Background: an optimization exercise with open tools, aiming at small area and a short achievable clock period. Do not read the settings as production practice. Function was checked by simulation only, so behaviour that the tests miss may differ from the original. Not every run is shown, and edits may drop behaviour that the tests do not exercise. No activity file was given, so power comes from the tool's default toggle rates.

**flow/config.mk**
```make
export PLATFORM = sky130hd
export DESIGN_NAME = PipelineMips
export DESIGN_NICKNAME = PipelineMips
export VERILOG_FILES = /design/flow/design.v
export SDC_FILE = /design/flow/constraint.sdc
export NUM_CORES = 4
export LEC_CHECK = 0
export CAP_MARGIN = 20
export CORE_MARGIN = 2
export CORE_UTILIZATION = 30
export SLEW_MARGIN = 20
```
**flow/constraint.sdc**
```tcl
create_clock -name core_clock -period 12.0 [get_ports {clk}]
set_input_delay 2.4000 -clock core_clock [delete_from_list [all_inputs] [get_ports {clk}]]
set_output_delay 2.4000 -clock core_clock [all_outputs]
set_load 0.01 [all_outputs]
```
**flow/design.v**
```verilog
module Adder(a, b, y);
  input [31:0] a, b;
  output wire [31:0] y;
  wire cout;
  assign {cout, y} = a + b;
endmodule
module ALU(a, b, ALU_Operation, ALU_Result, Zero);
  input [31:0] a, b;
  input [2:0] ALU_Operation;
  output reg[31:0] ALU_Result;
  output wire Zero;
  always@(a, b , ALU_Operation)
  begin
    case(ALU_Operation)
      3'b000:ALU_Result = a & b;
      3'b001:ALU_Result = a | b;
      3'b010:ALU_Result = a + b;
      3'b011:ALU_Result = a - b;
      3'b111:begin if(a < b)
                      ALU_Result = 32'b00000000000000000000000000000001;
                  else
                    ALU_Result = 32'b0;
                  end
      default:ALU_Result = 32'b0;
    endcase
  end
  assign Zero = (ALU_Result == 32'b0) ?
                1'b1 : 1'b0;
endmodule
module AluController(aluOp, func, aluOperation);
  input [1:0] aluOp;
  input [5:0] func;
  output reg [2:0] aluOperation;
  always@ (aluOp or func)
  begin
    aluOperation = 3'b000;
    if(aluOp == 2'b00)
    	aluOperation = 3'b010;
   	else if(aluOp == 2'b01)
    	aluOperation = 3'b011;
    else if(aluOp == 2'b11)
    	aluOperation = 3'b000;
    else if(aluOp == 2'b10)
    begin
    	if(func == 6'b100100)
    		aluOperation = 3'b000;
    	if(func == 6'b100101)
    		aluOperation = 3'b001;
    	if(func == 6'b100000)
    		aluOperation = 3'b010;
    	if(func == 6'b100010)
    		aluOperation = 3'b011;
    	if(func == 6'b101010)
    		aluOperation = 3'b111;
    end
  end
endmodule
module Controller(opcode, EX, MEM, WB, Jump, Branch, BranchNot);
  input [5:0] opcode;
  output reg [1:0] MEM;
  output reg [1:0] WB;
  output reg [3:0] EX;
  output reg Jump,  Branch, BranchNot;
  always @(opcode)
      begin
      {Jump,  Branch, BranchNot} = 3'b000;
      MEM = 2'b00;
      WB = 2'b00;
      EX = 4'b0000;
      case(opcode)
        6'b000000: begin 
          EX = 4'b0101;
          WB = 2'b10;
        end
        6'b001000:begin
          EX = 4'b1000;
          WB = 2'b10;
        end
        6'b001100:begin
          EX = 4'b1110;
          WB = 2'b10;
        end
        6'b100011:begin
          EX = 4'b1000;
          MEM = 2'b10;
          WB = 2'b11;
        end
        6'b101011:begin
          EX = 4'b1000;
          MEM = 2'b01;
          WB = 2'b00;
        end
        6'b000100:begin
          EX = 4'b0010;
          WB = 2'b00;
          Branch = 1'b1;
        end
        6'b000101:begin
          EX = 4'b0010;
          WB = 2'b00;
          BranchNot = 1'b1;
        end
        6'b000010:begin
          EX = 4'b0000;
          WB = 2'b00;
          Jump = 1'b1;
        end
      endcase
  end
endmodule
module Equal(a, b, equal);
  input [31:0] a, b;
  output wire equal;
  assign equal = (a==b) ? 1'b1 : 1'b0;
endmodule
module ForwardingUnit(ID_EX_RegWrite, ID_EX_RegisterRd, ID_EX_RegisterRt, ID_EX_RegisterRs, MEM_WB_RegisterRd, MEM_WB_RegWrite, EX_MEM_RegisterRd, EX_MEM_RegWrite,
instruction, ForwardA, ForwardB, Sel1, Sel2);
  input [31:0]instruction;
  input [4:0] ID_EX_RegisterRd, ID_EX_RegisterRt, ID_EX_RegisterRs, MEM_WB_RegisterRd, EX_MEM_RegisterRd;
  input ID_EX_RegWrite, MEM_WB_RegWrite, EX_MEM_RegWrite;
  output reg [1:0] ForwardA, ForwardB;
  output reg Sel1, Sel2;
  wire tempA, tempB;
  assign tempA = (EX_MEM_RegWrite == 1'b1) & ((EX_MEM_RegisterRd == ID_EX_RegisterRs) || (EX_MEM_RegisterRd == ID_EX_RegisterRt)) & (EX_MEM_RegisterRd != 0); 
  assign tempB = (ID_EX_RegWrite == 1'b1) & ((ID_EX_RegisterRd == instruction[25:21]) ||(ID_EX_RegisterRd == instruction[20:16])) & (ID_EX_RegisterRd != 0);
  always @(instruction or ID_EX_RegWrite or ID_EX_RegisterRd or ID_EX_RegisterRt or ID_EX_RegisterRs or MEM_WB_RegisterRd or MEM_WB_RegWrite or EX_MEM_RegisterRd or EX_MEM_RegWrite)
      begin
          ForwardB = 2'b00;
          ForwardA = 2'b00;
          Sel1 = 1'b0;
          Sel2 = 1'b0;
          if((EX_MEM_RegWrite == 1'b1) && (EX_MEM_RegisterRd == ID_EX_RegisterRs) && (EX_MEM_RegisterRd != 0))
              ForwardA = 2'b01;
          else if((EX_MEM_RegWrite == 1'b1) && (EX_MEM_RegisterRd == ID_EX_RegisterRt) && (EX_MEM_RegisterRd != 0))
              ForwardB = 2'b01;
          else if((MEM_WB_RegWrite == 1'b1) && (MEM_WB_RegisterRd == ID_EX_RegisterRs) && (MEM_WB_RegisterRd != 0) && (!tempA))
              ForwardA = 2'b10;
          else if((MEM_WB_RegWrite == 1'b1) && (MEM_WB_RegisterRd == ID_EX_RegisterRt) && (MEM_WB_RegisterRd != 0) && (!tempA))
              ForwardB = 2'b10;
          else if((EX_MEM_RegWrite == 1'b1) && (EX_MEM_RegisterRd == instruction[25:21]) && (EX_MEM_RegisterRd != 0) && (!tempB))
              Sel1 = 1'b1;
          else if((EX_MEM_RegWrite == 1'b1) && (EX_MEM_RegisterRd == instruction[20:16]) && (EX_MEM_RegisterRd !=0) && (!tempB))
              Sel2 = 1'b1;
      end
endmodule
 module HazardUnit(Rs, Rt, ID_EX_MemRead, ID_EX_RegisterRt, ID_EX_RegisterRd, ID_EX_RegWrite, IF_ID_Write, Sel, PCWrite, EX_MEM_MemRead, Branch, BranchNot, EX_MEM_RegisterRt);
  input [4:0] Rs, Rt, ID_EX_RegisterRt, ID_EX_RegisterRd, EX_MEM_RegisterRt;
  input ID_EX_MemRead, ID_EX_RegWrite, EX_MEM_MemRead, Branch, BranchNot;
  output reg Sel, PCWrite, IF_ID_Write;
  always @(Rs or Rt or ID_EX_MemRead or ID_EX_RegisterRt or ID_EX_RegisterRd or EX_MEM_RegisterRt or ID_EX_RegWrite or EX_MEM_MemRead or Branch or BranchNot)
      begin
          {PCWrite, IF_ID_Write} = 2'b11;
          Sel = 1'b1;
          if((ID_EX_MemRead == 1'b1) && ((ID_EX_RegisterRt == Rs) || (ID_EX_RegisterRt == Rt)) && (ID_EX_RegisterRt !=0))begin
              Sel = 1'b0;
              PCWrite = 1'b0;
              IF_ID_Write = 1'b0;
          end
          else if((EX_MEM_MemRead == 1'b1) && ((Branch == 1'b1) || (BranchNot == 1'b1)) && ((EX_MEM_RegisterRt == Rs) || (EX_MEM_RegisterRt == Rt)) && (EX_MEM_RegisterRt !=0))begin
              Sel = 1'b0;
              PCWrite = 1'b0;
              IF_ID_Write = 1'b0;
          end
          else if((ID_EX_RegWrite == 1'b1) && ((Branch == 1'b1) || (BranchNot == 1'b1)) && ((ID_EX_RegisterRd == Rs) || (ID_EX_RegisterRd == Rt)) && (ID_EX_RegisterRd !=0))begin
              Sel = 1'b0;
              PCWrite = 1'b0;
              IF_ID_Write = 1'b0;
          end
    end
endmodule
module Mux32bits(a, b, sel, y);
  input [31:0] a, b;
  input sel;
  output wire [31:0] y;
  assign y = sel ? a : b;
endmodule
module Mux5bits(a, b, sel, y);
  input [4:0] a, b;
  input sel;
  output wire [4:0] y;
  assign y = sel ? a : b;
endmodule
module Mux3(a, b, c, sel, y);
  input [31:0] a, b, c;
  input [1:0] sel;
  output wire [31:0] y;
  assign y = (sel == 2'b00) ? a:
             (sel == 2'b01) ? b:
             (sel == 2'b10) ? c : a;
endmodule
module Mux8bits(controlSignalStage, zero, controlSel, EX, MEM, WB);
  input [7:0] controlSignalStage, zero;
  input controlSel;
  output wire [1:0] MEM;
  output wire [1:0] WB;
  output wire [3:0] EX;
  assign {MEM,WB,EX} = controlSel ? controlSignalStage : zero;
endmodule
module Shifter26bits(a, y);
  input [25:0] a;
  output wire [27:0] y;
  assign y = {a[25:0], 2'b00};
endmodule
module Shifter32bits(a, y);
  input [31:0] a;
  output wire [31:0] y;
  assign y = {a[29:0], 2'b00};
endmodule
module SignExtender(a, y);
  input [15:0] a;
  output wire [31:0] y;
  assign y = a[15] ? {16'b1111111111111111, a[15:0]} : 
                     {16'b0000000000000000, a[15:0]};
endmodule
module Reg2bits(clk, rst, a, w);
	input [1:0] a;
	input clk, rst;
	output reg [1:0] w;
	always @(posedge clk, posedge rst)
	begin
		if(rst == 1) w = 2'b0;
		else w <= a;
	end
endmodule
module Reg4bits(clk, rst, a, w);
	input [3:0] a;
	input clk, rst;
	output reg [3:0] w;
	always @(posedge clk, posedge rst)
	begin
		if(rst == 1) w = 4'b0;
		else w <= a;
	end
endmodule
module Reg5bits(clk, rst, a, w);
	input [4:0] a;
	input clk, rst;
	output reg [4:0] w;
	always @(posedge clk, posedge rst)
	begin
		if(rst == 1) w = 5'b0;
		else w <= a;
	end
endmodule
module Reg32bits(clk, rst, a, w);
	input [31:0] a;
	input clk, rst;
	output reg [31:0] w;
	always @(posedge clk, posedge rst)
	begin
		if(rst == 1) w = 32'b0;
		else w <= a;
	end
endmodule
module RegisterWithClear(clk, rst, controlSignal, clear, a, w);
  input [31:0] a;
  input clk, rst, controlSignal, clear;
  output reg [31:0] w;
  always @(posedge clk, posedge rst)
  begin
    if(rst == 1'b1)
      w <= 32'b0;
    else if(clear == 1'b1)
      w <= 32'b0;
    else if(controlSignal == 1'b1)
      w <= a;
  end
endmodule
module RegisterWithControl(clk, rst, controlSignal, a, w);
  input [31:0] a;
  input clk, rst, controlSignal;
  output reg [31:0] w;
  always @(posedge clk, posedge rst)
  begin
    if(rst == 1'b1)
      w <= 32'b0;
    else if(controlSignal == 1'b1)
      w <= a;
  end
endmodule
module IfIdReg(clk, rst, IfIdWrite, IfFlush, nextPCIn, instIn, nextPCOut, instOut);
	input clk, rst, IfIdWrite, IfFlush;
	input [31:0]nextPCIn, instIn;
	output wire[31:0]nextPCOut, instOut;
	RegisterWithControl nextPC(clk, rst, IfIdWrite, nextPCIn, nextPCOut);
	RegisterWithClear Inst(clk, rst, IfIdWrite, IfFlush, instIn, instOut);
endmodule
module IdExReg(clk, rst, wbIn, wbOut, mIn, mOut, exIn, exOut, readData1In, readData1Out, readData2In, readData2Out, rtIn, rtOut, rdIn, rdOut, rsIn, rsOut, extendedAdrIn, extendedAdrOut); 
  input clk, rst;
  input [1:0]wbIn, mIn;
  input [3:0]exIn;
  input [31:0]readData1In, readData2In, extendedAdrIn;
  input [4:0]rtIn, rdIn, rsIn;
  output wire[1:0]wbOut, mOut;
  output wire[3:0]exOut;
  output wire[31:0]readData1Out, readData2Out, extendedAdrOut;
  output wire[4:0]rtOut, rdOut, rsOut;
  Reg4bits EX(clk, rst, exIn, exOut);
  Reg2bits WB(clk, rst, wbIn, wbOut);
  Reg2bits M(clk, rst, mIn, mOut);
  Reg32bits ReadData1(clk, rst, readData1In, readData1Out);
  Reg32bits ReadData2(clk, rst, readData2In, readData2Out);
  Reg32bits ExtendedAdr(clk, rst, extendedAdrIn, extendedAdrOut);
  Reg5bits Rt(clk, rst, rtIn, rtOut);
  Reg5bits Rs(clk, rst, rsIn, rsOut);
  Reg5bits Rd(clk, rst, rdIn, rdOut);
endmodule
module ExMemReg(clk, rst, wbIn, wbOut, mIn, mOut, resultIn, resultOut, writeDataIn, writeDataOut, registerRdIn, registerRdOut, registerRtIn, registerRtOut);
input clk, rst;
input [1:0]wbIn, mIn;
input [31:0]resultIn, writeDataIn;
input [4:0]registerRdIn, registerRtIn;
output wire[1:0]wbOut, mOut;
output wire[31:0]resultOut, writeDataOut;
output wire[4:0]registerRdOut, registerRtOut;
Reg2bits WB(clk, rst, wbIn, wbOut);
Reg2bits M(clk, rst, mIn, mOut);
Reg32bits Result(clk, rst, resultIn, resultOut);
Reg32bits WriteData(clk, rst, writeDataIn, writeDataOut);
Reg5bits RegisterRd(clk, rst, registerRdIn, registerRdOut);
Reg5bits RegisterRt(clk, rst, registerRtIn, registerRtOut);
endmodule
module MemWbReg(clk, rst, wbIn, wbOut, readDataIn, readDataOut, resultIn, resultOut, registerRdIn, registerRdOut);
input clk, rst;
input [1:0]wbIn;
input [31:0]readDataIn, resultIn;
input [4:0]registerRdIn;
output wire[1:0]wbOut;
output wire[31:0]readDataOut ,resultOut;
output wire[4:0]registerRdOut;
Reg2bits WB(clk, rst, wbIn, wbOut);
Reg32bits Result(clk, rst, resultIn, resultOut);
Reg32bits ReadData(clk, rst, readDataIn, readDataOut);
Reg5bits RegisterRd(clk, rst, registerRdIn, registerRdOut);
endmodule
module PCRegister_with_control(a, clk, reset, Write, w);
  input [31:0] a;
  input clk, reset;
  input Write;
  output reg [31:0] w;
  wire four;
  assign four = 32'b00000000000000000000000000000100;
  always @(posedge clk, posedge reset)
  begin
    if(reset == 1'b1)
      w <= 32'b0;
    else if(Write == 1'b0)
      w <= a - four;
    else
      w <= a;
    end
endmodule
module RegisterFile(Read_Register1, Read_Register2, Write_Register, Write_Data,
RegWrite, clk, reset, Read_Data1, Read_Data2);
input [4:0] Read_Register1, Read_Register2, Write_Register;
input [31:0] Write_Data;
input clk, reset, RegWrite;
output wire [31:0] Read_Data1, Read_Data2;
reg [31:0] reg_File [0:31];
integer i;
always @(negedge clk, posedge reset)
  begin
    if(reset == 1'b1)begin
      for(i = 0; i < 32; i = i + 1)begin
        reg_File[i] <= 32'b0;
      end
    end
    else if(RegWrite == 1'b1)
            reg_File[Write_Register] <= Write_Data;
    end
assign Read_Data1 = reg_File[Read_Register1];
assign Read_Data2 = reg_File[Read_Register2];
endmodule
module DataPath(clk, reset, controlSignalStage, Jump, func, opcode, ALU_Operation, ALUOp, Branch, BranchNot,
  imem_addr, imem_data, dmem_we, dmem_re, dmem_addr, dmem_wdata, dmem_rdata);
  output wire [31:0] imem_addr;
  input [31:0] imem_data;
  output wire dmem_we, dmem_re;
  output wire [31:0] dmem_addr, dmem_wdata;
  input [31:0] dmem_rdata;
  input clk, reset, Jump, Branch, BranchNot;
  input [7:0] controlSignalStage;
  input [2:0] ALU_Operation;
  output wire [5:0] func, opcode;
  output wire [1:0] ALUOp;
  wire [31:0] Addr, Inst, nextPCIn, nextPCOut, instOut, writeData, readData1, readData2, resultOutEXMEM,
  readData1InIDEX, readData2InIDEX, extendedAdrIn, readData1OutIDEX, readData2OutIDEX, extendedAdrOut, muxA, b,
  resultInEXMEM, writeDataInEXMEM, writeDataOutEXMEM, readData, readDataOutMEMWB, resultOutMEMWB, addOut, shiftAdder,
  y, nextPC, four;
  wire IfIdWriteSignal, IfFlush, PCWrite, Sel1, Sel2, Zero, Sel, equal, PCSrc, c, d, controlSel;
  wire [4:0] rtOutIDEX, rdOutIDEX, rsOutIDEX, registerRdInEXMEM, registerRdOutEXMEM, registerRdOutMEMWB, registerRtOutEXMEM;
  wire [1:0] MEM , WB, wbOutIDEX, mOutIDEX, ForwardA, ForwardB, wbOutMEMWB, wbOutEXMEM, mOutEXMEM;
  wire [3:0] EX, exOutIDEX;
  wire [27:0] z;
  assign four = 32'b00000000000000000000000000000100;
	assign func = instOut[5:0];
	assign opcode = instOut[31:26];
	assign ALUOp = exOutIDEX[2:1];
  assign c = Branch & equal;
  assign d = BranchNot & ~equal;
  assign PCSrc = c | d;
  assign IfFlush = c | d;
  assign imem_addr = Addr;
  assign Inst = imem_data;
  Adder PCAdder(Addr, four, nextPCIn);
  PCRegister_with_control PC(nextPC, clk, reset, PCWrite, Addr);
  Shifter32bits Shifter32bits(extendedAdrIn, shiftAdder);
  Adder Adder(nextPCOut, shiftAdder, addOut);
  Mux32bits AdderMUX(addOut, nextPCOut, PCSrc, y);
  Shifter26bits Shifter26bits(instOut[25:0], z);
  Mux32bits jump({nextPCOut[31:28],z}, y, Jump, nextPC);
  assign controlSel = Sel & ~IfFlush;
  Mux8bits Mux8bits(controlSignalStage, 8'b00000000, controlSel, EX, MEM, WB);
  RegisterFile RegisterFile(instOut[25:21], instOut[20:16], registerRdOutMEMWB, writeData, wbOutMEMWB[1], clk, reset, readData1, readData2);
  Mux32bits MuxRegFile1(resultOutEXMEM, readData1, Sel1, readData1InIDEX);
  Mux32bits MuxRegFile2(resultOutEXMEM, readData2, Sel2, readData2InIDEX);
  Equal Equal(readData1InIDEX, readData2InIDEX, equal);
  IdExReg IdExReg(clk, reset, WB, wbOutIDEX, MEM, mOutIDEX, EX, exOutIDEX, readData1InIDEX, readData1OutIDEX, readData2InIDEX, readData2OutIDEX, instOut[20:16], rtOutIDEX, instOut[15:11], rdOutIDEX, instOut[25:21], rsOutIDEX, extendedAdrIn, extendedAdrOut);
  SignExtender SignExtender(instOut[15:0], extendedAdrIn);
  HazardUnit HazardUnit(instOut[25:21], instOut[20:16], mOutIDEX[1], rtOutIDEX, rdOutIDEX, wbOutIDEX[1], IfIdWriteSignal, Sel, PCWrite, mOutEXMEM[1], Branch, BranchNot, registerRtOutEXMEM);
  IfIdReg IfIdReg(clk, reset, IfIdWriteSignal, IfFlush, nextPCIn, Inst, nextPCOut, instOut);
  Mux3 Mux3_1(readData1OutIDEX, resultOutEXMEM, writeData, ForwardA, muxA);
  Mux3 Mux3_2(readData2OutIDEX, resultOutEXMEM, writeData, ForwardB, writeDataInEXMEM);
  Mux32bits Mux32bits_B (extendedAdrOut, writeDataInEXMEM, exOutIDEX[3], b);
  ALU ALU(muxA, b, ALU_Operation, resultInEXMEM, Zero);
  Mux5bits Mux5bits(rdOutIDEX, rtOutIDEX, exOutIDEX[0], registerRdInEXMEM);
  ExMemReg ExMemReg(clk, reset, wbOutIDEX, wbOutEXMEM, mOutIDEX, mOutEXMEM, resultInEXMEM, resultOutEXMEM, 
  writeDataInEXMEM, writeDataOutEXMEM, registerRdInEXMEM, registerRdOutEXMEM, rtOutIDEX, registerRtOutEXMEM);
  ForwardingUnit ForwardingUnit(wbOutIDEX[1], rdOutIDEX, rtOutIDEX, rsOutIDEX, registerRdOutMEMWB, wbOutMEMWB[1],
  registerRdOutEXMEM, wbOutEXMEM[1], instOut, ForwardA, ForwardB, Sel1, Sel2);
  assign dmem_we = mOutEXMEM[0];
  assign dmem_re = mOutEXMEM[1];
  assign dmem_addr = resultOutEXMEM;
  assign dmem_wdata = writeDataOutEXMEM;
  assign readData = mOutEXMEM[1] ? dmem_rdata : 32'b0;
  MemWbReg MemWbReg(clk, reset, wbOutEXMEM, wbOutMEMWB, readData, readDataOutMEMWB, resultOutEXMEM, resultOutMEMWB, registerRdOutEXMEM, registerRdOutMEMWB);
  Mux32bits Mux32bitsMEMWB(readDataOutMEMWB, resultOutMEMWB, wbOutMEMWB[0], writeData);
endmodule
module PipelineMips(clk, reset, imem_addr, imem_data, dmem_we, dmem_re, dmem_addr, dmem_wdata, dmem_rdata);
  input clk, reset;
  output wire [31:0] imem_addr;
  input [31:0] imem_data;
  output wire dmem_we, dmem_re;
  output wire [31:0] dmem_addr, dmem_wdata;
  input [31:0] dmem_rdata;
  wire [1:0] MEM, WB, ALUOp;
  wire [3:0] EX;
  wire Jump,  Branch, BranchNot;
  wire [5:0] opcode, func;
  wire [7:0] controlSignalStage;
  wire [2:0] ALU_Operation;
  assign controlSignalStage[3:0] = EX;
  assign controlSignalStage[5:4] = WB;
  assign controlSignalStage[7:6] = MEM;
  DataPath DataPath(clk, reset, controlSignalStage, Jump, func, opcode, ALU_Operation, ALUOp, Branch, BranchNot,
    imem_addr, imem_data, dmem_we, dmem_re, dmem_addr, dmem_wdata, dmem_rdata);
  Controller Controller(opcode, EX, MEM, WB, Jump, Branch, BranchNot);
  AluController AluController(ALUOp, func, ALU_Operation);
endmodule
```
**flow/run.sh**
```bash
#!/bin/bash
# synth_recipe.tcl (not shown) runs the flow's synth.tcl, then flattens the netlist and writes it again
# the make line also repeats each setting of config.mk as NAME=value (left out here)
make -C /OpenROAD-flow-scripts/flow DESIGN_CONFIG=/design/flow/config.mk WORK_HOME=/design/flow/orfs CLKGATE_MAP_FILE= SYNTH_SCRIPT=/design/flow/synth_recipe.tcl finish
```
==> run_1/top_view.png <==
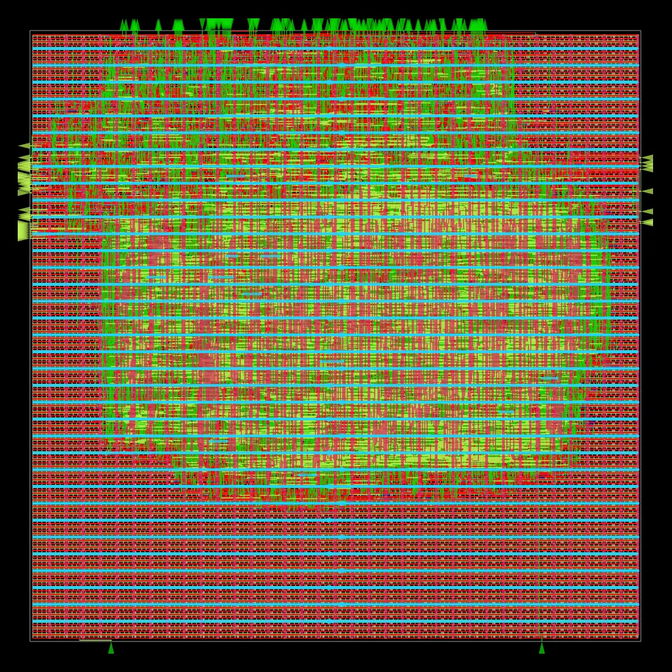
Die X: 493 um
Die H: 493 um
Die ar.: 243000 um^2
post-layout util: 35.1%
I/O Pins: 164

==> run_1/clock_wires.png <==
Scale: 1 px per um.
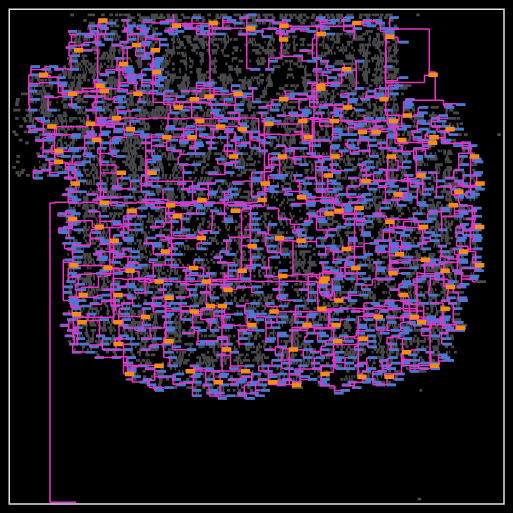
[blue] flip-flops | count: 1367
[magenta] clock wires | length: 19600 um
[orange] clock-net drivers | count: 152
routed clock nets: 153

==> run_1/m3.png <==
Scale: 1 px per um. Cells faint in the background.
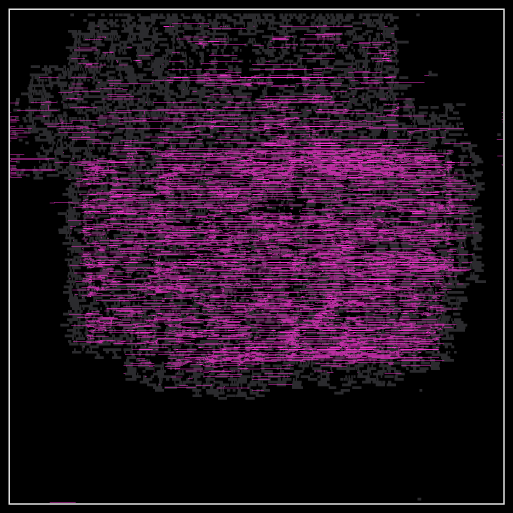
wire length on this layer: 57.1 mm
nets with wire on the layer: 1093
longest straight run: 208 um
main direction: horizontal

==> out/metrics.cfg, run 1 <==
[finish]
final_common_cell = dfrtn_1
layout_common_cells = 1024 x dfrtn_1, 927 x nor2_1, 860 x a21oi_1, 646 x nand2_1, 535 x o21ai_0
regArea_um2 = 34200
fin_nets = 8204
fillers = 24165
syn2layout_area_growth_pct = 16.4
drive_gt1_share_pct = 9.64

[global_routing]
grt_pass1_vias = 68753
grt_max_degree = 120
grt_overflow_total = 0
track_usage_pct = 29.9
grt_pass1_wl_mm = 525
grt.busiest_layer = met2
use_met3_pct = 11.9
use_met2_pct = 40.6

[worst_setup_path]
critPathSlowestCell = o22ai_1
cp_common_cell = o22ai_1
cp_top_family = compound AO/OA/AOI/OAI gates
worstPathArrival_ns = 11.68
worst-path-max-fanout = 18
crit_path_cell_trace = and3_1, a2111oi_0, nand3_1, or3_1, o22ai_1, a221oi_1, o22ai_1, o21ai_1, nor4b_4, a21oi_1, nor2_4, o221ai_1
ff2ff_setup_slack_ns = 0.98
worst_ep_required_time_ns = 12.66
crit_type = reg2reg
slowest_delay_ns = 0.91

[pwr]
ir_drop_mv = 0.128
power_w = 0.0136
power_frac_seq_pct = 41.5
pg_comb_w = 0.00277
powerSeq_w = 0.00564
internal-power_w = 0.00909
pwr-share-clk_pct = 38.1
top_power_group = sequential cells
power_switching_w = 0.00448
switching_share_pct = 33.0
power_density_nw_per_um2 = 162
combPwrFrac_pct = 20.4

[route]
wl_met3_mm = 57.1
vias = 72582
drt-total-wl_mm = 375
wl_per_cell_um = 33.1
drt_iter0_markers = 13622
firstDrtPassIters = 19
top_layer = met5
via_per_inst = 6.41
drt.antenna.violating_nets = 0
drc_errors = 0
met2_wirelength_mm = 147
wl_met1_mm = 139

[synthesis]
syn-mean-instance-area_um2 = 8.85
synth_top_family_by_area = compound AO/OA/AOI/OAI gates
yosys_most_used_dff = dfrtn_1
synth.distinct_cells = 99
synth_area_leaders = dfrtn_1 36%, dfrtp_1 12%, a21oi_1 6.0%
yosys_warnings = 14
synth_adder_area_share_pct = 2.49
synth-compound-area-share_pct = 21.1
yosysSeqAreaShare_pct = 47.6
synthTopCellsByCount = 1024 x dfrtn_1, 1004 x nor2_1, 861 x a21oi_1, 658 x nand2_1, 610 x clkbuf_1
synth_edf_count = 0
synth_xor_area_share_pct = 1.87
ys_seq_elements = 1367
synth_top_cell_area_share_pct = 35.7
yosysMostFrequentCell = dfrtn_1
yosys.area_share.simple_pct = 20.4
ys_async_sr_fraction_pct = 100

[outcome]
status = complete, no violations

[place]
gp_congestion = 1.00
hpwl_mm = 233
port-buffer-count = 163

[clocking]
cts_tree = built
post_cts_buffers = 0
ctsResizeCount = 0
clk_pin_slew_ns = 0.06
cts.htree.levels = 4
cts_inserted_buffers = 152
ctsLongestPathBuffers = 3
cts-root-buf = clkbuf_16
ctsHoldBuffers = 0

[sta]
worstMarginPinSlew_ns = 1.31
setup_viol = 0
slew_headroom_pct = 11.8
report.final.slew_viol_count = 0
hold_ws_ns = 0.362
tns_ns = 0

[run]
cap_violations = 0

[floorplanning]
start_util_pct = 30.2
row_count = 179

[hold_path]
hold_class = reg2reg

-- run 1: state kept, by name, summed over array words and instances (netlist names), 4 cells and up --
register / count
DataPath.PC.w: 32
DataPath.ExMemReg.WriteData.w: 32
DataPath.IdExReg.Rd.w: 4
DataPath.IdExReg.Rs.w: 5
DataPath.IdExReg.ReadData2.w: 32
DataPath.ExMemReg.RegisterRt.w: 5
DataPath.ExMemReg.Result.w: 32
DataPath.IdExReg.Rt.w: 5
DataPath.IdExReg.EX.w: 4
DataPath.ExMemReg.RegisterRd.w: 5
DataPath.IdExReg.ExtendedAdr.w: 12
DataPath.MemWbReg.RegisterRd.w: 5
DataPath.IfIdReg.Inst.w: 32
DataPath.IfIdReg.nextPC.w: 32
DataPath.MemWbReg.ReadData.w: 32
DataPath.MemWbReg.Result.w: 32
DataPath.IdExReg.ReadData1.w: 32
DataPath.RegisterFile.reg_File: 1024
-- run 1: per-stage QoR --
| step | cell area (um^2) | utilization [%] | std cells | setup WS [ns] |
|---|---|---|---|---|
| after floorplan | 71800 | - | 8112 | -14.82 |
| after global placement | 77700 | 32.7 | 10990 | 1.21 |
| after detailed placement | 77800 | 32.7 | 10996 | 1.17 |
| after CTS | 83200 | 35.0 | 11274 | 1.22 |
| after global routing | 83500 | 35.1 | 11292 | 0.668 |
| final | 83600 | 35.1 | 11322 | 0.978 |
-- run 1: worst paths after layout --
check                                                            from                                     to  cells past startpoint
min in group asynchronous                                       reset       DataPath.IdExReg.ReadData1.w[24]                      4
worst min-delay path                        DataPath.ExMemReg.WB.w[0]              DataPath.MemWbReg.WB.w[0]                      0
max in group asynchronous                                       reset  DataPath.RegisterFile.reg_File[0][13]                      4
worst max register to register  DataPath.RegisterFile.reg_File[6][11]                      DataPath.PC.w[20]                     12
worst min register to register              DataPath.ExMemReg.WB.w[0]              DataPath.MemWbReg.WB.w[0]                      0
worst max-delay path            DataPath.RegisterFile.reg_File[6][11]                      DataPath.PC.w[20]                     12
-- run 1: final cells by class --
| class | count | area share, % |
|---|---|---|
| Inverter | 160 | 0.723 |
| Clock buffer | 213 | 5.29 |
| Multi-Input combinational cell | 5865 | 42.0 |
| Tap cell | 3167 | 4.74 |
| Timing Repair Buffer | 451 | 5.07 |
| Clock inverter | 65 | 1.18 |
| Antenna cell | 34 | 0.102 |
| Sequential cell | 1367 | 40.9 |
--- run 2 (changed files replaced; the others as in run 1) ---
==> flow/design.v <==
module PipelineMips(clk, reset, imem_addr, imem_data, dmem_we, dmem_re, dmem_addr, dmem_wdata, dmem_rdata);
  input clk, reset;
  output wire [31:0] imem_addr;
  input [31:0] imem_data;
  output wire dmem_we, dmem_re;
  output wire [31:0] dmem_addr, dmem_wdata;
  input [31:0] dmem_rdata;
  integer i;
  reg [31:0] pc;
  reg [31:0] if_pc4, if_inst;                
  reg        ex_alusrc, ex_regdst;           
  reg [1:0]  ex_aluop;
  reg        ex_mr, ex_mw, ex_rw;
  reg [31:0] ex_a, ex_b;                     
  reg [15:0] ex_imm;
  reg [4:0]  ex_rt;
  reg        fa_mem, fa_wb, fb_mem, fb_wb, f_any;  
  reg        mem_mr, mem_mw, mem_rw;         
  reg [31:0] mem_res, mem_wd;                
  reg [4:0]  mem_rd;
  reg        wb_rw;                          
  reg [31:0] wb_wd;
  reg [4:0]  wb_rd;
  reg [31:0] rf [0:31];
  reg [31:0] rf_v;
  wire [5:0] opcode = if_inst[31:26];
  wire [5:0] func   = if_inst[5:0];
  wire [4:0] rs     = if_inst[25:21];
  wire [4:0] rt     = if_inst[20:16];
  wire [15:0] imm   = if_inst[15:0];
  wire op_r    = (opcode == 6'b000000);
  wire op_addi = (opcode == 6'b001000);
  wire op_andi = (opcode == 6'b001100);
  wire op_lw   = (opcode == 6'b100011);
  wire op_sw   = (opcode == 6'b101011);
  wire op_beq  = (opcode == 6'b000100);
  wire op_bne  = (opcode == 6'b000101);
  wire op_j    = (opcode == 6'b000010);
  wire c_alusrc = op_addi | op_andi | op_lw | op_sw;
  wire c_aluop1 = op_r | op_andi;
  wire c_aluop0 = op_andi | op_beq | op_bne;
  wire c_regdst = op_r;
  wire c_mr     = op_lw;
  wire c_mw     = op_sw;
  wire c_rw     = op_r | op_addi | op_andi | op_lw;
  wire br       = op_beq | op_bne;
  wire [4:0] ex_rdf = ex_imm[15:11];         
  wire hz1 = ex_mr & ((ex_rt == rs) | (ex_rt == rt)) & (ex_rt != 5'd0);
  wire hz2 = mem_mr & br & ((mem_rd == rs) | (mem_rd == rt)) & (mem_rd != 5'd0);
  wire hz3 = ex_rw & br & ((ex_rdf == rs) | (ex_rdf == rt)) & (ex_rdf != 5'd0);
  wire stall = hz1 | hz2 | hz3;
  wire tempB = ex_rw & ((ex_rdf == rs) | (ex_rdf == rt)) & (ex_rdf != 5'd0);
  wire mem_ok = mem_rw & (mem_rd != 5'd0) & ~tempB & ~f_any;
  wire sel1 = mem_ok & (mem_rd == rs);
  wire sel2 = mem_ok & (mem_rd == rt) & ~(mem_rd == rs);
  wire byp1 = wb_rw & (wb_rd == rs);
  wire byp2 = wb_rw & (wb_rd == rt);
  reg [31:0] rd1, rd2;
  always @* begin
    rd1 = 32'd0;
    rd2 = 32'd0;
    for (i = 0; i < 32; i = i + 1) begin
      rd1 = rd1 | ({32{rf_v[i] & (rs == i)}} & rf[i]);
      rd2 = rd2 | ({32{rf_v[i] & (rt == i)}} & rf[i]);
    end
  end
  wire [31:0] op1 = sel1 ? mem_res : (byp1 ? wb_wd : rd1);
  wire [31:0] op2 = sel2 ? mem_res : (byp2 ? wb_wd : rd2);
  wire equal = (op1 == op2);
  wire pcsrc = (op_beq & equal) | (op_bne & ~equal);
  wire csel  = ~stall & ~pcsrc;
  wire [31:0] jt   = {if_pc4[31:28], if_inst[25:0], 2'b00};
  wire [31:0] bt   = if_pc4 + {{14{imm[15]}}, imm, 2'b00};
  wire [31:0] pc_next = op_j ? jt : (pcsrc ? bt : if_pc4);
  wire [4:0] n_exmem_rd = ex_regdst ? ex_rdf : ex_rt;
  wire c1 = ex_rw & (n_exmem_rd != 5'd0) & (n_exmem_rd == rs);
  wire c2 = ex_rw & (n_exmem_rd != 5'd0) & (n_exmem_rd == rt);
  wire c3 = mem_rw & (mem_rd != 5'd0) & (mem_rd == rs);
  wire c4 = mem_rw & (mem_rd != 5'd0) & (mem_rd == rt);
  reg [2:0] aluctl;
  always @* begin
    case (ex_aluop)
      2'b00: aluctl = 3'b010;
      2'b01: aluctl = 3'b011;
      2'b11: aluctl = 3'b000;
      default: case (func)
        6'b100101: aluctl = 3'b001;
        6'b100000: aluctl = 3'b010;
        6'b100010: aluctl = 3'b011;
        6'b101010: aluctl = 3'b111;
        default:   aluctl = 3'b000;
      endcase
    endcase
  end
  wire [31:0] fwd_a = fa_mem ? mem_res : (fa_wb ? wb_wd : ex_a);
  wire [31:0] fwd_b = fb_mem ? mem_res : (fb_wb ? wb_wd : ex_b);
  wire [31:0] alu_b = ex_alusrc ? {{16{ex_imm[15]}}, ex_imm} : fwd_b;
  wire sub = aluctl[0];
  wire [31:0] bx = alu_b ^ {32{sub}};
  wire [33:0] sum = {1'b0, fwd_a, 1'b1} + {1'b0, bx, sub};
  wire ltu = ~sum[33];
  reg [31:0] alu_res;
  always @* begin
    case (aluctl)
      3'b000: alu_res = fwd_a & alu_b;
      3'b001: alu_res = fwd_a | alu_b;
      3'b010: alu_res = sum[32:1];
      3'b011: alu_res = sum[32:1];
      3'b111: alu_res = {31'd0, ltu};
      default: alu_res = 32'd0;
    endcase
  end
  assign imem_addr  = pc;
  assign dmem_we    = mem_mw;
  assign dmem_re    = mem_mr;
  assign dmem_addr  = mem_res;
  assign dmem_wdata = mem_wd;
  always @(posedge clk or posedge reset) begin
    if (reset) begin
      pc <= 32'd0;
      if_pc4 <= 32'd0;
      if_inst <= 32'd0;
      ex_alusrc <= 1'b0; ex_regdst <= 1'b0; ex_aluop <= 2'b00;
      ex_mr <= 1'b0; ex_mw <= 1'b0; ex_rw <= 1'b0;
      fa_mem <= 1'b0; fa_wb <= 1'b0; fb_mem <= 1'b0; fb_wb <= 1'b0; f_any <= 1'b0;
      mem_mr <= 1'b0; mem_mw <= 1'b0; mem_rw <= 1'b0;
      wb_rw <= 1'b0;
      rf_v <= 32'd0;
    end else begin
      pc <= pc_next;
      if (~stall) if_pc4 <= pc + 32'd4;
      if (pcsrc) if_inst <= 32'd0;
      else if (~stall) if_inst <= imem_data;
      ex_alusrc <= csel & c_alusrc;
      ex_regdst <= csel & c_regdst;
      ex_aluop  <= {csel & c_aluop1, csel & c_aluop0};
      ex_mr <= csel & c_mr;
      ex_mw <= csel & c_mw;
      ex_rw <= csel & c_rw;
      fa_mem <= c1;
      fb_mem <= ~c1 & c2;
      fa_wb  <= ~c1 & ~c2 & c3;
      fb_wb  <= ~c1 & ~c2 & ~c3 & c4;
      f_any  <= c1 | c2 | c3 | c4;
      mem_mr <= ex_mr; mem_mw <= ex_mw; mem_rw <= ex_rw;
      wb_rw <= mem_rw;
      if (wb_rw) rf_v[wb_rd] <= 1'b1;
    end
  end
  always @(posedge clk) begin
    ex_a <= op1;
    ex_b <= op2;
    ex_imm <= imm;
    ex_rt <= rt;
    mem_res <= alu_res;
    mem_wd <= fwd_b;
    mem_rd <= n_exmem_rd;
    wb_wd <= mem_mr ? dmem_rdata : mem_res;
    wb_rd <= mem_rd;
    if (wb_rw) rf[wb_rd] <= wb_wd;
  end
endmodule
==> out/metrics.cfg, run 2 <==
[worst_setup_path]
worst_ep_required_time_ns = 12.80  ; was 12.66 ns
cp_common_cell = buf_4  ; was o22ai_1
worst-path-max-fanout = 27  ; was 18
cp_top_family = compound AO/OA/AOI/OAI gates  ; unchanged
crit_path_cell_trace = nor3b_2, buf_4, buf_4, nand2_1, o2111ai_1, a2111oi_0, nand3_1, o32ai_1, a221oi_1, o22ai_1, nand4_1, nor4_4, a21boi_1, nor3_2, a221o_1  ; was and3_1, a2111oi_0, nand3_1, or3_1, o22ai_1, a221oi_1, o22ai_1, o21ai_1, nor4b_4, a21oi_1, nor2_4, o221ai_1
worstPathArrival_ns = 8.82  ; was 11.68 ns
slowest_delay_ns = 1.12  ; was 0.91 ns
critPathLaunchType = flip-flop  ; unchanged
crit_type = reg2reg  ; unchanged
path_buf_inv = 2  ; was 0
critPathSlowestCell = dfrtp_1  ; was o22ai_1
crit_path_end_kind = flip-flop  ; unchanged

[synthesis]
yosysSeqAreaShare_pct = 57.4  ; was 47.6%
synth_area_um2 = 66500  ; was 71800 um^2
synth_edf_count = 1024  ; was 0
yosysMostFrequentCell = edfxtp_1  ; was dfrtn_1
syn_inst = 5904  ; was 8112
synth_area_leaders = edfxtp_1 46%, dfxtp_1 5.8%, dfrtp_1 5.4%  ; was dfrtn_1 36%, dfrtp_1 12%, a21oi_1 6.0%
yosys_warnings = 1  ; was 14
syn-mean-instance-area_um2 = 11.3  ; was 8.85 um^2
ys_async_sr_fraction_pct = 10.6  ; was 100%
ys_seq_elements = 1359  ; was 1367
yosys.area_share.simple_pct = 17.1  ; was 20.4%
synth_adder_area_share_pct = 1.74  ; was 2.49%
synth_top_cell_area_share_pct = 46.3  ; was 35.7%
yosys_most_used_dff = edfxtp_1  ; was dfrtn_1
synth-compound-area-share_pct = 15.1  ; was 21.1%
synth.distinct_cells = 105  ; was 99
yosysTopAreaCell = edfxtp_1  ; was dfrtn_1
synthMuxAreaShare_pct = 2.75  ; was 1.67%
synth_xor_area_share_pct = 2.56  ; was 1.87%
synth_top_family_by_area = simple AND/OR/NAND/NOR gates  ; was compound AO/OA/AOI/OAI gates
synthTopCellsByCount = 1024 x edfxtp_1, 675 x nand2_1, 333 x nand3_1, 282 x clkbuf_1, 260 x nand4_1  ; was 1024 x dfrtn_1, 1004 x nor2_1, 861 x a21oi_1, 658 x nand2_1, 610 x clkbuf_1

[finish]
largest_reg_flops = 1024  ; unchanged
top_register = rf  ; was DataPath.RegisterFile.reg_File
finalCoreUtilization_pct = 35.9  ; was 35.1%
layout_common_cells = 1024 x edfxtp_1, 661 x nand2_1, 346 x buf_4, 332 x nand3_1, 260 x nand4_1  ; was 1024 x dfrtn_1, 927 x nor2_1, 860 x a21oi_1, 646 x nand2_1, 535 x o21ai_0
fin_area_um2 = 79100  ; was 83600 um^2
final_common_cell = edfxtp_1  ; was dfrtn_1
drive_gt1_share_pct = 13.5  ; was 9.64%
fin_nets = 6262  ; was 8204
syn2layout_area_growth_pct = 18.9  ; was 16.4%

[sta]
max_freq_ghz = 0.125
slew_headroom_pct = -3.22  ; was 11.8%
worstMarginPinSlew_ns = 1.51  ; was 1.31 ns
setup_viol = 0  ; unchanged
tns_ns = 0  ; unchanged
finalClockSkew_ns = 0.0627  ; was 0.0984 ns
period_share_pct = 66.8
rsz0062_at_grt = no  ; unchanged
setup_ws_ns = 3.98  ; was 0.978 ns
period_minus_slack_ns = 8.02
hold_viol_final = 0  ; unchanged
report.final.slew_viol_count = 2  ; was 0

[clocking]
cts_tree = built  ; unchanged
cts-root-buf = clkbuf_16  ; unchanged
cts.htree.levels = 4  ; unchanged
clock_latency_ns = 0.92  ; was 0.83 ns
clock_sinks = 1359  ; was 1367
post_cts_buffers = 0  ; unchanged
ctsHoldBuffers = 0  ; unchanged
ctsLongestPathBuffers = 3  ; unchanged
cts_inserted_buffers = 156  ; was 152
clk_pin_slew_ns = 0.06  ; about the same
ctsResizeCount = 0  ; unchanged

[place]
gp_congestion = 1.15  ; was 1.00
hpwl_mm = 319  ; was 233 mm
dpl_worst_slack_ns = 4.65  ; was 1.17 ns
placed_cell_area_um2 = 73200  ; was 77800 um^2
port-buffer-count = 163  ; unchanged

[route]
wl_per_cell_um = 53.2  ; was 33.1 um
vias = 70110  ; was 72582
drt-total-wl_mm = 499  ; was 375 mm
via_per_inst = 7.48  ; was 6.41
drc_errors = 0  ; unchanged
drt_iter0_markers = 16992  ; was 13622
drt.antenna.violating_nets = 0  ; unchanged
firstDrtPassIters = 12  ; was 19

[floorplanning]
coreArea_um2 = 220000  ; was 238000 um^2
die_area_um2 = 225000  ; was 243000 um^2
start_util_pct = 30.2  ; about the same
io_pins = 164  ; unchanged

[pwr]
power_leakage_nw = 26.5  ; was 37.8 nW
ir_drop_mv = 0.144  ; was 0.128 mV
power_w = 0.0140  ; was 0.0136 W
power_density_nw_per_um2 = 177  ; was 162 nW/um^2

[outcome]
status = complete, but fails checks  ; was complete, no violations
so_faults = capacitance limit, slew limit

[run]
cap_violations = 1  ; was 0

[global_routing]
grt_overflow_total = 0  ; unchanged
antenna_found_initial = 109  ; was 42
track_usage_pct = 43.1  ; was 29.9%
grt_pass1_wl_mm = 633  ; was 525 mm
grt_pass1_vias = 60394  ; was 68753
grt_max_degree = 79  ; was 120

[hold_path]
hold_class = reg2reg  ; unchanged

-- run 2: kinds of logic (layout without fill, tap and decap cells) --
group / after synthesis / count (layout)
XOR/XNOR: 194 / 194
multiplexers: 177 / 177
other: 0 / 160
buffers and inverters: 530 / 881
adder cells (fa/ha/maj): 98 / 98
AND/OR/NAND/NOR: 2205 / 2205
AO/OA/AOI/OAI: 1341 / 1341
flip-flops: 1359 / 1359
-- run 2: cell type report --
class	instances	area, um^2
tap	2958	3700
inverter	79	302
clock inverter	86	973
sequential	1359	38200
multi-input combinational	4015	26800
fill	21618	141000
timing repair buffer	518	4410
clock buffer	198	4300
antenna	160	400
-- run 2: layer usage --
layer / wire, um / track usage (%) / vias to the layer above
met5: 935 / 4.07 / -
met4: 51300 / 31.4 / 40
met3: 84800 / 26.3 / 2808
met2: 186000 / 55.9 / 8708
met1: 175000 / 50.9 / 34800
li1: - / - / 23754
-- run 2: worst paths after layout --
kind	start	to	slack, ns	cells past startpoint
max in group asynchronous	reset	fa_wb	8.40	3
min in group asynchronous	reset	rf_v[15]	2.05	2
setup reg to reg	if_inst[24]	pc[24]	3.98	15
setup / recovery	if_inst[24]	pc[24]	3.98	15
hold / removal	ex_mw	mem_mw	0.35	0
hold reg to reg	ex_mw	mem_mw	0.35	0
-- run 2: worst reg2reg max path, cell delays in order, from the launching register on --
cell and delay (ns):
dfrtp_1 1.12, nor3b_2 0.12, buf_4 0.31, buf_4 0.32, nand2_1 0.93, o2111ai_1 0.29, a2111oi_0 0.59, nand3_1 0.16
o32ai_1 1.02, a221oi_1 0.26, o22ai_1 0.42, nand4_1 0.24, nor4_4 0.50, a21boi_1 0.37, nor3_2 0.97, a221o_1 0.30
-- run 2: where the power goes --
group / switching, W / internal [W] / leakage, nW / total [W]
Combinational: 0.00212 / 0.000833 / 11.1 / 0.00295
Sequential: 0.000355 / 0.00557 / 12.8 / 0.00593
Clock: 0.00222 / 0.00288 / 2.57 / 0.00510
-- run 2: through the flow --
step / instances / hold slack [ns]
6_report: 9373 / 0.355
5_1_grt: 9235 / 0.381
4_1_cts: 9208 / 0.356
3_5_place_dp: 8924 / 0.338
3_3_place_gp: 8919 / 0.338
2_1_floorplan: 5904 / 0.331
==> run_2/clock_wires.png <==
Scale: 1 px per um.
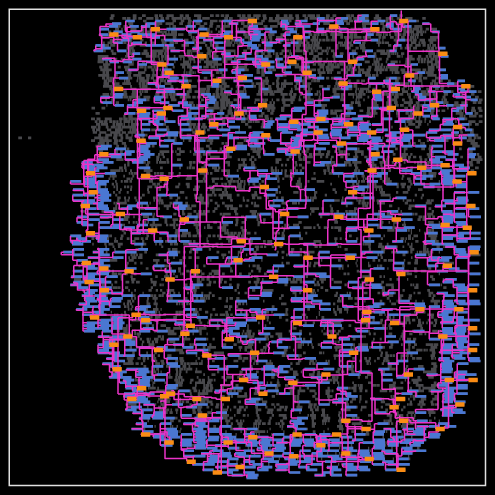
[magenta] clock wires | length: 19800 um
[orange] clock-net drivers | count: 156
[blue] flip-flops | count: 1359
routed clock nets: 157

==> run_2/top_view.png <==
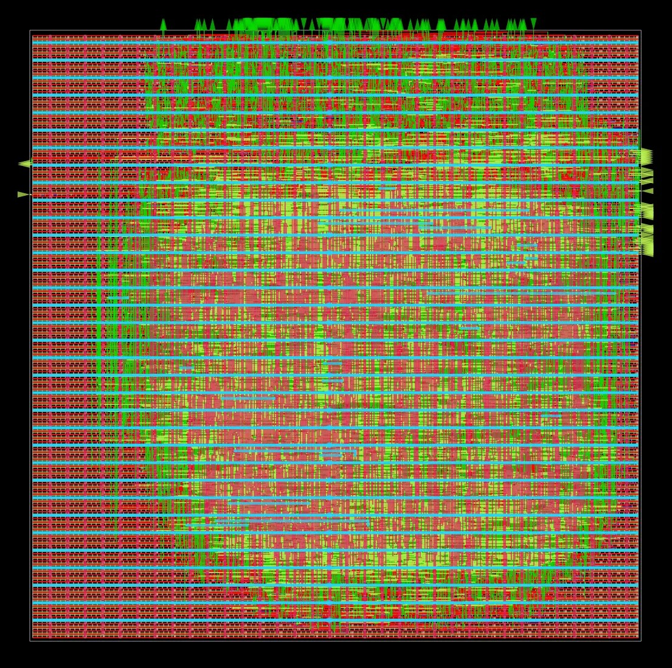
fin cells: 9373
num rows: 172
Die X: 475 um
Die H: 475 um

## Run 3: files that changed since run 2, shown whole
removed: flow/run.sh
==> flow/design.v <==
module PipelineMips(clk, reset, imem_addr, imem_data, dmem_we, dmem_re, dmem_addr, dmem_wdata, dmem_rdata);
  input clk, reset;
  output wire [31:0] imem_addr;
  input [31:0] imem_data;
  output wire dmem_we, dmem_re;
  output wire [31:0] dmem_addr, dmem_wdata;
  input [31:0] dmem_rdata;
  integer i;
  reg [31:2] pc;                             
  reg [31:2] if_pc4;                         
  reg [31:0] if_inst;
  reg        if_z;                           
  reg [31:0] if_g1, if_g2;                   
  reg        ex_regdst;                      
  reg        ex_sub, ex_r_and, ex_r_or, ex_r_sum, ex_r_slt;  
  reg        ex_mr, ex_mw, ex_rw;
  reg [31:0] ex_a, ex_b;                     
  reg [15:0] ex_imm;
  reg [4:0]  ex_rt;
  reg        as_mem, as_wb, as_reg;          
  reg        bs_imm, bs_mem, bs_wb, bs_reg;  
  reg        fb_mem, fb_wb;                  
  reg        id_sel1, id_sel2, id_byp1, id_byp2;  
  reg        id_byp0;                        
  reg        mem_mr, mem_mw, mem_rw;         
  reg        mem_mr2;
  reg [31:0] mem_res, mem_wd;                
  reg [4:0]  mem_rd;
  reg        wb_rw;                          
  reg [31:0] wb_wd;
  reg [4:0]  wb_rd;
  reg [31:0] rf [0:31];
  reg [31:0] rf_v;
  wire [31:0] inst  = if_inst & {32{~if_z}};
  wire [5:0] opcode = inst[31:26];
  wire [5:0] func   = inst[5:0];
  wire [4:0] rs     = inst[25:21];
  wire [4:0] rt     = inst[20:16];
  wire [15:0] imm   = inst[15:0];
  wire op_r    = (opcode == 6'b000000);
  wire op_addi = (opcode == 6'b001000);
  wire op_andi = (opcode == 6'b001100);
  wire op_lw   = (opcode == 6'b100011);
  wire op_sw   = (opcode == 6'b101011);
  wire op_beq  = (opcode == 6'b000100);
  wire op_bne  = (opcode == 6'b000101);
  wire op_j    = (opcode == 6'b000010);
  wire c_alusrc = op_addi | op_andi | op_lw | op_sw;
  wire c_aluop1 = op_r | op_andi;
  wire c_aluop0 = op_andi | op_beq | op_bne;
  wire c_regdst = op_r;
  wire c_mr     = op_lw;
  wire c_mw     = op_sw;
  wire c_rw     = op_r | op_addi | op_andi | op_lw;
  wire br       = op_beq | op_bne;
  wire [4:0] ex_rdf = ex_imm[15:11];         
  wire hz1 = ex_mr & ((ex_rt == rs) | (ex_rt == rt)) & (ex_rt != 5'd0);
  wire hz2 = mem_mr & br & ((mem_rd == rs) | (mem_rd == rt)) & (mem_rd != 5'd0);
  wire hz3 = ex_rw & br & ((ex_rdf == rs) | (ex_rdf == rt)) & (ex_rdf != 5'd0);
  wire stall = hz1 | hz2 | hz3;
  reg [31:0] rd1, rd2;
  always @* begin
    rd1 = 32'd0;
    rd2 = 32'd0;
    for (i = 0; i < 32; i = i + 1) begin
      rd1 = rd1 | ({32{if_g1[i]}} & rf[i]);
      rd2 = rd2 | ({32{if_g2[i]}} & rf[i]);
    end
  end
  wire byp0  = id_byp0;
  wire [31:0] rf0 = {32{rf_v[0]}} & rf[0];
  wire s1_mem = ~if_z & id_sel1;
  wire s1_wb  = if_z ? byp0 : (~id_sel1 & id_byp1);
  wire s1_r0  = if_z & ~byp0;
  wire s1_rf  = ~if_z & ~id_sel1 & ~id_byp1;
  wire s2_mem = ~if_z & id_sel2;
  wire s2_wb  = if_z ? byp0 : (~id_sel2 & id_byp2);
  wire s2_rf  = ~if_z & ~id_sel2 & ~id_byp2;
  wire [31:0] op1 = ({32{s1_mem}} & mem_res) | ({32{s1_wb}} & wb_wd) | ({32{s1_r0}} & rf0) | ({32{s1_rf}} & rd1);
  wire [31:0] op2 = ({32{s2_mem}} & mem_res) | ({32{s2_wb}} & wb_wd) | ({32{s1_r0}} & rf0) | ({32{s2_rf}} & rd2);
  wire equal = (op1 == op2);
  wire pcsrc = (op_beq & equal) | (op_bne & ~equal);
  wire csel  = ~stall & ~pcsrc;
  wire [31:0] rf_w = {31'd0, wb_rw} << wb_rd;
  wire [31:0] rf_vn = rf_v | rf_w;
  wire [4:0] h_rs = stall ? rs : imem_data[25:21];
  wire [4:0] h_rt = stall ? rt : imem_data[20:16];
  wire [31:0] g1_next = (32'd1 << h_rs) & rf_vn;
  wire [31:0] g2_next = (32'd1 << h_rt) & rf_vn;
  wire [31:2] jt   = {if_pc4[31:28], inst[25:0]};
  wire [31:2] bt   = if_pc4 + {{14{imm[15]}}, imm};
  wire [31:2] pc_nt = op_j ? jt : if_pc4;
  wire [31:2] pc_next = pcsrc ? bt : pc_nt;
  wire [4:0] n_exmem_rd = ex_regdst ? ex_rdf : ex_rt;
  wire c1 = ex_rw & (n_exmem_rd != 5'd0) & (n_exmem_rd == rs);
  wire c2 = ex_rw & (n_exmem_rd != 5'd0) & (n_exmem_rd == rt);
  wire c3 = mem_rw & (mem_rd != 5'd0) & (mem_rd == rs);
  wire c4 = mem_rw & (mem_rd != 5'd0) & (mem_rd == rt);
  wire n_fa_mem = c1;
  wire n_fb_mem = ~c1 & c2;
  wire n_fa_wb  = ~c1 & ~c2 & c3;
  wire n_fb_wb  = ~c1 & ~c2 & ~c3 & c4;
  wire [5:0] n_func = imem_data[5:0];
  reg [2:0] n_ctl;
  always @* begin
    case ({c_aluop1, c_aluop0})
      2'b00: n_ctl = 3'b010;
      2'b01: n_ctl = 3'b011;
      2'b11: n_ctl = 3'b000;
      default: case (n_func)
        6'b100101: n_ctl = 3'b001;
        6'b100000: n_ctl = 3'b010;
        6'b100010: n_ctl = 3'b011;
        6'b101010: n_ctl = 3'b111;
        default:   n_ctl = 3'b000;
      endcase
    endcase
  end
  wire [4:0] f_rs = imem_data[25:21];
  wire [4:0] f_rt = imem_data[20:16];
  wire [4:0] rdf  = inst[15:11];
  wire n_fany  = c1 | c2 | c3 | c4;
  wire nmem_ok = ex_rw & (n_exmem_rd != 5'd0) & ~n_fany;
  wire tempB_n = c_rw & ((rdf == f_rs) | (rdf == f_rt)) & (rdf != 5'd0);
  wire sel1_n = nmem_ok & ~tempB_n & (n_exmem_rd == f_rs);
  wire sel2_n = nmem_ok & ~tempB_n & (n_exmem_rd == f_rt) & ~(n_exmem_rd == f_rs);
  wire byp1_n = mem_rw & (mem_rd == f_rs);
  wire byp2_n = mem_rw & (mem_rd == f_rt);
  wire sel1_s = nmem_ok & (n_exmem_rd == rs);
  wire sel2_s = nmem_ok & (n_exmem_rd == rt) & ~(n_exmem_rd == rs);
  wire byp1_s = mem_rw & (mem_rd == rs);
  wire byp2_s = mem_rw & (mem_rd == rt);
  wire sel1_ns = stall ? sel1_s : sel1_n;
  wire sel2_ns = stall ? sel2_s : sel2_n;
  wire byp1_ns = stall ? byp1_s : byp1_n;
  wire byp2_ns = stall ? byp2_s : byp2_n;
  wire [31:0] ext = {{16{ex_imm[15]}}, ex_imm};
  wire [31:0] alu_a = ({32{as_mem}} & mem_res) | ({32{as_wb}} & wb_wd) | ({32{as_reg}} & ex_a);
  wire [31:0] alu_b = ({32{bs_imm}} & ext) | ({32{bs_mem}} & mem_res) | ({32{bs_wb}} & wb_wd) | ({32{bs_reg}} & ex_b);
  wire [31:0] fwd_b = fb_mem ? mem_res : (fb_wb ? wb_wd : ex_b);
  wire [31:0] bx = alu_b ^ {32{ex_sub}};
  wire [33:0] sum = {1'b0, alu_a, 1'b1} + {1'b0, bx, ex_sub};
  wire ltu = ~sum[33];
  wire [31:0] alu_res = ({32{ex_r_and}} & (alu_a & alu_b)) | ({32{ex_r_or}} & (alu_a | alu_b)) |
                        ({32{ex_r_sum}} & sum[32:1]) | {31'd0, ex_r_slt & ltu};
  assign imem_addr  = {pc, 2'b00};
  assign dmem_we    = mem_mw;
  assign dmem_re    = mem_mr;              
  assign dmem_addr  = mem_res;
  assign dmem_wdata = mem_wd;
  always @(posedge clk or posedge reset) begin
    if (reset) begin
      pc <= 30'd0;
      if_pc4 <= 30'd0;
      mem_mr2 <= 1'b0;
      if_z <= 1'b1;
      id_byp0 <= 1'b0;
      ex_mr <= 1'b0; ex_mw <= 1'b0; ex_rw <= 1'b0;
      mem_mr <= 1'b0; mem_mw <= 1'b0; mem_rw <= 1'b0;
      wb_rw <= 1'b0;
      rf_v <= 32'd0;
    end else begin
      pc <= pc_next;
      if (~stall) if_pc4 <= pc + 30'd1;
      mem_mr2 <= ex_mr;
      if_z <= pcsrc | (stall & if_z);
      id_byp0 <= mem_rw & (mem_rd == 5'd0);
      ex_mr <= csel & c_mr;
      ex_mw <= csel & c_mw;
      ex_rw <= csel & c_rw;
      mem_mr <= ex_mr; mem_mw <= ex_mw; mem_rw <= ex_rw;
      wb_rw <= mem_rw;
      rf_v <= rf_vn;
    end
  end
  always @(posedge clk) begin
    if (~stall) if_inst <= imem_data;
    if_g1 <= g1_next;
    if_g2 <= g2_next;
    id_sel1 <= sel1_ns;
    id_sel2 <= sel2_ns;
    id_byp1 <= byp1_ns;
    id_byp2 <= byp2_ns;
    ex_regdst <= csel & c_regdst;
    ex_a <= op1;
    ex_b <= op2;
    ex_imm <= imm;
    ex_rt <= rt;
    as_mem <= n_fa_mem;
    as_wb  <= n_fa_wb;
    as_reg <= ~(n_fa_mem | n_fa_wb);
    bs_imm <= c_alusrc;
    bs_mem <= ~c_alusrc & n_fb_mem;
    bs_wb  <= ~c_alusrc & n_fb_wb;
    bs_reg <= ~c_alusrc & ~(n_fb_mem | n_fb_wb);
    ex_sub   <= n_ctl[0];
    ex_r_and <= (n_ctl == 3'b000);
    ex_r_or  <= (n_ctl == 3'b001);
    ex_r_sum <= (n_ctl[2:1] == 2'b01);
    ex_r_slt <= n_ctl[2];
    fb_mem <= n_fb_mem;
    fb_wb  <= n_fb_wb;
    mem_res <= alu_res;
    mem_wd <= fwd_b;
    mem_rd <= n_exmem_rd;
    wb_wd <= mem_mr2 ? dmem_rdata : mem_res;
    wb_rd <= mem_rd;
    for (i = 0; i < 32; i = i + 1)
      if (rf_w[i]) rf[i] <= wb_wd;
  end
endmodule
==> flow/flow/run.sh <==
#!/bin/bash
# Layout flow: the standard ORFS flow (standard.sh) with
#  - plain buf_2 port buffers instead of delay buffers;
#  - a clock tree of clkbuf_16 with larger clusters and no dummy loads.
# The make output goes to flow.log here; ORFS writes each step's log under orfs/logs.
set -euo pipefail
export SETUP_SLACK_MARGIN=8.5
export TNS_END_PERCENT=10
export BUFFER_PORTS_ARGS="-buffer_cell sky130_fd_sc_hd__buf_2"
export CTS_ARGS="-sink_clustering_enable -repair_clock_nets -dont_use_dummy_load -buf_list sky130_fd_sc_hd__clkbuf_16 -sink_clustering_size 25 -sink_clustering_max_diameter 70"
bash standard.sh > flow.log 2>&1
==> flow/standard.sh <==
#!/bin/bash
# synth_recipe.tcl (not shown) runs the flow's synth.tcl, then flattens the netlist and writes it again
# the make line also repeats each setting of config.mk as NAME=value (left out here)
make -C /OpenROAD-flow-scripts/flow DESIGN_CONFIG=/design/flow/config.mk WORK_HOME=/design/flow/orfs CLKGATE_MAP_FILE= SYNTH_SCRIPT=/design/flow/synth_recipe.tcl "${@:-finish}"
==> flow/config.mk <==
export PLATFORM = sky130hd
export DESIGN_NAME = PipelineMips
export DESIGN_NICKNAME = PipelineMips
export VERILOG_FILES = /design/flow/design.v
export SDC_FILE = /design/flow/constraint.sdc
export NUM_CORES = 4
export LEC_CHECK = 0
export CAP_MARGIN = 30
export CORE_MARGIN = 2
export CORE_UTILIZATION = 50
export SLEW_MARGIN = 30
==> out/metrics.cfg, run 3 <==
[worst_setup_path]
cp.depth = 16  ; was 15
worstPathArrival_ns = 5.03  ; was 8.82 ns
crit_path_end_kind = flip-flop  ; unchanged
worstReg2RegStart = if_g1[10]  ; was if_inst[24]
critPathSlowestCell = nor4_4  ; was dfrtp_1
worst-path-max-fanout = 24  ; was 27
worst_ep_required_time_ns = 12.63  ; was 12.80 ns
crit_path_cell_trace = buf_8, a22oi_1, nand4_1, nor4_4, o21ai_1, xor2_1, nor4_1, nand4_1, nor3_4, mux2i_4, buf_12, buf_12, buf_12, buf_16, nand2_2, o21ai_1  ; was nor3b_2, buf_4, buf_4, nand2_1, o2111ai_1, a2111oi_0, nand3_1, o32ai_1, a221oi_1, o22ai_1, nand4_1, nor4_4, a21boi_1, nor3_2, a221o_1
path_buf_inv = 5  ; was 2
ff2ff_setup_slack_ns = 7.60  ; was 3.98 ns
ff2ff_path_depth = 16  ; was 15
slowest_delay_ns = 0.79  ; was 1.12 ns
worstSetupEndpoint = pc[6]  ; was pc[24]
cp_top_family = simple AND/OR/NAND/NOR gates  ; was compound AO/OA/AOI/OAI gates
setup.worst_path.start = if_g1[10]  ; was if_inst[24]
timing.rr.end = pc[6]  ; was pc[24]
crit_type = reg2reg  ; unchanged
cp_common_cell = buf_12  ; was buf_4
critPathLaunchType = flip-flop  ; unchanged

[clocking]
clk_pin_slew_ns = 0.08  ; was 0.06 ns
cts.htree.levels = 3  ; was 4
ctsLongestPathBuffers = 3  ; unchanged
cts_tree = built  ; unchanged
cts-root-buf = clkbuf_16  ; unchanged
clock_sinks = 1431  ; was 1359
ctsHoldBuffers = 0  ; unchanged
cts_inserted_buffers = 91  ; was 156

[sta]
rsz0062_at_grt = yes  ; was no
period_minus_slack_ns = 4.40  ; was 8.02 ns
worstMarginPinSlew_ns = 1.11  ; was 1.51 ns
period_share_pct = 36.7  ; was 66.8%
tns_ns = 0  ; unchanged
setup_ws_ns = 7.60  ; was 3.98 ns
max_freq_ghz = 0.227  ; was 0.125 GHz
setup_viol = 0  ; unchanged
slew_headroom_pct = 25.8  ; was -3.22%
report.final.slew_viol_count = 0  ; was 2
hold_viol_final = 0  ; unchanged

[floorplanning]
coreArea_um2 = 122000  ; was 220000 um^2
die-height_um = 356  ; was 475 um
fp.dieW_um = 356  ; was 475 um
row_count = 128  ; was 172
die_area_um2 = 126000  ; was 225000 um^2
start_util_pct = 50.6  ; was 30.2%
io_pins = 164  ; unchanged

[synthesis]
yosys_most_used_dff = edfxtp_1  ; unchanged
synth_area_leaders = edfxtp_1 51%, a22oi_1 13%, dfxtp_1 8.9%  ; was edfxtp_1 46%, dfxtp_1 5.8%, dfrtp_1 5.4%
yosysSeqAreaShare_pct = 64.3  ; was 57.4%
yosysMostFrequentCell = a22oi_1  ; was edfxtp_1
synth.distinct_cells = 80  ; was 105
syn_inst = 4836  ; was 5904
synth_area_um2 = 61800  ; was 66500 um^2
synth_top_cell_area_share_pct = 51.3  ; was 46.3%
ys_async_sr_fraction_pct = 7.06  ; was 10.6%
ys_seq_elements = 1431  ; was 1359
yosys_warnings = 2  ; was 1
syn-mean-instance-area_um2 = 12.8  ; was 11.3 um^2
synth_edf_count = 1056  ; was 1024
yosysTopAreaCell = edfxtp_1  ; unchanged
synthTopCellsByCount = 1088 x a22oi_1, 1056 x edfxtp_1, 274 x dfxtp_1, 270 x nand4_1, 265 x nand2_1  ; was 1024 x edfxtp_1, 675 x nand2_1, 333 x nand3_1, 282 x clkbuf_1, 260 x nand4_1

[place]
port-buffer-count = 161  ; was 163
gp_congestion = 1.05  ; was 1.15
dpl_worst_slack_ns = 6.57  ; was 4.65 ns
hpwl_mm = 164  ; was 319 mm

[global_routing]
grt_max_degree = 65  ; was 79
track_usage_pct = 44.3  ; was 43.1%
grt.busiest_layer = met2  ; unchanged
antenna_found_initial = 7  ; was 109
use_met1_pct = 57.0  ; was 50.9%
use_met2_pct = 60.4  ; was 55.9%
grt_pass1_wl_mm = 389  ; was 633 mm
grt_pass1_vias = 49077  ; was 60394
grt_overflow_total = 0  ; unchanged

[pwr]
power_switching_w = 0.00302  ; was 0.00469 W
ir_drop_mv = 0.157  ; was 0.144 mV
powerSeq_w = 0.00608  ; was 0.00593 W
combPwrFrac_pct = 15.4  ; was 21.1%
top_power_group = sequential cells  ; unchanged
power_density_nw_per_um2 = 151  ; was 177 nW/um^2
power_leakage_nw = 24.2  ; was 26.5 nW
pg_comb_w = 0.00165  ; was 0.00295 W
power_frac_seq_pct = 56.9  ; was 42.4%
switching_share_pct = 28.2  ; was 33.6%
internal-power_w = 0.00767  ; was 0.00929 W

[finish]
drive_gt1_share_pct = 17.1  ; was 13.5%
largest_reg_flops = 1024  ; unchanged
final_common_cell = a22oi_1  ; was edfxtp_1
fillers = 9760  ; was 21618
layout_common_cells = 1067 x a22oi_1, 1056 x edfxtp_1, 270 x nand4_1, 249 x nand2_1, 201 x dfxtp_1  ; was 1024 x edfxtp_1, 661 x nand2_1, 346 x buf_4, 332 x nand3_1, 260 x nand4_1
fin_nets = 5171  ; was 6262
syn2layout_area_growth_pct = 14.4  ; was 18.9%
top_register = rf  ; unchanged

[run]
cap_violations = 0  ; was 1

[route]
via_per_inst = 7.90  ; was 7.48
drt_iter0_markers = 14121  ; was 16992
vias = 52701  ; was 70110
drc_errors = 0  ; unchanged
drt.antenna.violating_nets = 0  ; unchanged
firstDrtPassIters = 19  ; was 12
wl_per_cell_um = 43.3  ; was 53.2 um

[hold_path]
min_to = mem_mw  ; unchanged
hold_class = reg2reg  ; unchanged
hold_start = ex_mw  ; unchanged
hold_path_depth = 0  ; unchanged

[outcome]
status = complete, no violations  ; was complete, but fails checks

==> run 3: cell types whose count changed after synthesis, moves of 48 or more <==
cell and change:
a22oi_1 +924, nand2_1 -410, nand3_1 -246, o22ai_1 -170, and3_1 -146, nor2_1 -113, buf_2 -92, o2111ai_1 -86
dfxtp_1 +83, and2_1 -72, mux2i_1 -63, or3_1 -60, a2111oi_0 -52, a22o_1 -48
==> run 3: layout make-up <==
class	count	area (um^2)	area share, %
tap	1625	2030	2.87
multi-input combinational	3016	22200	31.4
timing repair buffer	434	4030	5.70
clock buffer	91	2280	3.22
antenna	5	12.5	0.0177
sequential	1431	39900	56.4
timing repair inverter	1	5.00	0.00708
inverter	67	259	0.366
==> run 3: kinds of logic (layout without fill, tap and decap cells) <==
| group | count (synthesis) | count (layout) | share of synthesized area (%) |
|---|---|---|---|
| compound gates | 1583 | 1584 | 18.5 |
| flops | 1431 | 1431 | 64.3 |
| simple gates | 1056 | 1057 | 8.80 |
| buf+inv | 392 | 593 | 2.45 |
| xor+xnor | 203 | 203 | 2.88 |
| mux | 107 | 107 | 1.81 |
| fa+ha+maj | 63 | 63 | 1.29 |
| other cells | 1 | 7 | 0.00607 |
==> run 3: layer usage <==
| metal | up-vias | share of wire (%) |
|---|---|---|
| met5 | - | 0.095 |
| met4 | 17 | 9.1 |
| met3 | 1620 | 18 |
| met2 | 5862 | 39 |
| met1 | 25365 | 34 |
| li1 | 19837 | - |
==> run 3: through the flow <==
step | area (um^2) | utilization [%] | total power, W | hold slack (ns) | cells
floorplan | 61900 | - | 0.00698 | 0.329 | 4837
global placement | 65300 | 53.4 | 0.00766 | 0.359 | 6478
detailed placement | 65400 | 53.5 | 0.00767 | 0.340 | 6478
CTS | 69600 | 57.0 | 0.0106 | 0.337 | 6613
global route | 70700 | 57.9 | 0.0110 | 0.346 | 6665
finish | 70700 | 57.9 | 0.0107 | 0.336 | 6670
==> run 3: timing repair <==
| item | 4_1_cts | 5_1_grt |
|---|---|---|
| gates resized for setup | 323 | 129 |
| pin swaps | 43 | 42 |
| setup buffers | 31 | 46 |
| setup endpoints to repair | 281 | 243 |
| gates cloned | 13 | 6 |
==> run_3/clock_wires.png <==
Scale: 1.5 px per um.
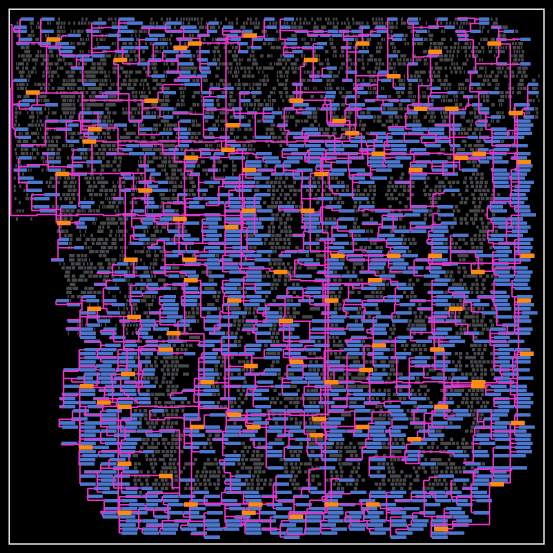
clock network power share: 27.7%
Final Skew: 0.0736 ns
Clk Latency, worst-skew pair: 0.76 ns
clock-net power: 0.00296 W

==> run_3/m3.png <==
Scale: 1 px per um. Cells faint in the background.
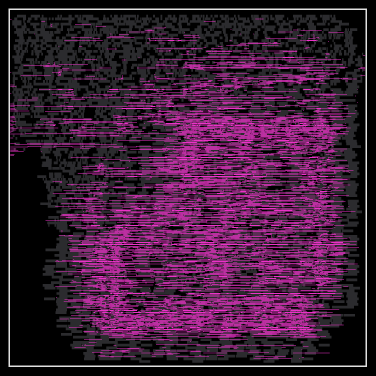
DRT Wirelength: 289 mm
M3 GR Usage: 20.5%

==> run 3 -> run 4 <==
--- a/flow/design.v
+++ b/flow/design.v
@@ -79,8 +79,8 @@
   wire [31:0] op1 = ({32{s1_mem}} & mem_res) | ({32{s1_wb}} & wb_wd) | ({32{s1_r0}} & rf0) | ({32{s1_rf}} & rd1);
   wire [31:0] op2 = ({32{s2_mem}} & mem_res) | ({32{s2_wb}} & wb_wd) | ({32{s1_r0}} & rf0) | ({32{s2_rf}} & rd2);
   wire equal = (op1 == op2);
-  wire pcsrc = (op_beq & equal) | (op_bne & ~equal);
-  wire csel  = ~stall & ~pcsrc;
+  wire csel_eq = ~stall & ~op_beq;
+  wire csel_ne = ~stall & ~op_bne;
   wire [31:0] rf_w = {31'd0, wb_rw} << wb_rd;
   wire [31:0] rf_vn = rf_v | rf_w;
   wire [4:0] h_rs = stall ? rs : imem_data[25:21];
@@ -90,7 +90,11 @@
   wire [31:2] jt   = {if_pc4[31:28], inst[25:0]};
   wire [31:2] bt   = if_pc4 + {{14{imm[15]}}, imm};
   wire [31:2] pc_nt = op_j ? jt : if_pc4;
-  wire [31:2] pc_next = pcsrc ? bt : pc_nt;
+  wire [31:2] pc_eq = op_beq ? bt : pc_nt;
+  wire [31:2] pc_ne = op_bne ? bt : pc_nt;
+  wire [31:2] pc_next = equal ? pc_eq : pc_ne;
+  wire z_hold = stall & if_z;
+  wire z_next = equal ? (op_beq | z_hold) : (op_bne | z_hold);
   wire [4:0] n_exmem_rd = ex_regdst ? ex_rdf : ex_rt;
   wire c1 = ex_rw & (n_exmem_rd != 5'd0) & (n_exmem_rd == rs);
   wire c2 = ex_rw & (n_exmem_rd != 5'd0) & (n_exmem_rd == rt);
@@ -163,11 +167,11 @@
       pc <= pc_next;
       if (~stall) if_pc4 <= pc + 30'd1;
       mem_mr2 <= ex_mr;
-      if_z <= pcsrc | (stall & if_z);
+      if_z <= z_next;
       id_byp0 <= mem_rw & (mem_rd == 5'd0);
-      ex_mr <= csel & c_mr;
-      ex_mw <= csel & c_mw;
-      ex_rw <= csel & c_rw;
+      ex_mr <= equal ? (csel_eq & c_mr) : (csel_ne & c_mr);
+      ex_mw <= equal ? (csel_eq & c_mw) : (csel_ne & c_mw);
+      ex_rw <= equal ? (csel_eq & c_rw) : (csel_ne & c_rw);
       mem_mr <= ex_mr; mem_mw <= ex_mw; mem_rw <= ex_rw;
       wb_rw <= mem_rw;
       rf_v <= rf_vn;
@@ -181,7 +185,7 @@
     id_sel2 <= sel2_ns;
     id_byp1 <= byp1_ns;
     id_byp2 <= byp2_ns;
-    ex_regdst <= csel & c_regdst;
+    ex_regdst <= equal ? (csel_eq & c_regdst) : (csel_ne & c_regdst);
     ex_a <= op1;
     ex_b <= op2;
     ex_imm <= imm;
--- a/flow/config.mk
+++ b/flow/config.mk
@@ -7,5 +7,5 @@
 export LEC_CHECK = 0
 export CAP_MARGIN = 30
 export CORE_MARGIN = 2
-export CORE_UTILIZATION = 50
+export CORE_UTILIZATION = 55
 export SLEW_MARGIN = 30
==> out/metrics.cfg, run 4 <==
[synthesis]
yosys_most_used_dff = edfxtp_1  ; unchanged
synth_edf_count = 1056  ; unchanged
synth_area_leaders = edfxtp_1 51%, a22oi_1 13%, dfxtp_1 8.9%  ; unchanged
synthTopCellsByCount = 1091 x a22oi_1, 1056 x edfxtp_1, 293 x clkbuf_1, 274 x dfxtp_1, 270 x nand4_1  ; was 1088 x a22oi_1, 1056 x edfxtp_1, 274 x dfxtp_1, 270 x nand4_1, 265 x nand2_1
syn-mean-instance-area_um2 = 12.8  ; about the same
ys_async_sr_fraction_pct = 7.06  ; unchanged
yosysMostFrequentCell = a22oi_1  ; unchanged
synth.distinct_cells = 83  ; was 80
yosysTopAreaCell = edfxtp_1  ; unchanged
synth_top_cell_area_share_pct = 51.2  ; was 51.3%
syn_inst = 4842  ; was 4836
synth_area_um2 = 61900  ; was 61800 um^2
ys_seq_elements = 1431  ; unchanged

[clocking]
ctsHoldBuffers = 0  ; unchanged
cts_tree = built  ; unchanged
cts_inserted_buffers = 90  ; was 91
clock_latency_ns = 0.74  ; was 0.76 ns
clock_sinks = 1431  ; unchanged
cts.htree.levels = 3  ; unchanged
ctsLongestPathBuffers = 3  ; unchanged
cts-root-buf = clkbuf_16  ; unchanged

[run]
cap_violations = 0  ; unchanged

[floorplanning]
die-height_um = 339  ; was 356 um
io_pins = 164  ; unchanged
fp.dieW_um = 339  ; was 356 um
die_area_um2 = 115000  ; was 126000 um^2
coreArea_um2 = 112000  ; was 122000 um^2
start_util_pct = 55.2  ; was 50.6%

[place]
hpwl_mm = 155  ; was 164 mm
port-buffer-count = 161  ; unchanged
gp_congestion = 0.966  ; was 1.05

[finish]
top_register = rf  ; unchanged
largest_reg_flops = 1024  ; unchanged
syn2layout_area_growth_pct = 15.2  ; was 14.4%
fillers = 8562  ; was 9760
fin_area_um2 = 71300  ; was 70700 um^2
fin_nets = 5225  ; was 5171
final_common_cell = a22oi_1  ; unchanged
drive_gt1_share_pct = 18.8  ; was 17.1%
layout_common_cells = 1072 x a22oi_1, 1056 x edfxtp_1, 270 x nand4_1, 184 x buf_4, 183 x nand2_1  ; was 1067 x a22oi_1, 1056 x edfxtp_1, 270 x nand4_1, 249 x nand2_1, 201 x dfxtp_1

[worst_setup_path]
path_buf_inv = 5  ; unchanged
ff2ff_setup_slack_ns = 7.77  ; was 7.60 ns
critPathLaunchType = flip-flop  ; unchanged
crit_path_cell_trace = buf_6, a22oi_1, nand4_1, nor4_4, o21ai_2, xor2_1, nor4_2, nand4_1, buf_4, or3_4, a21o_4, buf_6, buf_6, buf_16, a21oi_2  ; was buf_8, a22oi_1, nand4_1, nor4_4, o21ai_1, xor2_1, nor4_1, nand4_1, nor3_4, mux2i_4, buf_12, buf_12, buf_12, buf_16, nand2_2, o21ai_1
cp.depth = 15  ; was 16
worstPathArrival_ns = 4.85  ; was 5.03 ns
timing.rr.end = pc[12]  ; was pc[6]
cp_common_cell = buf_6  ; was buf_12
crit_type = reg2reg  ; unchanged
cp_top_family = simple AND/OR/NAND/NOR gates  ; unchanged
setup.worst_path.start = if_g2[26]  ; was if_g1[10]
ff2ff_path_depth = 15  ; was 16
slowest_delay_ns = 0.75  ; was 0.79 ns
worstReg2RegStart = if_g2[26]  ; was if_g1[10]
critPathSlowestCell = nor4_4  ; unchanged
worst_ep_required_time_ns = 12.62  ; was 12.63 ns
crit_path_end_kind = flip-flop  ; unchanged
worstSetupEndpoint = pc[12]  ; was pc[6]

[global_routing]
use_met1_pct = 64.2  ; was 57.0%
track_usage_pct = 49.3  ; was 44.3%
grt_pass1_vias = 48981  ; was 49077
grt_pass1_wl_mm = 394  ; was 389 mm
grt_overflow_total = 0  ; unchanged
antenna_found_initial = 13  ; was 7
grt.busiest_layer = met2  ; unchanged
use_met3_pct = 21.7  ; was 20.5%
use_met2_pct = 67.3  ; was 60.4%
grt_max_degree = 87  ; was 65

[sta]
slew_headroom_pct = 24.3  ; was 25.8%
tns_ns = 0  ; unchanged
period_minus_slack_ns = 4.23  ; was 4.40 ns
rsz0062_at_grt = yes  ; unchanged
hold_viol_final = 0  ; unchanged
report.final.slew_viol_count = 0  ; unchanged
worstMarginPinSlew_ns = 1.14  ; was 1.11 ns
max_freq_ghz = 0.236  ; was 0.227 GHz
period_share_pct = 35.3  ; was 36.7%

[pwr]
power_w = 0.0106  ; was 0.0107 W
ir_drop_mv = 0.138  ; was 0.157 mV
switching_share_pct = 28.1  ; was 28.2%
internal-power_w = 0.00763  ; was 0.00767 W
power_switching_w = 0.00299  ; was 0.00302 W
pwr-share-clk_pct = 27.8  ; was 27.7%
power_frac_seq_pct = 56.9  ; about the same
combPwrFrac_pct = 15.2  ; was 15.4%
power_leakage_nw = 24.6  ; was 24.2 nW

[outcome]
status = complete, no violations  ; unchanged

[route]
drt.antenna.violating_nets = 0  ; unchanged
firstDrtPassIters = 21  ; was 19
vias = 53338  ; was 52701
wl_met1_mm = 98.6  ; was 97.9 mm
drt_iter0_markers = 13422  ; was 14121
drc_errors = 0  ; unchanged
drt-total-wl_mm = 294  ; was 289 mm
wl_per_cell_um = 44.4  ; was 43.3 um
met2_wirelength_mm = 116  ; was 114 mm
via_per_inst = 8.08  ; was 7.90
wl_met3_mm = 53.3  ; was 50.7 mm

[hold_path]
hold_class = reg2reg  ; unchanged

-- run 4: area by class of cell --
type | instances | area (um^2) | area share, %
diodes | 11 | 27.5 | 0.0386
multi-input cells | 3002 | 22200 | 31.2
well taps | 1500 | 1880 | 2.63
clock buffers | 90 | 2250 | 3.16
flip-flops and latches | 1431 | 39900 | 56.0
inverters | 89 | 354 | 0.497
repair buffers | 482 | 4630 | 6.49
-- run 4: metrics by stage --
stage	worst slack (ns)	util, %	hold WS, ns	std cells
after floorplan	7.52	-	0.329	4843
after global placement	6.96	58.0	0.368	6339
after detailed placement	6.91	58.1	0.358	6342
after CTS	8.12	62.9	0.350	6549
after global routing	7.87	63.6	0.344	6594
final	7.77	63.6	0.343	6605
-- run 4: kinds of logic (layout without fill, tap and decap cells) --
logic type | Yosys count | after routing | synth area share, %
other | 1 | 13 | 0.00606
flip-flops | 1431 | 1431 | 64.2
XOR/XNOR | 200 | 200 | 2.83
adder cells (fa/ha/maj) | 63 | 63 | 1.29
AND/OR/NAND/NOR | 1039 | 1047 | 8.78
multiplexers | 90 | 90 | 1.53
AO/OA/AOI/OAI | 1598 | 1600 | 18.7
buffers and inverters | 420 | 661 | 2.72
-- run 4: timing repair --
item                                    CTS  global route
gates resized for setup                 407            99
endpoints found under the setup margin  281           278
buffers inserted                         93            39
pin swaps                                50            40
gates cloned                             24             6
-- run 4: power groups by stage --
stage | Sequential (W) | Clock, W | Combinational, W
2_1_floorplan | 0.00615 | 0 | 0.000723
3_3_place_gp | 0.00613 | 0 | 0.00138
3_5_place_dp | 0.00614 | 0 | 0.00140
4_1_cts | 0.00603 | 0.00293 | 0.00149
5_1_grt | 0.00605 | 0.00310 | 0.00170
6_report | 0.00604 | 0.00295 | 0.00162
-- run 4: how the worst min path moves through the flow --
stage	from	endpoint	slack [ns]	cells after the start
floorplan	mem_rd[0]	wb_rd[0]	0.33	0
global placement	ex_mw	mem_mw	0.37	0
detailed placement	ex_mw	mem_mw	0.36	0
CTS	ex_mw	mem_mw	0.35	0
global route	ex_mw	mem_mw	0.34	0
finish	ex_mw	mem_mw	0.34	0
==> run_4/ff_map.png <==
Scale: 2 px per um. Other sequential cells in the stronger grey, the rest of the logic in the fainter grey.
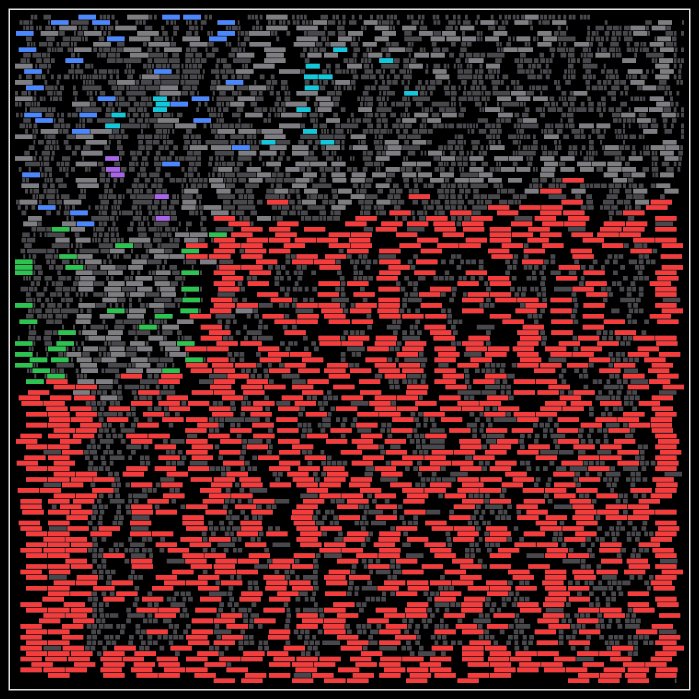
| colour | netlist name | sequential cells |
|---|---|---|
| red | `rf` | 1024 |
| green | `rf_v` | 32 |
| blue | `if_pc4` | 30 |
| purple | `ex_rt` | 5 |
| cyan | `ex_imm` | 16 |

==> run_4/m1.png <==
Scale: 1.5 px per um.
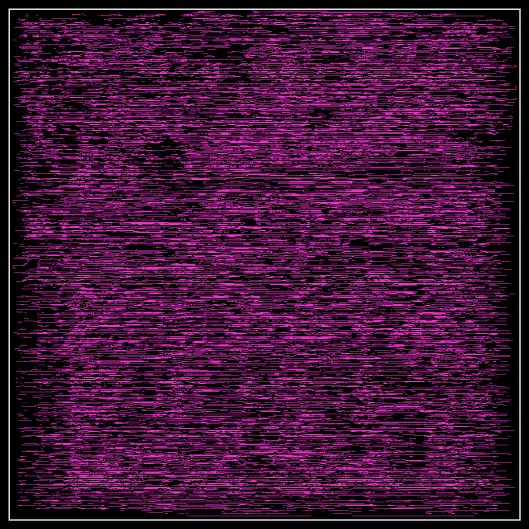
main direction: horizontal
wire length on this layer: 98.6 mm
share of all routed wire: 34%
nets with wire on the layer: 4921

==> run 4 -> run 5 <==
--- a/flow/flow/run.sh
+++ b/flow/flow/run.sh
@@ -4,7 +4,7 @@
 #  - a clock tree of clkbuf_16 with larger clusters and no dummy loads.
 # The make output goes to flow.log here; ORFS writes each step's log under orfs/logs.
 set -euo pipefail
-export SETUP_SLACK_MARGIN=8.5
+export SETUP_SLACK_MARGIN=8
 export TNS_END_PERCENT=10
 export BUFFER_PORTS_ARGS="-buffer_cell sky130_fd_sc_hd__buf_2"
 export CTS_ARGS="-sink_clustering_enable -repair_clock_nets -dont_use_dummy_load -buf_list sky130_fd_sc_hd__clkbuf_16 -sink_clustering_size 25 -sink_clustering_max_diameter 70"
==> out/metrics.cfg, run 5 <==
[route]
drt_iter0_markers = 12598  ; was 13422
drc_errors = 0  ; unchanged
wl_per_cell_um = 44.5  ; was 44.4 um
firstDrtPassIters = 14  ; was 21
via_per_inst = 8.10  ; was 8.08
drt.antenna.violating_nets = 0  ; unchanged

[clocking]
clock_latency_ns = 0.74  ; about the same
cts_inserted_buffers = 85  ; was 90
ctsHoldBuffers = 0  ; unchanged
cts.htree.levels = 3  ; unchanged
cts-root-buf = clkbuf_16  ; unchanged
clock_sinks = 1431  ; unchanged
clk_pin_slew_ns = 0.08  ; was 0.10 ns
ctsLongestPathBuffers = 3  ; unchanged
cts_tree = built  ; unchanged

[synthesis]
yosys_warnings = 2  ; unchanged
syn-mean-instance-area_um2 = 12.8  ; unchanged
synthTopCellsByCount = 1091 x a22oi_1, 1056 x edfxtp_1, 293 x clkbuf_1, 274 x dfxtp_1, 270 x nand4_1  ; unchanged
syn_inst = 4842  ; unchanged
ys_seq_elements = 1431  ; unchanged
yosysTopAreaCell = edfxtp_1  ; unchanged
synth_area_leaders = edfxtp_1 51%, a22oi_1 13%, dfxtp_1 8.9%  ; unchanged
synth_top_cell_area_share_pct = 51.2  ; unchanged
yosysMostFrequentCell = a22oi_1  ; unchanged
synth_edf_count = 1056  ; unchanged
yosysSeqAreaShare_pct = 64.2  ; unchanged
synth_area_um2 = 61900  ; unchanged
yosys_most_used_dff = edfxtp_1  ; unchanged
ys_async_sr_fraction_pct = 7.06  ; unchanged
synth.distinct_cells = 83  ; unchanged

[pwr]
power_leakage_nw = 24.0  ; was 24.6 nW
power_density_nw_per_um2 = 149  ; about the same
ir_drop_mv = 0.157  ; was 0.138 mV

[place]
hpwl_mm = 158  ; was 155 mm
port-buffer-count = 161  ; unchanged
gp_congestion = 0.989  ; was 0.966
dpl_worst_slack_ns = 7.27  ; was 6.91 ns

[finish]
layout_common_cells = 1067 x a22oi_1, 1056 x edfxtp_1, 270 x nand4_1, 198 x dfxtp_1, 194 x nand2_1  ; was 1072 x a22oi_1, 1056 x edfxtp_1, 270 x nand4_1, 184 x buf_4, 183 x nand2_1
final_common_cell = a22oi_1  ; unchanged
fin_nets = 5138  ; was 5225
fillers = 8776  ; was 8562
drive_gt1_share_pct = 15.6  ; was 18.8%
syn2layout_area_growth_pct = 12.6  ; was 15.2%
top_register = rf  ; unchanged
largest_reg_flops = 1024  ; unchanged

[sta]
max_freq_ghz = 0.239  ; was 0.236 GHz
tns_ns = 0  ; unchanged
setup_ws_ns = 7.81  ; was 7.77 ns
rsz0062_at_grt = yes  ; unchanged
worstMarginPinSlew_ns = 1.10  ; was 1.14 ns
period_share_pct = 34.9  ; was 35.3%
report.final.slew_viol_count = 0  ; unchanged
setup_viol = 0  ; unchanged
slew_headroom_pct = 26.7  ; was 24.3%
period_minus_slack_ns = 4.19  ; was 4.23 ns
hold_viol_final = 0  ; unchanged
finalClockSkew_ns = 0.0776  ; was 0.0689 ns

[floorplanning]
coreArea_um2 = 112000  ; unchanged
fp.dieW_um = 339  ; unchanged
io_pins = 164  ; unchanged
die-height_um = 339  ; unchanged
die_area_um2 = 115000  ; unchanged
start_util_pct = 55.2  ; unchanged
row_count = 123  ; unchanged

[hold_path]
hold_class = reg2reg  ; unchanged

[worst_setup_path]
critPathLaunchType = flip-flop  ; unchanged
critPathSlowestCell = a311o_1  ; was nor4_4
crit_type = reg2reg  ; unchanged
slowest_delay_ns = 0.40  ; was 0.75 ns
cp_top_family = compound AO/OA/AOI/OAI gates  ; was simple AND/OR/NAND/NOR gates
crit_path_cell_trace = buf_6, a22oi_2, nand2_2, xor2_1, ha_1, a21o_1, a21oi_1, nor2b_1, o21ai_2, a211oi_1, or2_2, a31o_2, a311o_1, a21oi_2, mux2_2, o21ai_0  ; was buf_6, a22oi_1, nand4_1, nor4_4, o21ai_2, xor2_1, nor4_2, nand4_1, buf_4, or3_4, a21o_4, buf_6, buf_6, buf_16, a21oi_2
crit_path_end_kind = flip-flop  ; unchanged
worst_ep_required_time_ns = 12.60  ; was 12.62 ns
worst-path-max-fanout = 32  ; unchanged
worstPathArrival_ns = 4.79  ; was 4.85 ns
path_buf_inv = 1  ; was 5

[global_routing]
grt_pass1_wl_mm = 384  ; was 394 mm
grt_pass1_vias = 47801  ; was 48981
grt_overflow_total = 0  ; unchanged
antenna_found_initial = 16  ; was 13
grt_max_degree = 82  ; was 87
track_usage_pct = 48.0  ; was 49.3%

[outcome]
status = complete, no violations  ; unchanged

[run]
cap_violations = 0  ; unchanged

==> run 5: changes by cell type in the layout (fill, tap and decap cells not counted), sizes merged, moves of 2 or more <==
cell and delta:
clkbuf -2, diode +8, and3b -3, a22o +2
buf -77, bufbuf -5
==> run 5: where the power goes <==
group	switching, W	total, W	internal (W)	leakage (nW)
logic	0.000948	0.00147	0.000523	9.61
clock network	0.00161	0.00286	0.00126	1.05
registers	0.000328	0.00605	0.00572	13.3
total	0.00288	0.0104	0.00750	24.0
==> run 5: cells by family (layout without fill, tap and decap cells) <==
kind of cell	Yosys count	in the layout	share of synthesized area [%]
other	1	21	0.00606
AO/OA/AOI/OAI	1598	1602	18.7
adder cells (fa/ha/maj)	63	63	1.29
buffers and inverters	420	577	2.72
multiplexers	90	90	1.53
AND/OR/NAND/NOR	1039	1042	8.78
XOR/XNOR	200	200	2.83
flip-flops	1431	1431	64.2
==> run 5: final cells by class <==
type	count	area [um^2]	area share (%)
diodes	19	47.5	0.0682
clock buffers	85	2130	3.05
inverters	89	343	0.492
multi-input cells	2999	21800	31.3
flip-flops and latches	1431	39900	57.2
well taps	1500	1880	2.69
repair buffers	403	3620	5.20
==> run 5: through the flow <==
stage               hold slack (ns)  power (W)  cell area [um^2]  util [%]  std cells
floorplan                     0.329    0.00687             61900         -       4843
finish                        0.361     0.0104             69700      62.2       6526
global placement              0.339    0.00750             65000      58.0       6336
detailed placement            0.337    0.00752             65100      58.1       6339
global route                  0.367     0.0107             69700      62.2       6510
CTS                           0.364     0.0103             68100      60.8       6437
==> run 5: worst paths after layout <==
check                            from           to  slack, ns  cells past startpoint
worst max-delay path            bs_wb  mem_res[30]       7.81                     16
worst min-delay path            ex_mw       mem_mw       0.36                      0
worst max register to register  bs_wb  mem_res[30]       7.81                     16
worst min register to register  ex_mw       mem_mw       0.36                      0
max in group asynchronous       reset       pc[17]       8.89                      4
min in group asynchronous       reset     rf_v[25]       1.69                      2
==> run 5: metal layers <==
metal,part of all wire [%],GRT usage (%),wire length (um),vias to the layer above
li1,-,-,-,19867
met2,40,66.3,115000,5906
met3,18,19.3,51100,1599
met4,9.0,29.4,26200,20
met5,0.098,0.368,285,-
met1,34,63.3,97500,25489
==> run 5: what timing repair did <==
item | CTS | global route
pin swaps | 22 | 33
setup endpoints to repair | 118 | 108
setup buffers | 12 | 51
cloned | 1 | 15
gates resized for setup | 145 | 186
==> run_5/m3.png <==
Scale: 1 px per um. Cells faint in the background.
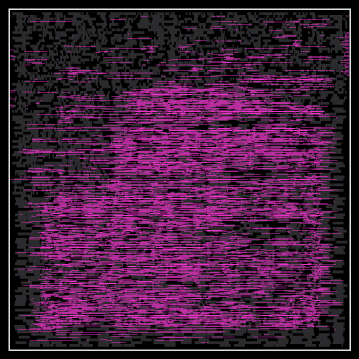
M3 GR Usage: 19.3%
DRT Wirelength: 290 mm
via count: 52881

==> run_5/clock_wires.png <==
Scale: 1.5 px per um.
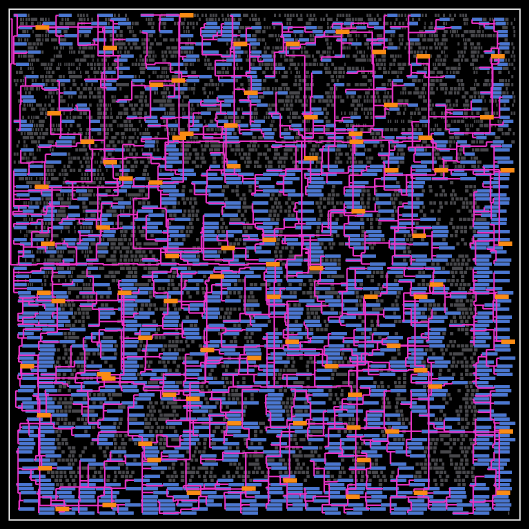
[orange] clock-net drivers | count: 85
[magenta] clock wires | length: 15300 um
[blue] flip-flops | count: 1431
routed clock nets: 86
flops lie: widely spread

==> run 5 -> run 6 <==
--- a/flow/design.v
+++ b/flow/design.v
@@ -53,11 +53,14 @@
   wire c_mw     = op_sw;
   wire c_rw     = op_r | op_addi | op_andi | op_lw;
   wire br       = op_beq | op_bne;
+  wire [4:0] rs_r = if_inst[25:21];
+  wire [4:0] rt_r = if_inst[20:16];
+  wire br_r = (if_inst[31:27] == 5'b00010);    
   wire [4:0] ex_rdf = ex_imm[15:11];         
-  wire hz1 = ex_mr & ((ex_rt == rs) | (ex_rt == rt)) & (ex_rt != 5'd0);
-  wire hz2 = mem_mr & br & ((mem_rd == rs) | (mem_rd == rt)) & (mem_rd != 5'd0);
-  wire hz3 = ex_rw & br & ((ex_rdf == rs) | (ex_rdf == rt)) & (ex_rdf != 5'd0);
-  wire stall = hz1 | hz2 | hz3;
+  wire hz1 = ex_mr & ((ex_rt == rs_r) | (ex_rt == rt_r)) & (ex_rt != 5'd0);
+  wire hz2 = mem_mr & br_r & ((mem_rd == rs_r) | (mem_rd == rt_r)) & (mem_rd != 5'd0);
+  wire hz3 = ex_rw & br_r & ((ex_rdf == rs_r) | (ex_rdf == rt_r)) & (ex_rdf != 5'd0);
+  wire stall = ~if_z & (hz1 | hz2 | hz3);
   reg [31:0] rd1, rd2;
   always @* begin
     rd1 = 32'd0;
@@ -83,8 +86,8 @@
   wire csel_ne = ~stall & ~op_bne;
   wire [31:0] rf_w = {31'd0, wb_rw} << wb_rd;
   wire [31:0] rf_vn = rf_v | rf_w;
-  wire [4:0] h_rs = stall ? rs : imem_data[25:21];
-  wire [4:0] h_rt = stall ? rt : imem_data[20:16];
+  wire [4:0] h_rs = stall ? rs_r : imem_data[25:21];
+  wire [4:0] h_rt = stall ? rt_r : imem_data[20:16];
   wire [31:0] g1_next = (32'd1 << h_rs) & rf_vn;
   wire [31:0] g2_next = (32'd1 << h_rt) & rf_vn;
   wire [31:2] jt   = {if_pc4[31:28], inst[25:0]};
@@ -93,13 +96,12 @@
   wire [31:2] pc_eq = op_beq ? bt : pc_nt;
   wire [31:2] pc_ne = op_bne ? bt : pc_nt;
   wire [31:2] pc_next = equal ? pc_eq : pc_ne;
-  wire z_hold = stall & if_z;
-  wire z_next = equal ? (op_beq | z_hold) : (op_bne | z_hold);
+  wire z_next = equal ? op_beq : op_bne;     
   wire [4:0] n_exmem_rd = ex_regdst ? ex_rdf : ex_rt;
-  wire c1 = ex_rw & (n_exmem_rd != 5'd0) & (n_exmem_rd == rs);
-  wire c2 = ex_rw & (n_exmem_rd != 5'd0) & (n_exmem_rd == rt);
-  wire c3 = mem_rw & (mem_rd != 5'd0) & (mem_rd == rs);
-  wire c4 = mem_rw & (mem_rd != 5'd0) & (mem_rd == rt);
+  wire c1 = ~if_z & ex_rw & (n_exmem_rd != 5'd0) & (n_exmem_rd == rs_r);
+  wire c2 = ~if_z & ex_rw & (n_exmem_rd != 5'd0) & (n_exmem_rd == rt_r);
+  wire c3 = ~if_z & mem_rw & (mem_rd != 5'd0) & (mem_rd == rs_r);
+  wire c4 = ~if_z & mem_rw & (mem_rd != 5'd0) & (mem_rd == rt_r);
   wire n_fa_mem = c1;
   wire n_fb_mem = ~c1 & c2;
   wire n_fa_wb  = ~c1 & ~c2 & c3;
@@ -130,10 +132,10 @@
   wire sel2_n = nmem_ok & ~tempB_n & (n_exmem_rd == f_rt) & ~(n_exmem_rd == f_rs);
   wire byp1_n = mem_rw & (mem_rd == f_rs);
   wire byp2_n = mem_rw & (mem_rd == f_rt);
-  wire sel1_s = nmem_ok & (n_exmem_rd == rs);
-  wire sel2_s = nmem_ok & (n_exmem_rd == rt) & ~(n_exmem_rd == rs);
-  wire byp1_s = mem_rw & (mem_rd == rs);
-  wire byp2_s = mem_rw & (mem_rd == rt);
+  wire sel1_s = nmem_ok & (n_exmem_rd == rs_r);
+  wire sel2_s = nmem_ok & (n_exmem_rd == rt_r) & ~(n_exmem_rd == rs_r);
+  wire byp1_s = mem_rw & (mem_rd == rs_r);
+  wire byp2_s = mem_rw & (mem_rd == rt_r);
   wire sel1_ns = stall ? sel1_s : sel1_n;
   wire sel2_ns = stall ? sel2_s : sel2_n;
   wire byp1_ns = stall ? byp1_s : byp1_n;
--- a/flow/flow/run.sh
+++ b/flow/flow/run.sh
@@ -4,7 +4,7 @@
 #  - a clock tree of clkbuf_16 with larger clusters and no dummy loads.
 # The make output goes to flow.log here; ORFS writes each step's log under orfs/logs.
 set -euo pipefail
-export SETUP_SLACK_MARGIN=8
+export SETUP_SLACK_MARGIN=8.5
 export TNS_END_PERCENT=10
 export BUFFER_PORTS_ARGS="-buffer_cell sky130_fd_sc_hd__buf_2"
 export CTS_ARGS="-sink_clustering_enable -repair_clock_nets -dont_use_dummy_load -buf_list sky130_fd_sc_hd__clkbuf_16 -sink_clustering_size 25 -sink_clustering_max_diameter 70"
==> out/metrics.cfg, run 6 <==
[synthesis]
synth_top_family_by_area = compound AO/OA/AOI/OAI gates  ; unchanged
synth.distinct_cells = 70  ; was 83
yosys.area_share.simple_pct = 8.35  ; was 8.78%
synth_area_leaders = edfxtp_1 51%, a22oi_1 13%, dfxtp_1 8.9%  ; unchanged
synth_xor_area_share_pct = 3.03  ; was 2.83%
syn_inst = 4763  ; was 4842
synth_area_um2 = 61700  ; was 61900 um^2
synth_edf_count = 1056  ; unchanged
synthTopCellsByCount = 1084 x a22oi_1, 1056 x edfxtp_1, 282 x clkbuf_1, 274 x dfxtp_1, 270 x nand4_1  ; was 1091 x a22oi_1, 1056 x edfxtp_1, 293 x clkbuf_1, 274 x dfxtp_1, 270 x nand4_1
syn-mean-instance-area_um2 = 12.9  ; was 12.8 um^2
synth_adder_area_share_pct = 1.29  ; about the same
yosysSeqAreaShare_pct = 64.4  ; was 64.2%
yosys_warnings = 2  ; unchanged
synth-compound-area-share_pct = 18.2  ; was 18.7%
ys_seq_elements = 1431  ; unchanged
synth_top_cell_area_share_pct = 51.4  ; was 51.2%
synthMuxAreaShare_pct = 2.25  ; was 1.53%
yosysMostFrequentCell = a22oi_1  ; unchanged
yosys_most_used_dff = edfxtp_1  ; unchanged
yosysTopAreaCell = edfxtp_1  ; unchanged
ys_async_sr_fraction_pct = 7.06  ; unchanged

[finish]
layout_common_cells = 1056 x edfxtp_1, 1040 x a22oi_1, 270 x nand4_1, 243 x buf_4, 203 x nand2_1  ; was 1067 x a22oi_1, 1056 x edfxtp_1, 270 x nand4_1, 198 x dfxtp_1, 194 x nand2_1
fillers = 8241  ; was 8776
regArea_um2 = 40000  ; was 39900 um^2
fin_nets = 5226  ; was 5138
final_common_cell = edfxtp_1  ; was a22oi_1
drive_gt1_share_pct = 19.9  ; was 15.6%
syn2layout_area_growth_pct = 17.1  ; was 12.6%
largest_reg_flops = 1024  ; unchanged
top_register = rf  ; unchanged
fin_area_um2 = 72200  ; was 69700 um^2
multi_input_area_um2 = 21900  ; was 21800 um^2

[global_routing]
track_usage_pct = 47.8  ; was 48.0%
grt_pass1_wl_mm = 382  ; was 384 mm
antenna_found_initial = 17  ; was 16
grt_pass1_vias = 48355  ; was 47801
grt_overflow_total = 0  ; unchanged
grt_max_degree = 65  ; was 82

[sta]
hold_viol_final = 0  ; unchanged
setup_viol = 0  ; unchanged
setup_ws_ns = 7.89  ; was 7.81 ns
worstMarginPinSlew_ns = 1.17  ; was 1.10 ns
rsz0062_at_grt = yes  ; unchanged
finalClockSkew_ns = 0.0823  ; was 0.0776 ns
report.final.slew_viol_count = 0  ; unchanged
period_minus_slack_ns = 4.11  ; was 4.19 ns
max_freq_ghz = 0.243  ; was 0.239 GHz
slew_headroom_pct = 21.7  ; was 26.7%
period_share_pct = 34.3  ; was 34.9%
tns_ns = 0  ; unchanged

[place]
placed_cell_area_um2 = 65000  ; was 65100 um^2
hpwl_mm = 159  ; was 158 mm
dpl_worst_slack_ns = 7.03  ; was 7.27 ns
gp_congestion = 1.00  ; was 0.989
port-buffer-count = 161  ; unchanged

[clocking]
clk_pin_slew_ns = 0.10  ; was 0.08 ns
clock_sinks = 1431  ; unchanged
cts_inserted_buffers = 83  ; was 85
ctsHoldBuffers = 0  ; unchanged
cts.htree.levels = 3  ; unchanged
ctsLongestPathBuffers = 3  ; unchanged
clock_latency_ns = 0.73  ; was 0.74 ns
cts-root-buf = clkbuf_16  ; unchanged
cts_tree = built  ; unchanged

[outcome]
status = complete, no violations  ; unchanged

[route]
wl_per_cell_um = 45.1  ; was 44.5 um
drt_iter0_markers = 13039  ; was 12598
firstDrtPassIters = 15  ; was 14
drt.antenna.violating_nets = 0  ; unchanged
drc_errors = 0  ; unchanged
via_per_inst = 8.18  ; was 8.10

[pwr]
pwr-share-clk_pct = 26.7  ; was 27.6%
pg_comb_w = 0.00162  ; was 0.00147 W
internal-power_w = 0.00759  ; was 0.00750 W
ir_drop_mv = 0.129  ; was 0.157 mV
switching_share_pct = 28.3  ; was 27.7%
power_frac_seq_pct = 58.0  ; was 58.3%
combPwrFrac_pct = 15.3  ; was 14.2%
clk-power_w = 0.00282  ; was 0.00286 W
power_switching_w = 0.00299  ; was 0.00288 W
powerSeq_w = 0.00613  ; was 0.00605 W
power_leakage_nw = 25.1  ; was 24.0 nW
top_power_group = sequential cells  ; unchanged
power_density_nw_per_um2 = 147  ; was 149 nW/um^2

[worst_setup_path]
crit_type = reg2reg  ; unchanged
worst_ep_required_time_ns = 12.61  ; was 12.60 ns
worst-path-max-fanout = 8  ; was 32
worstPathArrival_ns = 4.72  ; was 4.79 ns
critPathLaunchType = flip-flop  ; unchanged
crit_path_end_kind = flip-flop  ; unchanged

[floorplanning]
coreArea_um2 = 111000  ; was 112000 um^2
die_area_um2 = 115000  ; about the same
row_count = 122  ; was 123
fp.dieW_um = 339  ; about the same
io_pins = 164  ; unchanged
die-height_um = 339  ; about the same
start_util_pct = 55.6  ; was 55.2%

[hold_path]
hold_class = reg2reg  ; unchanged

[run]
cap_violations = 0  ; unchanged

==> run 6: changes by cell type after synthesis, moves of 15 or more <==
cell	previous run	this run
a21oi_1	100	59
a31oi_1	28	12
mux2i_1	54	95
nand2b_1	36	19
nor2_1	160	126
o21ai_0	137	122
o21ai_1	42	65
xnor2_1	97	77
xor2_1	103	136
==> run 6: repair_timing <==
| item | 4_1_cts | 5_1_grt |
|---|---|---|
| endpoints found under the setup margin | 194 | 184 |
| pin swaps | 55 | 57 |
| buffers inserted | 105 | 93 |
| gates resized for setup | 342 | 150 |
| cloned | 8 | 30 |
==> run 6: logic make-up (layout without fill, tap and decap cells) <==
family / Yosys count / count (layout)
AO/OA/AOI/OAI: 1544 / 1544
XOR/XNOR: 213 / 213
adder cells (fa/ha/maj): 63 / 63
buffers and inverters: 391 / 722
flip-flops: 1431 / 1431
multiplexers: 134 / 134
other: 1 / 28
AND/OR/NAND/NOR: 986 / 986
==> run 6: area by class of cell <==
cell class | count | area share (%)
inverter | 75 | 0.395
multi-input combinational | 2942 | 30.4
tap | 1488 | 2.58
sequential | 1431 | 55.5
timing repair buffer | 564 | 8.21
antenna | 26 | 0.0901
clock buffer | 83 | 2.88
==> run 6: routing by layer <==
layer  GRT usage (%)  wire length, um
met1            62.2            98200
met2            65.0           115000
met3            20.3            55000
met4            31.2            29200
met5           0.625              731
==> run 6: path summary, 6_finish.rpt <==
path	startpoint	endpoint	slack, ns	depth (start not counted)
min	ex_mw	mem_mw	0.41	0
max	if_g2[3]	pc[10]	7.89	13
min in group asynchronous	reset	rf_v[8]	1.86	3
max in group asynchronous	reset	pc[12]	8.81	4
min reg2reg	ex_mw	mem_mw	0.41	0
max reg2reg	if_g2[3]	pc[10]	7.89	13
==> run 6: critical path, cell delays in order, from the launching register on <==
cell and delay [ns]:
dfxtp_4 0.45, buf_8 0.20, a22oi_2 0.21, nand4_1 0.21, nor4_4 0.74, o21ai_2 0.13
xor2_1 0.23, nor4_2 0.31, nand4_1 0.24, or3_4 0.49, a21oi_4 0.21, buf_12 0.17
buf_12 0.15, mux2i_2 0.22
==> run 6: stage by stage <==
stage               hold slack [ns]  std cells  util [%]  power, W
finish                        0.408       6609      65.0    0.0106
global route                  0.409       6583      65.0    0.0108
CTS                           0.419       6459      62.9    0.0104
detailed placement            0.396       6263      58.6   0.00768
global placement              0.403       6257      58.4   0.00766
floorplan                     0.329       4764         -   0.00697
==> run_6/m3.png <==
Scale: 1 px per um. Cells faint in the background.
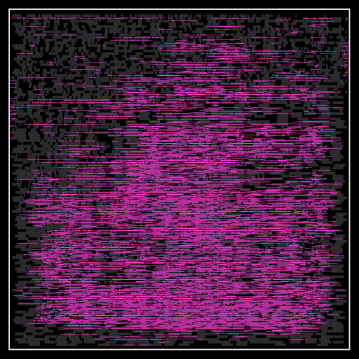
share of all routed wire: 18%
nets with wire on the layer: 1170
wire length on this layer: 55.0 mm

==> run_6/m1.png <==
Scale: 1.5 px per um.
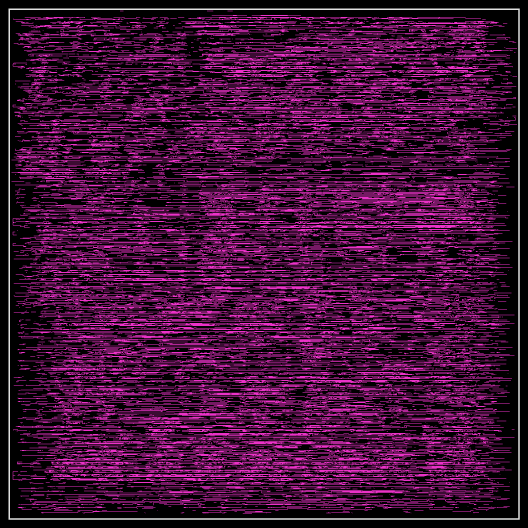
via count: 54081
DRT Wirelength: 298 mm
GR Util met1: 62.2%

==> run 6 -> run 7 <==
--- a/flow/flow/run.sh
+++ b/flow/flow/run.sh
@@ -4,7 +4,7 @@
 #  - a clock tree of clkbuf_16 with larger clusters and no dummy loads.
 # The make output goes to flow.log here; ORFS writes each step's log under orfs/logs.
 set -euo pipefail
-export SETUP_SLACK_MARGIN=8.5
+export SETUP_SLACK_MARGIN=8
 export TNS_END_PERCENT=10
 export BUFFER_PORTS_ARGS="-buffer_cell sky130_fd_sc_hd__buf_2"
 export CTS_ARGS="-sink_clustering_enable -repair_clock_nets -dont_use_dummy_load -buf_list sky130_fd_sc_hd__clkbuf_16 -sink_clustering_size 25 -sink_clustering_max_diameter 70"
==> out/metrics.cfg, run 7 <==
[sta]
worstMarginPinSlew_ns = 1.11  ; was 1.17 ns
tns_ns = 0  ; unchanged
setup_ws_ns = 7.80  ; was 7.89 ns
period_share_pct = 35.0  ; was 34.3%
hold_viol_final = 0  ; unchanged
report.final.slew_viol_count = 0  ; unchanged
rsz0062_at_grt = yes  ; unchanged
max_freq_ghz = 0.238  ; was 0.243 GHz
finalClockSkew_ns = 0.0768  ; was 0.0823 ns
slew_headroom_pct = 25.5  ; was 21.7%
period_minus_slack_ns = 4.20  ; was 4.11 ns
setup_viol = 0  ; unchanged

[synthesis]
yosys_warnings = 2  ; unchanged
synth-compound-area-share_pct = 18.2  ; unchanged
synth_xor_area_share_pct = 3.03  ; unchanged
syn-mean-instance-area_um2 = 12.9  ; unchanged
synth_top_family_by_area = compound AO/OA/AOI/OAI gates  ; unchanged
yosys.area_share.simple_pct = 8.35  ; unchanged
synth_area_um2 = 61700  ; unchanged
yosysTopAreaCell = edfxtp_1  ; unchanged
synth.distinct_cells = 70  ; unchanged
synth_edf_count = 1056  ; unchanged
synth_top_cell_area_share_pct = 51.4  ; unchanged
synth_adder_area_share_pct = 1.29  ; unchanged
ys_seq_elements = 1431  ; unchanged
synth_area_leaders = edfxtp_1 51%, a22oi_1 13%, dfxtp_1 8.9%  ; unchanged
synthMuxAreaShare_pct = 2.25  ; unchanged
yosysMostFrequentCell = a22oi_1  ; unchanged
yosysSeqAreaShare_pct = 64.4  ; unchanged
synthTopCellsByCount = 1084 x a22oi_1, 1056 x edfxtp_1, 282 x clkbuf_1, 274 x dfxtp_1, 270 x nand4_1  ; unchanged
yosys_most_used_dff = edfxtp_1  ; unchanged
ys_async_sr_fraction_pct = 7.06  ; unchanged
syn_inst = 4763  ; unchanged

[pwr]
top_power_group = sequential cells  ; unchanged
switching_share_pct = 28.0  ; was 28.3%
power_leakage_nw = 24.1  ; was 25.1 nW
power_switching_w = 0.00296  ; was 0.00299 W
ir_drop_mv = 0.125  ; was 0.129 mV
clk-power_w = 0.00291  ; was 0.00282 W
powerSeq_w = 0.00613  ; about the same
power_frac_seq_pct = 57.9  ; was 58.0%
power_w = 0.0106  ; about the same
internal-power_w = 0.00763  ; was 0.00759 W
combPwrFrac_pct = 14.6  ; was 15.3%
pwr-share-clk_pct = 27.5  ; was 26.7%
power_density_nw_per_um2 = 152  ; was 147 nW/um^2
pg_comb_w = 0.00155  ; was 0.00162 W

[route]
drt.antenna.violating_nets = 0  ; unchanged
wl_per_cell_um = 42.4  ; was 45.1 um
drt-total-wl_mm = 274  ; was 298 mm
vias = 51162  ; was 54081
drt_iter0_markers = 11351  ; was 13039
drc_errors = 0  ; unchanged
via_per_inst = 7.92  ; was 8.18

[finish]
fin_nets = 5094  ; was 5226
layout_common_cells = 1058 x a22oi_1, 1056 x edfxtp_1, 270 x nand4_1, 203 x nand2_1, 197 x dfxtp_1  ; was 1056 x edfxtp_1, 1040 x a22oi_1, 270 x nand4_1, 243 x buf_4, 203 x nand2_1
finalNonFillerCells = 6459  ; was 6609
final_common_cell = a22oi_1  ; was edfxtp_1
top_register = rf  ; unchanged
syn2layout_area_growth_pct = 13.2  ; was 17.1%
largest_reg_flops = 1024  ; unchanged

[global_routing]
grt_pass1_wl_mm = 366  ; was 382 mm
grt_pass1_vias = 47050  ; was 48355
antenna_found_initial = 5  ; was 17
grt_overflow_total = 0  ; unchanged
grt_max_degree = 65  ; unchanged
track_usage_pct = 45.5  ; was 47.8%

[worst_setup_path]
cp_common_cell = buf_12
crit_path_end_kind = flip-flop  ; unchanged
critPathLaunchType = flip-flop  ; unchanged
worst-path-max-fanout = 8  ; unchanged
crit_type = reg2reg  ; unchanged
slowest_delay_ns = 0.67  ; was 0.74 ns
worstPathArrival_ns = 4.77  ; was 4.72 ns
worst_ep_required_time_ns = 12.57  ; was 12.61 ns
crit_path_cell_trace = buf_12, buf_12, buf_12, a22oi_2, nand4_1, nor4_4, o21ai_2, xor2_2, nor4_2, nand4_1, or3_4, a21oi_4, buf_12, mux2_2  ; was buf_8, a22oi_2, nand4_1, nor4_4, o21ai_2, xor2_1, nor4_2, nand4_1, or3_4, a21oi_4, buf_12, buf_12, mux2i_2
critPathSlowestCell = nor4_4  ; unchanged

[floorplanning]
row_count = 122  ; unchanged
io_pins = 164  ; unchanged
coreArea_um2 = 111000  ; unchanged

[outcome]
status = complete, no violations  ; unchanged

[place]
port-buffer-count = 161  ; unchanged
hpwl_mm = 160  ; was 159 mm
dp.cells = 6270  ; was 6263
dpl_worst_slack_ns = 6.83  ; was 7.03 ns
gp_congestion = 1.06  ; was 1.00

[clocking]
clock_sinks = 1431  ; unchanged
cts.htree.levels = 3  ; unchanged
clk_pin_slew_ns = 0.09  ; was 0.10 ns
ctsLongestPathBuffers = 3  ; unchanged
cts-root-buf = clkbuf_16  ; unchanged
cts_inserted_buffers = 89  ; was 83
cts_tree = built  ; unchanged

[hold_path]
hold_class = reg2reg  ; unchanged

[run 7: changes by cell type in the layout (fill, tap and decap cells not counted), moves of 12 or more]
cell       change
a22oi_1       +18
a22oi_2       -18
buf_12        -31
buf_16        -14
buf_4         -82
buf_8         +12
clkbuf_16     -14
dfxtp_1       +33
dfxtp_4       -35
diode_2       -18
nor4_1        +13
nor4_2        -13
[run 7: repair_timing]
action | 4_1_cts | 5_1_grt
cloned | 1 | 12
resized for setup | 138 | 218
buffers inserted | 11 | 68
setup endpoints to repair | 57 | 63
hold buffers | 0 | 0
pin swaps | 21 | 55
[run 7: layer usage]
metal	vias to the layer above	global-route usage, %	share of wire, %
li1	19609	-	-
met1	24808	60.7	35
met2	5415	63.7	41
met3	1321	16.7	17
met4	9	26.7	8.0
met5	-	0	0.028
[run 7: cell families (layout without fill, tap and decap cells)]
logic type / Yosys count / after routing
xor gates and xnor gates: 213 / 213
AOI/OAI and AO/OA: 1544 / 1545
other: 1 / 10
buffers and inverters: 391 / 589
DFF: 1431 / 1431
muxes: 134 / 134
and+or+nand+nor: 986 / 986
adders and majority gates: 63 / 63
[run 7: worst paths after layout]
check	from	slack [ns]	cells past startpoint	to
worst max-delay path	if_g1[12]	7.80	14	pc[28]
worst min-delay path	ex_mw	0.42	0	mem_mw
worst max register to register	if_g1[12]	7.80	14	pc[28]
worst min register to register	ex_mw	0.42	0	mem_mw
max in group asynchronous	reset	8.84	4	pc[23]
min in group asynchronous	reset	1.89	3	id_byp0
[run 7: critical path, delay by kind of cell, from the launching register on]
kind	cells	cell delay [ns]
buffers and inverters	4	0.63
XOR/XNOR	1	0.24
flip-flops	1	0.36
AO/OA/AOI/OAI	3	0.59
multiplexers	1	0.35
AND/OR/NAND/NOR	5	1.84
[run 7: through the flow]
stage	hold WS, ns	instance area, um^2
2_1_floorplan	0.329	61700
3_5_place_dp	0.407	64900
4_1_cts	0.424	68100
3_3_place_gp	0.409	64900
5_1_grt	0.423	69800
6_report	0.424	69800
[run 7: cell type report]
type | instances | area (um^2)
antenna | 8 | 20.0
multi-input combinational | 2943 | 21700
sequential | 1431 | 39900
fill | 8540 | 41200
timing repair buffer | 425 | 3810
tap | 1488 | 1860
inverter | 75 | 285
clock buffer | 89 | 2230
==> run_7/clock_wires.png <==
Scale: 1.5 px per um.
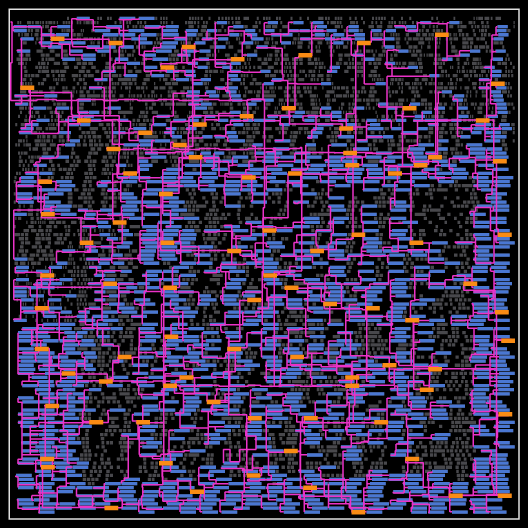
[blue] flip-flops | count: 1431
[magenta] clock wires | length: 15200 um
[orange] clock-net drivers | count: 89
flops lie: widely spread
routed clock nets: 90

==> run_7/top_view.png <==
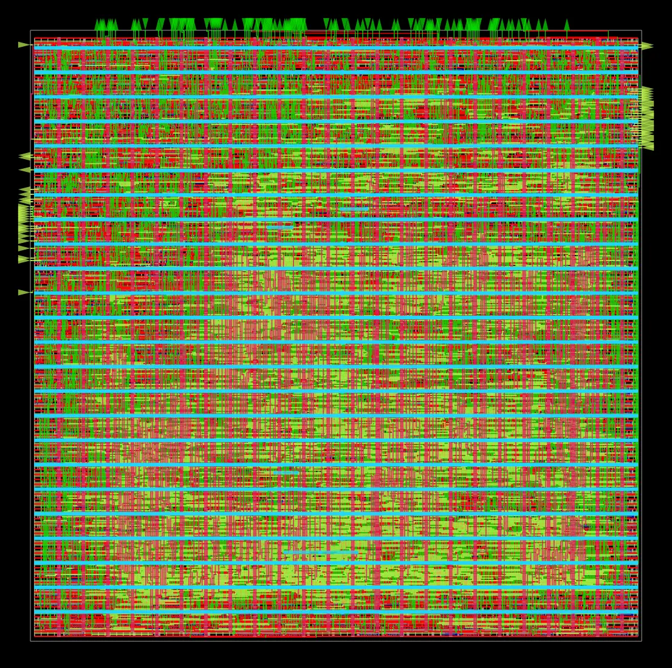
post-layout util: 62.9%
Die ar.: 115000 um^2
Die X: 339 um

==> run 7 -> run 8 <==
--- a/flow/design.v
+++ b/flow/design.v
@@ -18,7 +18,7 @@
   reg [15:0] ex_imm;
   reg [4:0]  ex_rt;
   reg        as_mem, as_wb, as_reg;          
-  reg        bs_imm, bs_mem, bs_wb, bs_reg;  
+  reg        bsp_imm, bsn_imm, bsp_mem, bsn_mem, bsp_wb, bsn_wb, bs_reg;
   reg        fb_mem, fb_wb;                  
   reg        id_sel1, id_sel2, id_byp1, id_byp2;  
   reg        id_byp0;                        
@@ -122,6 +122,7 @@
       endcase
     endcase
   end
+  wire n_sub = n_ctl[1] & n_ctl[0];          
   wire [4:0] f_rs = imem_data[25:21];
   wire [4:0] f_rt = imem_data[20:16];
   wire [4:0] rdf  = inst[15:11];
@@ -142,12 +143,13 @@
   wire byp2_ns = stall ? byp2_s : byp2_n;
   wire [31:0] ext = {{16{ex_imm[15]}}, ex_imm};
   wire [31:0] alu_a = ({32{as_mem}} & mem_res) | ({32{as_wb}} & wb_wd) | ({32{as_reg}} & ex_a);
-  wire [31:0] alu_b = ({32{bs_imm}} & ext) | ({32{bs_mem}} & mem_res) | ({32{bs_wb}} & wb_wd) | ({32{bs_reg}} & ex_b);
-  wire [31:0] fwd_b = fb_mem ? mem_res : (fb_wb ? wb_wd : ex_b);
-  wire [31:0] bx = alu_b ^ {32{ex_sub}};
+  wire [31:0] bx = ({32{bsp_imm}} & ext) | ({32{bsn_imm}} & ~ext) |
+                   ({32{bsp_mem}} & mem_res) | ({32{bsn_mem}} & ~mem_res) |
+                   ({32{bsp_wb}} & wb_wd) | ({32{bsn_wb}} & ~wb_wd) | ({32{bs_reg}} & ex_b);
+  wire [31:0] fwd_b = fb_mem ? mem_res : (fb_wb ? wb_wd : (ex_b ^ {32{ex_sub}}));
   wire [33:0] sum = {1'b0, alu_a, 1'b1} + {1'b0, bx, ex_sub};
   wire ltu = ~sum[33];
-  wire [31:0] alu_res = ({32{ex_r_and}} & (alu_a & alu_b)) | ({32{ex_r_or}} & (alu_a | alu_b)) |
+  wire [31:0] alu_res = ({32{ex_r_and}} & (alu_a & bx)) | ({32{ex_r_or}} & (alu_a | bx)) |
                         ({32{ex_r_sum}} & sum[32:1]) | {31'd0, ex_r_slt & ltu};
   assign imem_addr  = {pc, 2'b00};
   assign dmem_we    = mem_mw;
@@ -189,17 +191,20 @@
     id_byp2 <= byp2_ns;
     ex_regdst <= equal ? (csel_eq & c_regdst) : (csel_ne & c_regdst);
     ex_a <= op1;
-    ex_b <= op2;
+    ex_b <= op2 ^ {32{n_sub}};
     ex_imm <= imm;
     ex_rt <= rt;
     as_mem <= n_fa_mem;
     as_wb  <= n_fa_wb;
     as_reg <= ~(n_fa_mem | n_fa_wb);
-    bs_imm <= c_alusrc;
-    bs_mem <= ~c_alusrc & n_fb_mem;
-    bs_wb  <= ~c_alusrc & n_fb_wb;
+    bsp_imm <= c_alusrc & ~n_sub;
+    bsn_imm <= c_alusrc & n_sub;
+    bsp_mem <= ~c_alusrc & n_fb_mem & ~n_sub;
+    bsn_mem <= ~c_alusrc & n_fb_mem & n_sub;
+    bsp_wb  <= ~c_alusrc & n_fb_wb & ~n_sub;
+    bsn_wb  <= ~c_alusrc & n_fb_wb & n_sub;
     bs_reg <= ~c_alusrc & ~(n_fb_mem | n_fb_wb);
-    ex_sub   <= n_ctl[0];
+    ex_sub   <= n_sub;
     ex_r_and <= (n_ctl == 3'b000);
     ex_r_or  <= (n_ctl == 3'b001);
     ex_r_sum <= (n_ctl[2:1] == 2'b01);
==> out/metrics.cfg, run 8 <==
[outcome]
status = complete, no violations  ; unchanged

[finish]
finalNonFillerCells = 6658  ; was 6459
largest_reg_flops = 1024  ; unchanged
top_register = rf  ; unchanged
fillers = 8621  ; was 8540
fin_area_um2 = 72500  ; was 69800 um^2

[global_routing]
use_met1_pct = 64.2  ; was 60.7%
antenna_found_initial = 20  ; was 5
grt_max_degree = 65  ; unchanged

[run]
cap_violations = 0  ; unchanged

[sta]
max_freq_ghz = 0.225  ; was 0.238 GHz
report.final.slew_viol_count = 0  ; unchanged
rsz0062_at_grt = yes  ; unchanged

[synthesis]
synthTopCellsByCount = 1056 x edfxtp_1, 677 x a22oi_1, 277 x dfxtp_1, 238 x nand4_1, 204 x a221oi_1  ; was 1084 x a22oi_1, 1056 x edfxtp_1, 282 x clkbuf_1, 274 x dfxtp_1, 270 x nand4_1
yosys_most_used_dff = edfxtp_1  ; unchanged
syn-mean-instance-area_um2 = 12.9  ; about the same

[worst_setup_path]
crit_path_cell_trace = buf_4, buf_8, a22o_1, a221oi_1, nand4_1, nor3_1, o21ai_1, xor2_1, o21ai_0, nor2_1, and4_4, nand2_4, a21oi_4, buf_12, clkinv_16, buf_4, nor3_1, o21bai_1  ; was buf_12, buf_12, buf_12, a22oi_2, nand4_1, nor4_4, o21ai_2, xor2_2, nor4_2, nand4_1, or3_4, a21oi_4, buf_12, mux2_2
critPathLaunchType = flip-flop  ; unchanged

[floorplanning]
fp.dieW_um = 342  ; was 339 um
row_count = 124  ; was 122

[route]
firstDrtPassIters = 22  ; was 14
wl_per_cell_um = 46.1  ; was 42.4 um

[place]
gp_congestion = 1.02  ; was 1.06

[clocking]
cts.htree.levels = 3  ; unchanged
cts_inserted_buffers = 90  ; was 89

## run 8: power breakdown
part	total, W	switching (W)	internal (W)
sequential	0.00610	0.000344	0.00576
combinational	0.00178	0.00109	0.000686
clock	0.00294	0.00161	0.00133
## run 8: through the flow
| stage | utilization, % | setup slack [ns] | hold slack (ns) |
|---|---|---|---|
| 6_report | 63.6 | 7.56 | 0.356 |
| 5_1_grt | 63.6 | 7.53 | 0.393 |
| 3_3_place_gp | 58.0 | 6.51 | 0.337 |
| 2_1_floorplan | - | 7.62 | 0.329 |
| 3_5_place_dp | 58.0 | 6.55 | 0.335 |
| 4_1_cts | 62.7 | 7.72 | 0.356 |
## run 8: timing repair
action,in CTS,in global routing
pin swaps,84,60
resized for setup,402,113
endpoints found under the setup margin,70,129
cloned,21,6
setup buffers,96,34
## run 8: worst paths after layout
path / start / cells after the start / to
worst max-delay path: if_g1[26] / 18 / pc[20]
worst min-delay path: ex_mw / 0 / mem_mw
worst max register to register: if_g1[26] / 18 / pc[20]
worst min register to register: ex_mw / 0 / mem_mw
max in group asynchronous: reset / 4 / mem_mr2
min in group asynchronous: reset / 3 / if_pc4[31]
## run 8: kinds of logic (layout without fill, tap and decap cells)
logic type	after synthesis	in the layout	share of synthesized area (%)
AOI/OAI and AO/OA	1564	1564	18.9
xor gates and xnor gates	243	243	3.38
adders and majority gates	96	96	1.93
buffers and inverters	480	741	3.15
DFF	1434	1434	63.2
muxes	93	93	1.54
other	1	17	0.00596
and+or+nand+nor	958	958	7.87
## run 8: cell type report
cell class,count,area [um^2],area share (%)
diodes,14,35.0,0.0484
clock buffers,90,2250,3.11
inverters,144,574,0.793
multi-input cells,2957,22700,31.3
flip-flops and latches,1434,40000,55.2
well taps,1512,1890,2.61
repair buffers,507,5010,6.91
## run 8: routing by layer
metal,part of all wire [%],routed length [um]
met2,39,119000
met3,19,58000
met5,0.10,313
met4,9.9,30500
met1,32,99300
==> run_8/m3.png <==
Scale: 1 px per um. Cells faint in the background.
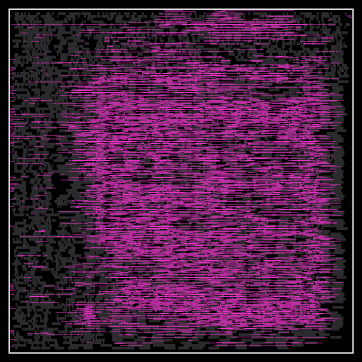
DRT Wirelength: 307 mm
via count: 54325
M3 GR Usage: 25.1%

==> run_8/m1.png <==
Scale: 1.5 px per um.
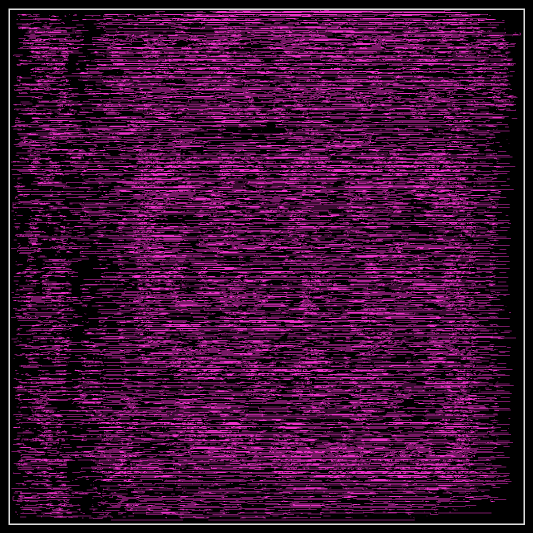
nets with wire on the layer: 4982
longest straight run: 138 um
wire length on this layer: 99.3 mm
share of all routed wire: 32%
main direction: horizontal


==> notes/layouts.md <==
Pictures saved along the way, in no particular order.

Met1 routing.
(a)
Scale: 1 px per um.
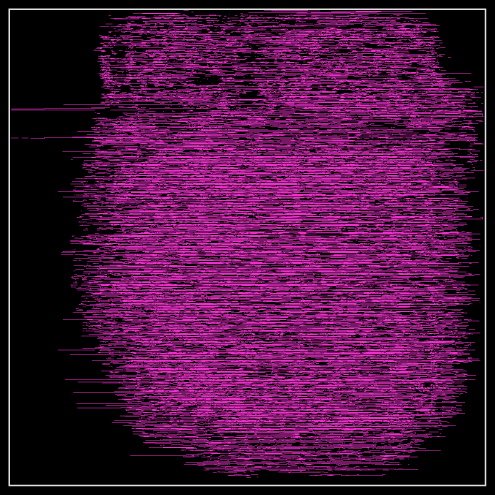
(b)
Scale: 1.5 px per um.
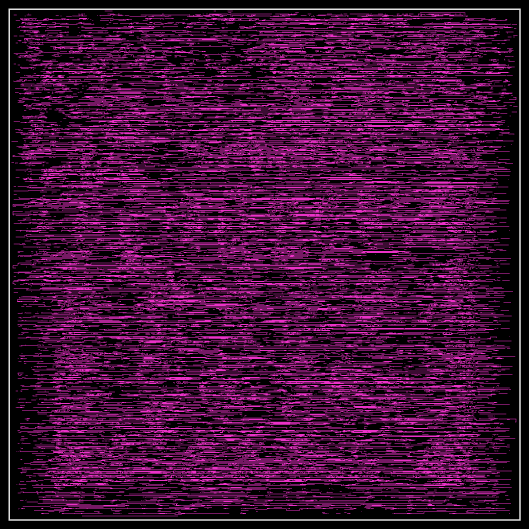
(c)
Scale: 1 px per um.
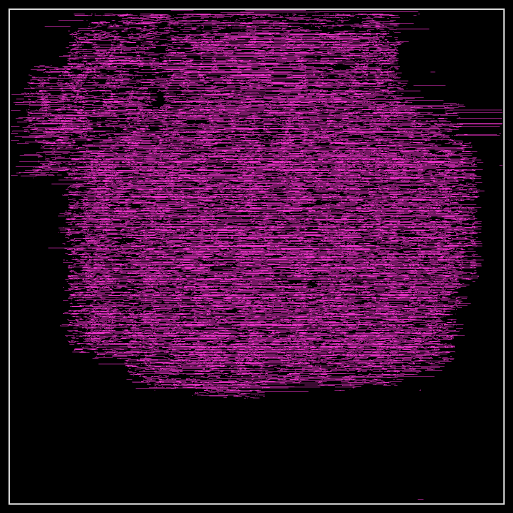
- smallest die: (b)
| picture | from |
|---|---|
| (b) | run 5 |
| (a) | run 2 |
| (c) | run 1 |

what the ideal ports hide:
The results above use ideal ports. As a check the final layouts listed here were re-extracted and re-timed, cells and wires unchanged.
Step 1 assumes that a clkbuf_16 drives the clock port and a buf_2 every other input.
Step 2 adds t to the input delays and takes it off the output delays; t is the mean of the earliest and latest rising clock arrival at the registers after step 1. Input paths then give back, and output paths get back, about the clock's delay inside the block.
a / b / c = ideal ports / drivers / drivers and shift; a / b = the first two.
run | t, ns | slack for setup (ns) | hold WS [ns]
run 2 | 0.972 | 3.984 / 3.984 / 3.984 | 0.355 / 0.355 / 0.355
run 3 | 0.798 | 7.598 / 7.598 / 7.598 | 0.336 / 0.336 / 0.336
run 4 | 0.780 | 7.768 / 7.768 / 7.768 | 0.343 / 0.343 / 0.343
run 5 | 0.776 | 7.814 / 7.814 / 7.814 | 0.361 / 0.361 / 0.361
run 6 | 0.777 | 7.888 / 7.888 / 7.811 | 0.408 / 0.408 / 0.408
run 7 | 0.781 | 7.804 / 7.804 / 7.791 | 0.424 / 0.424 / 0.424
run 8 | 0.779 | 7.565 / 7.565 / 7.144 | 0.356 / 0.356 / 0.356
For run 8, which loses most, drivers alone change the setup slack by 0.000 ns; drivers and shift together by -0.421 ns.
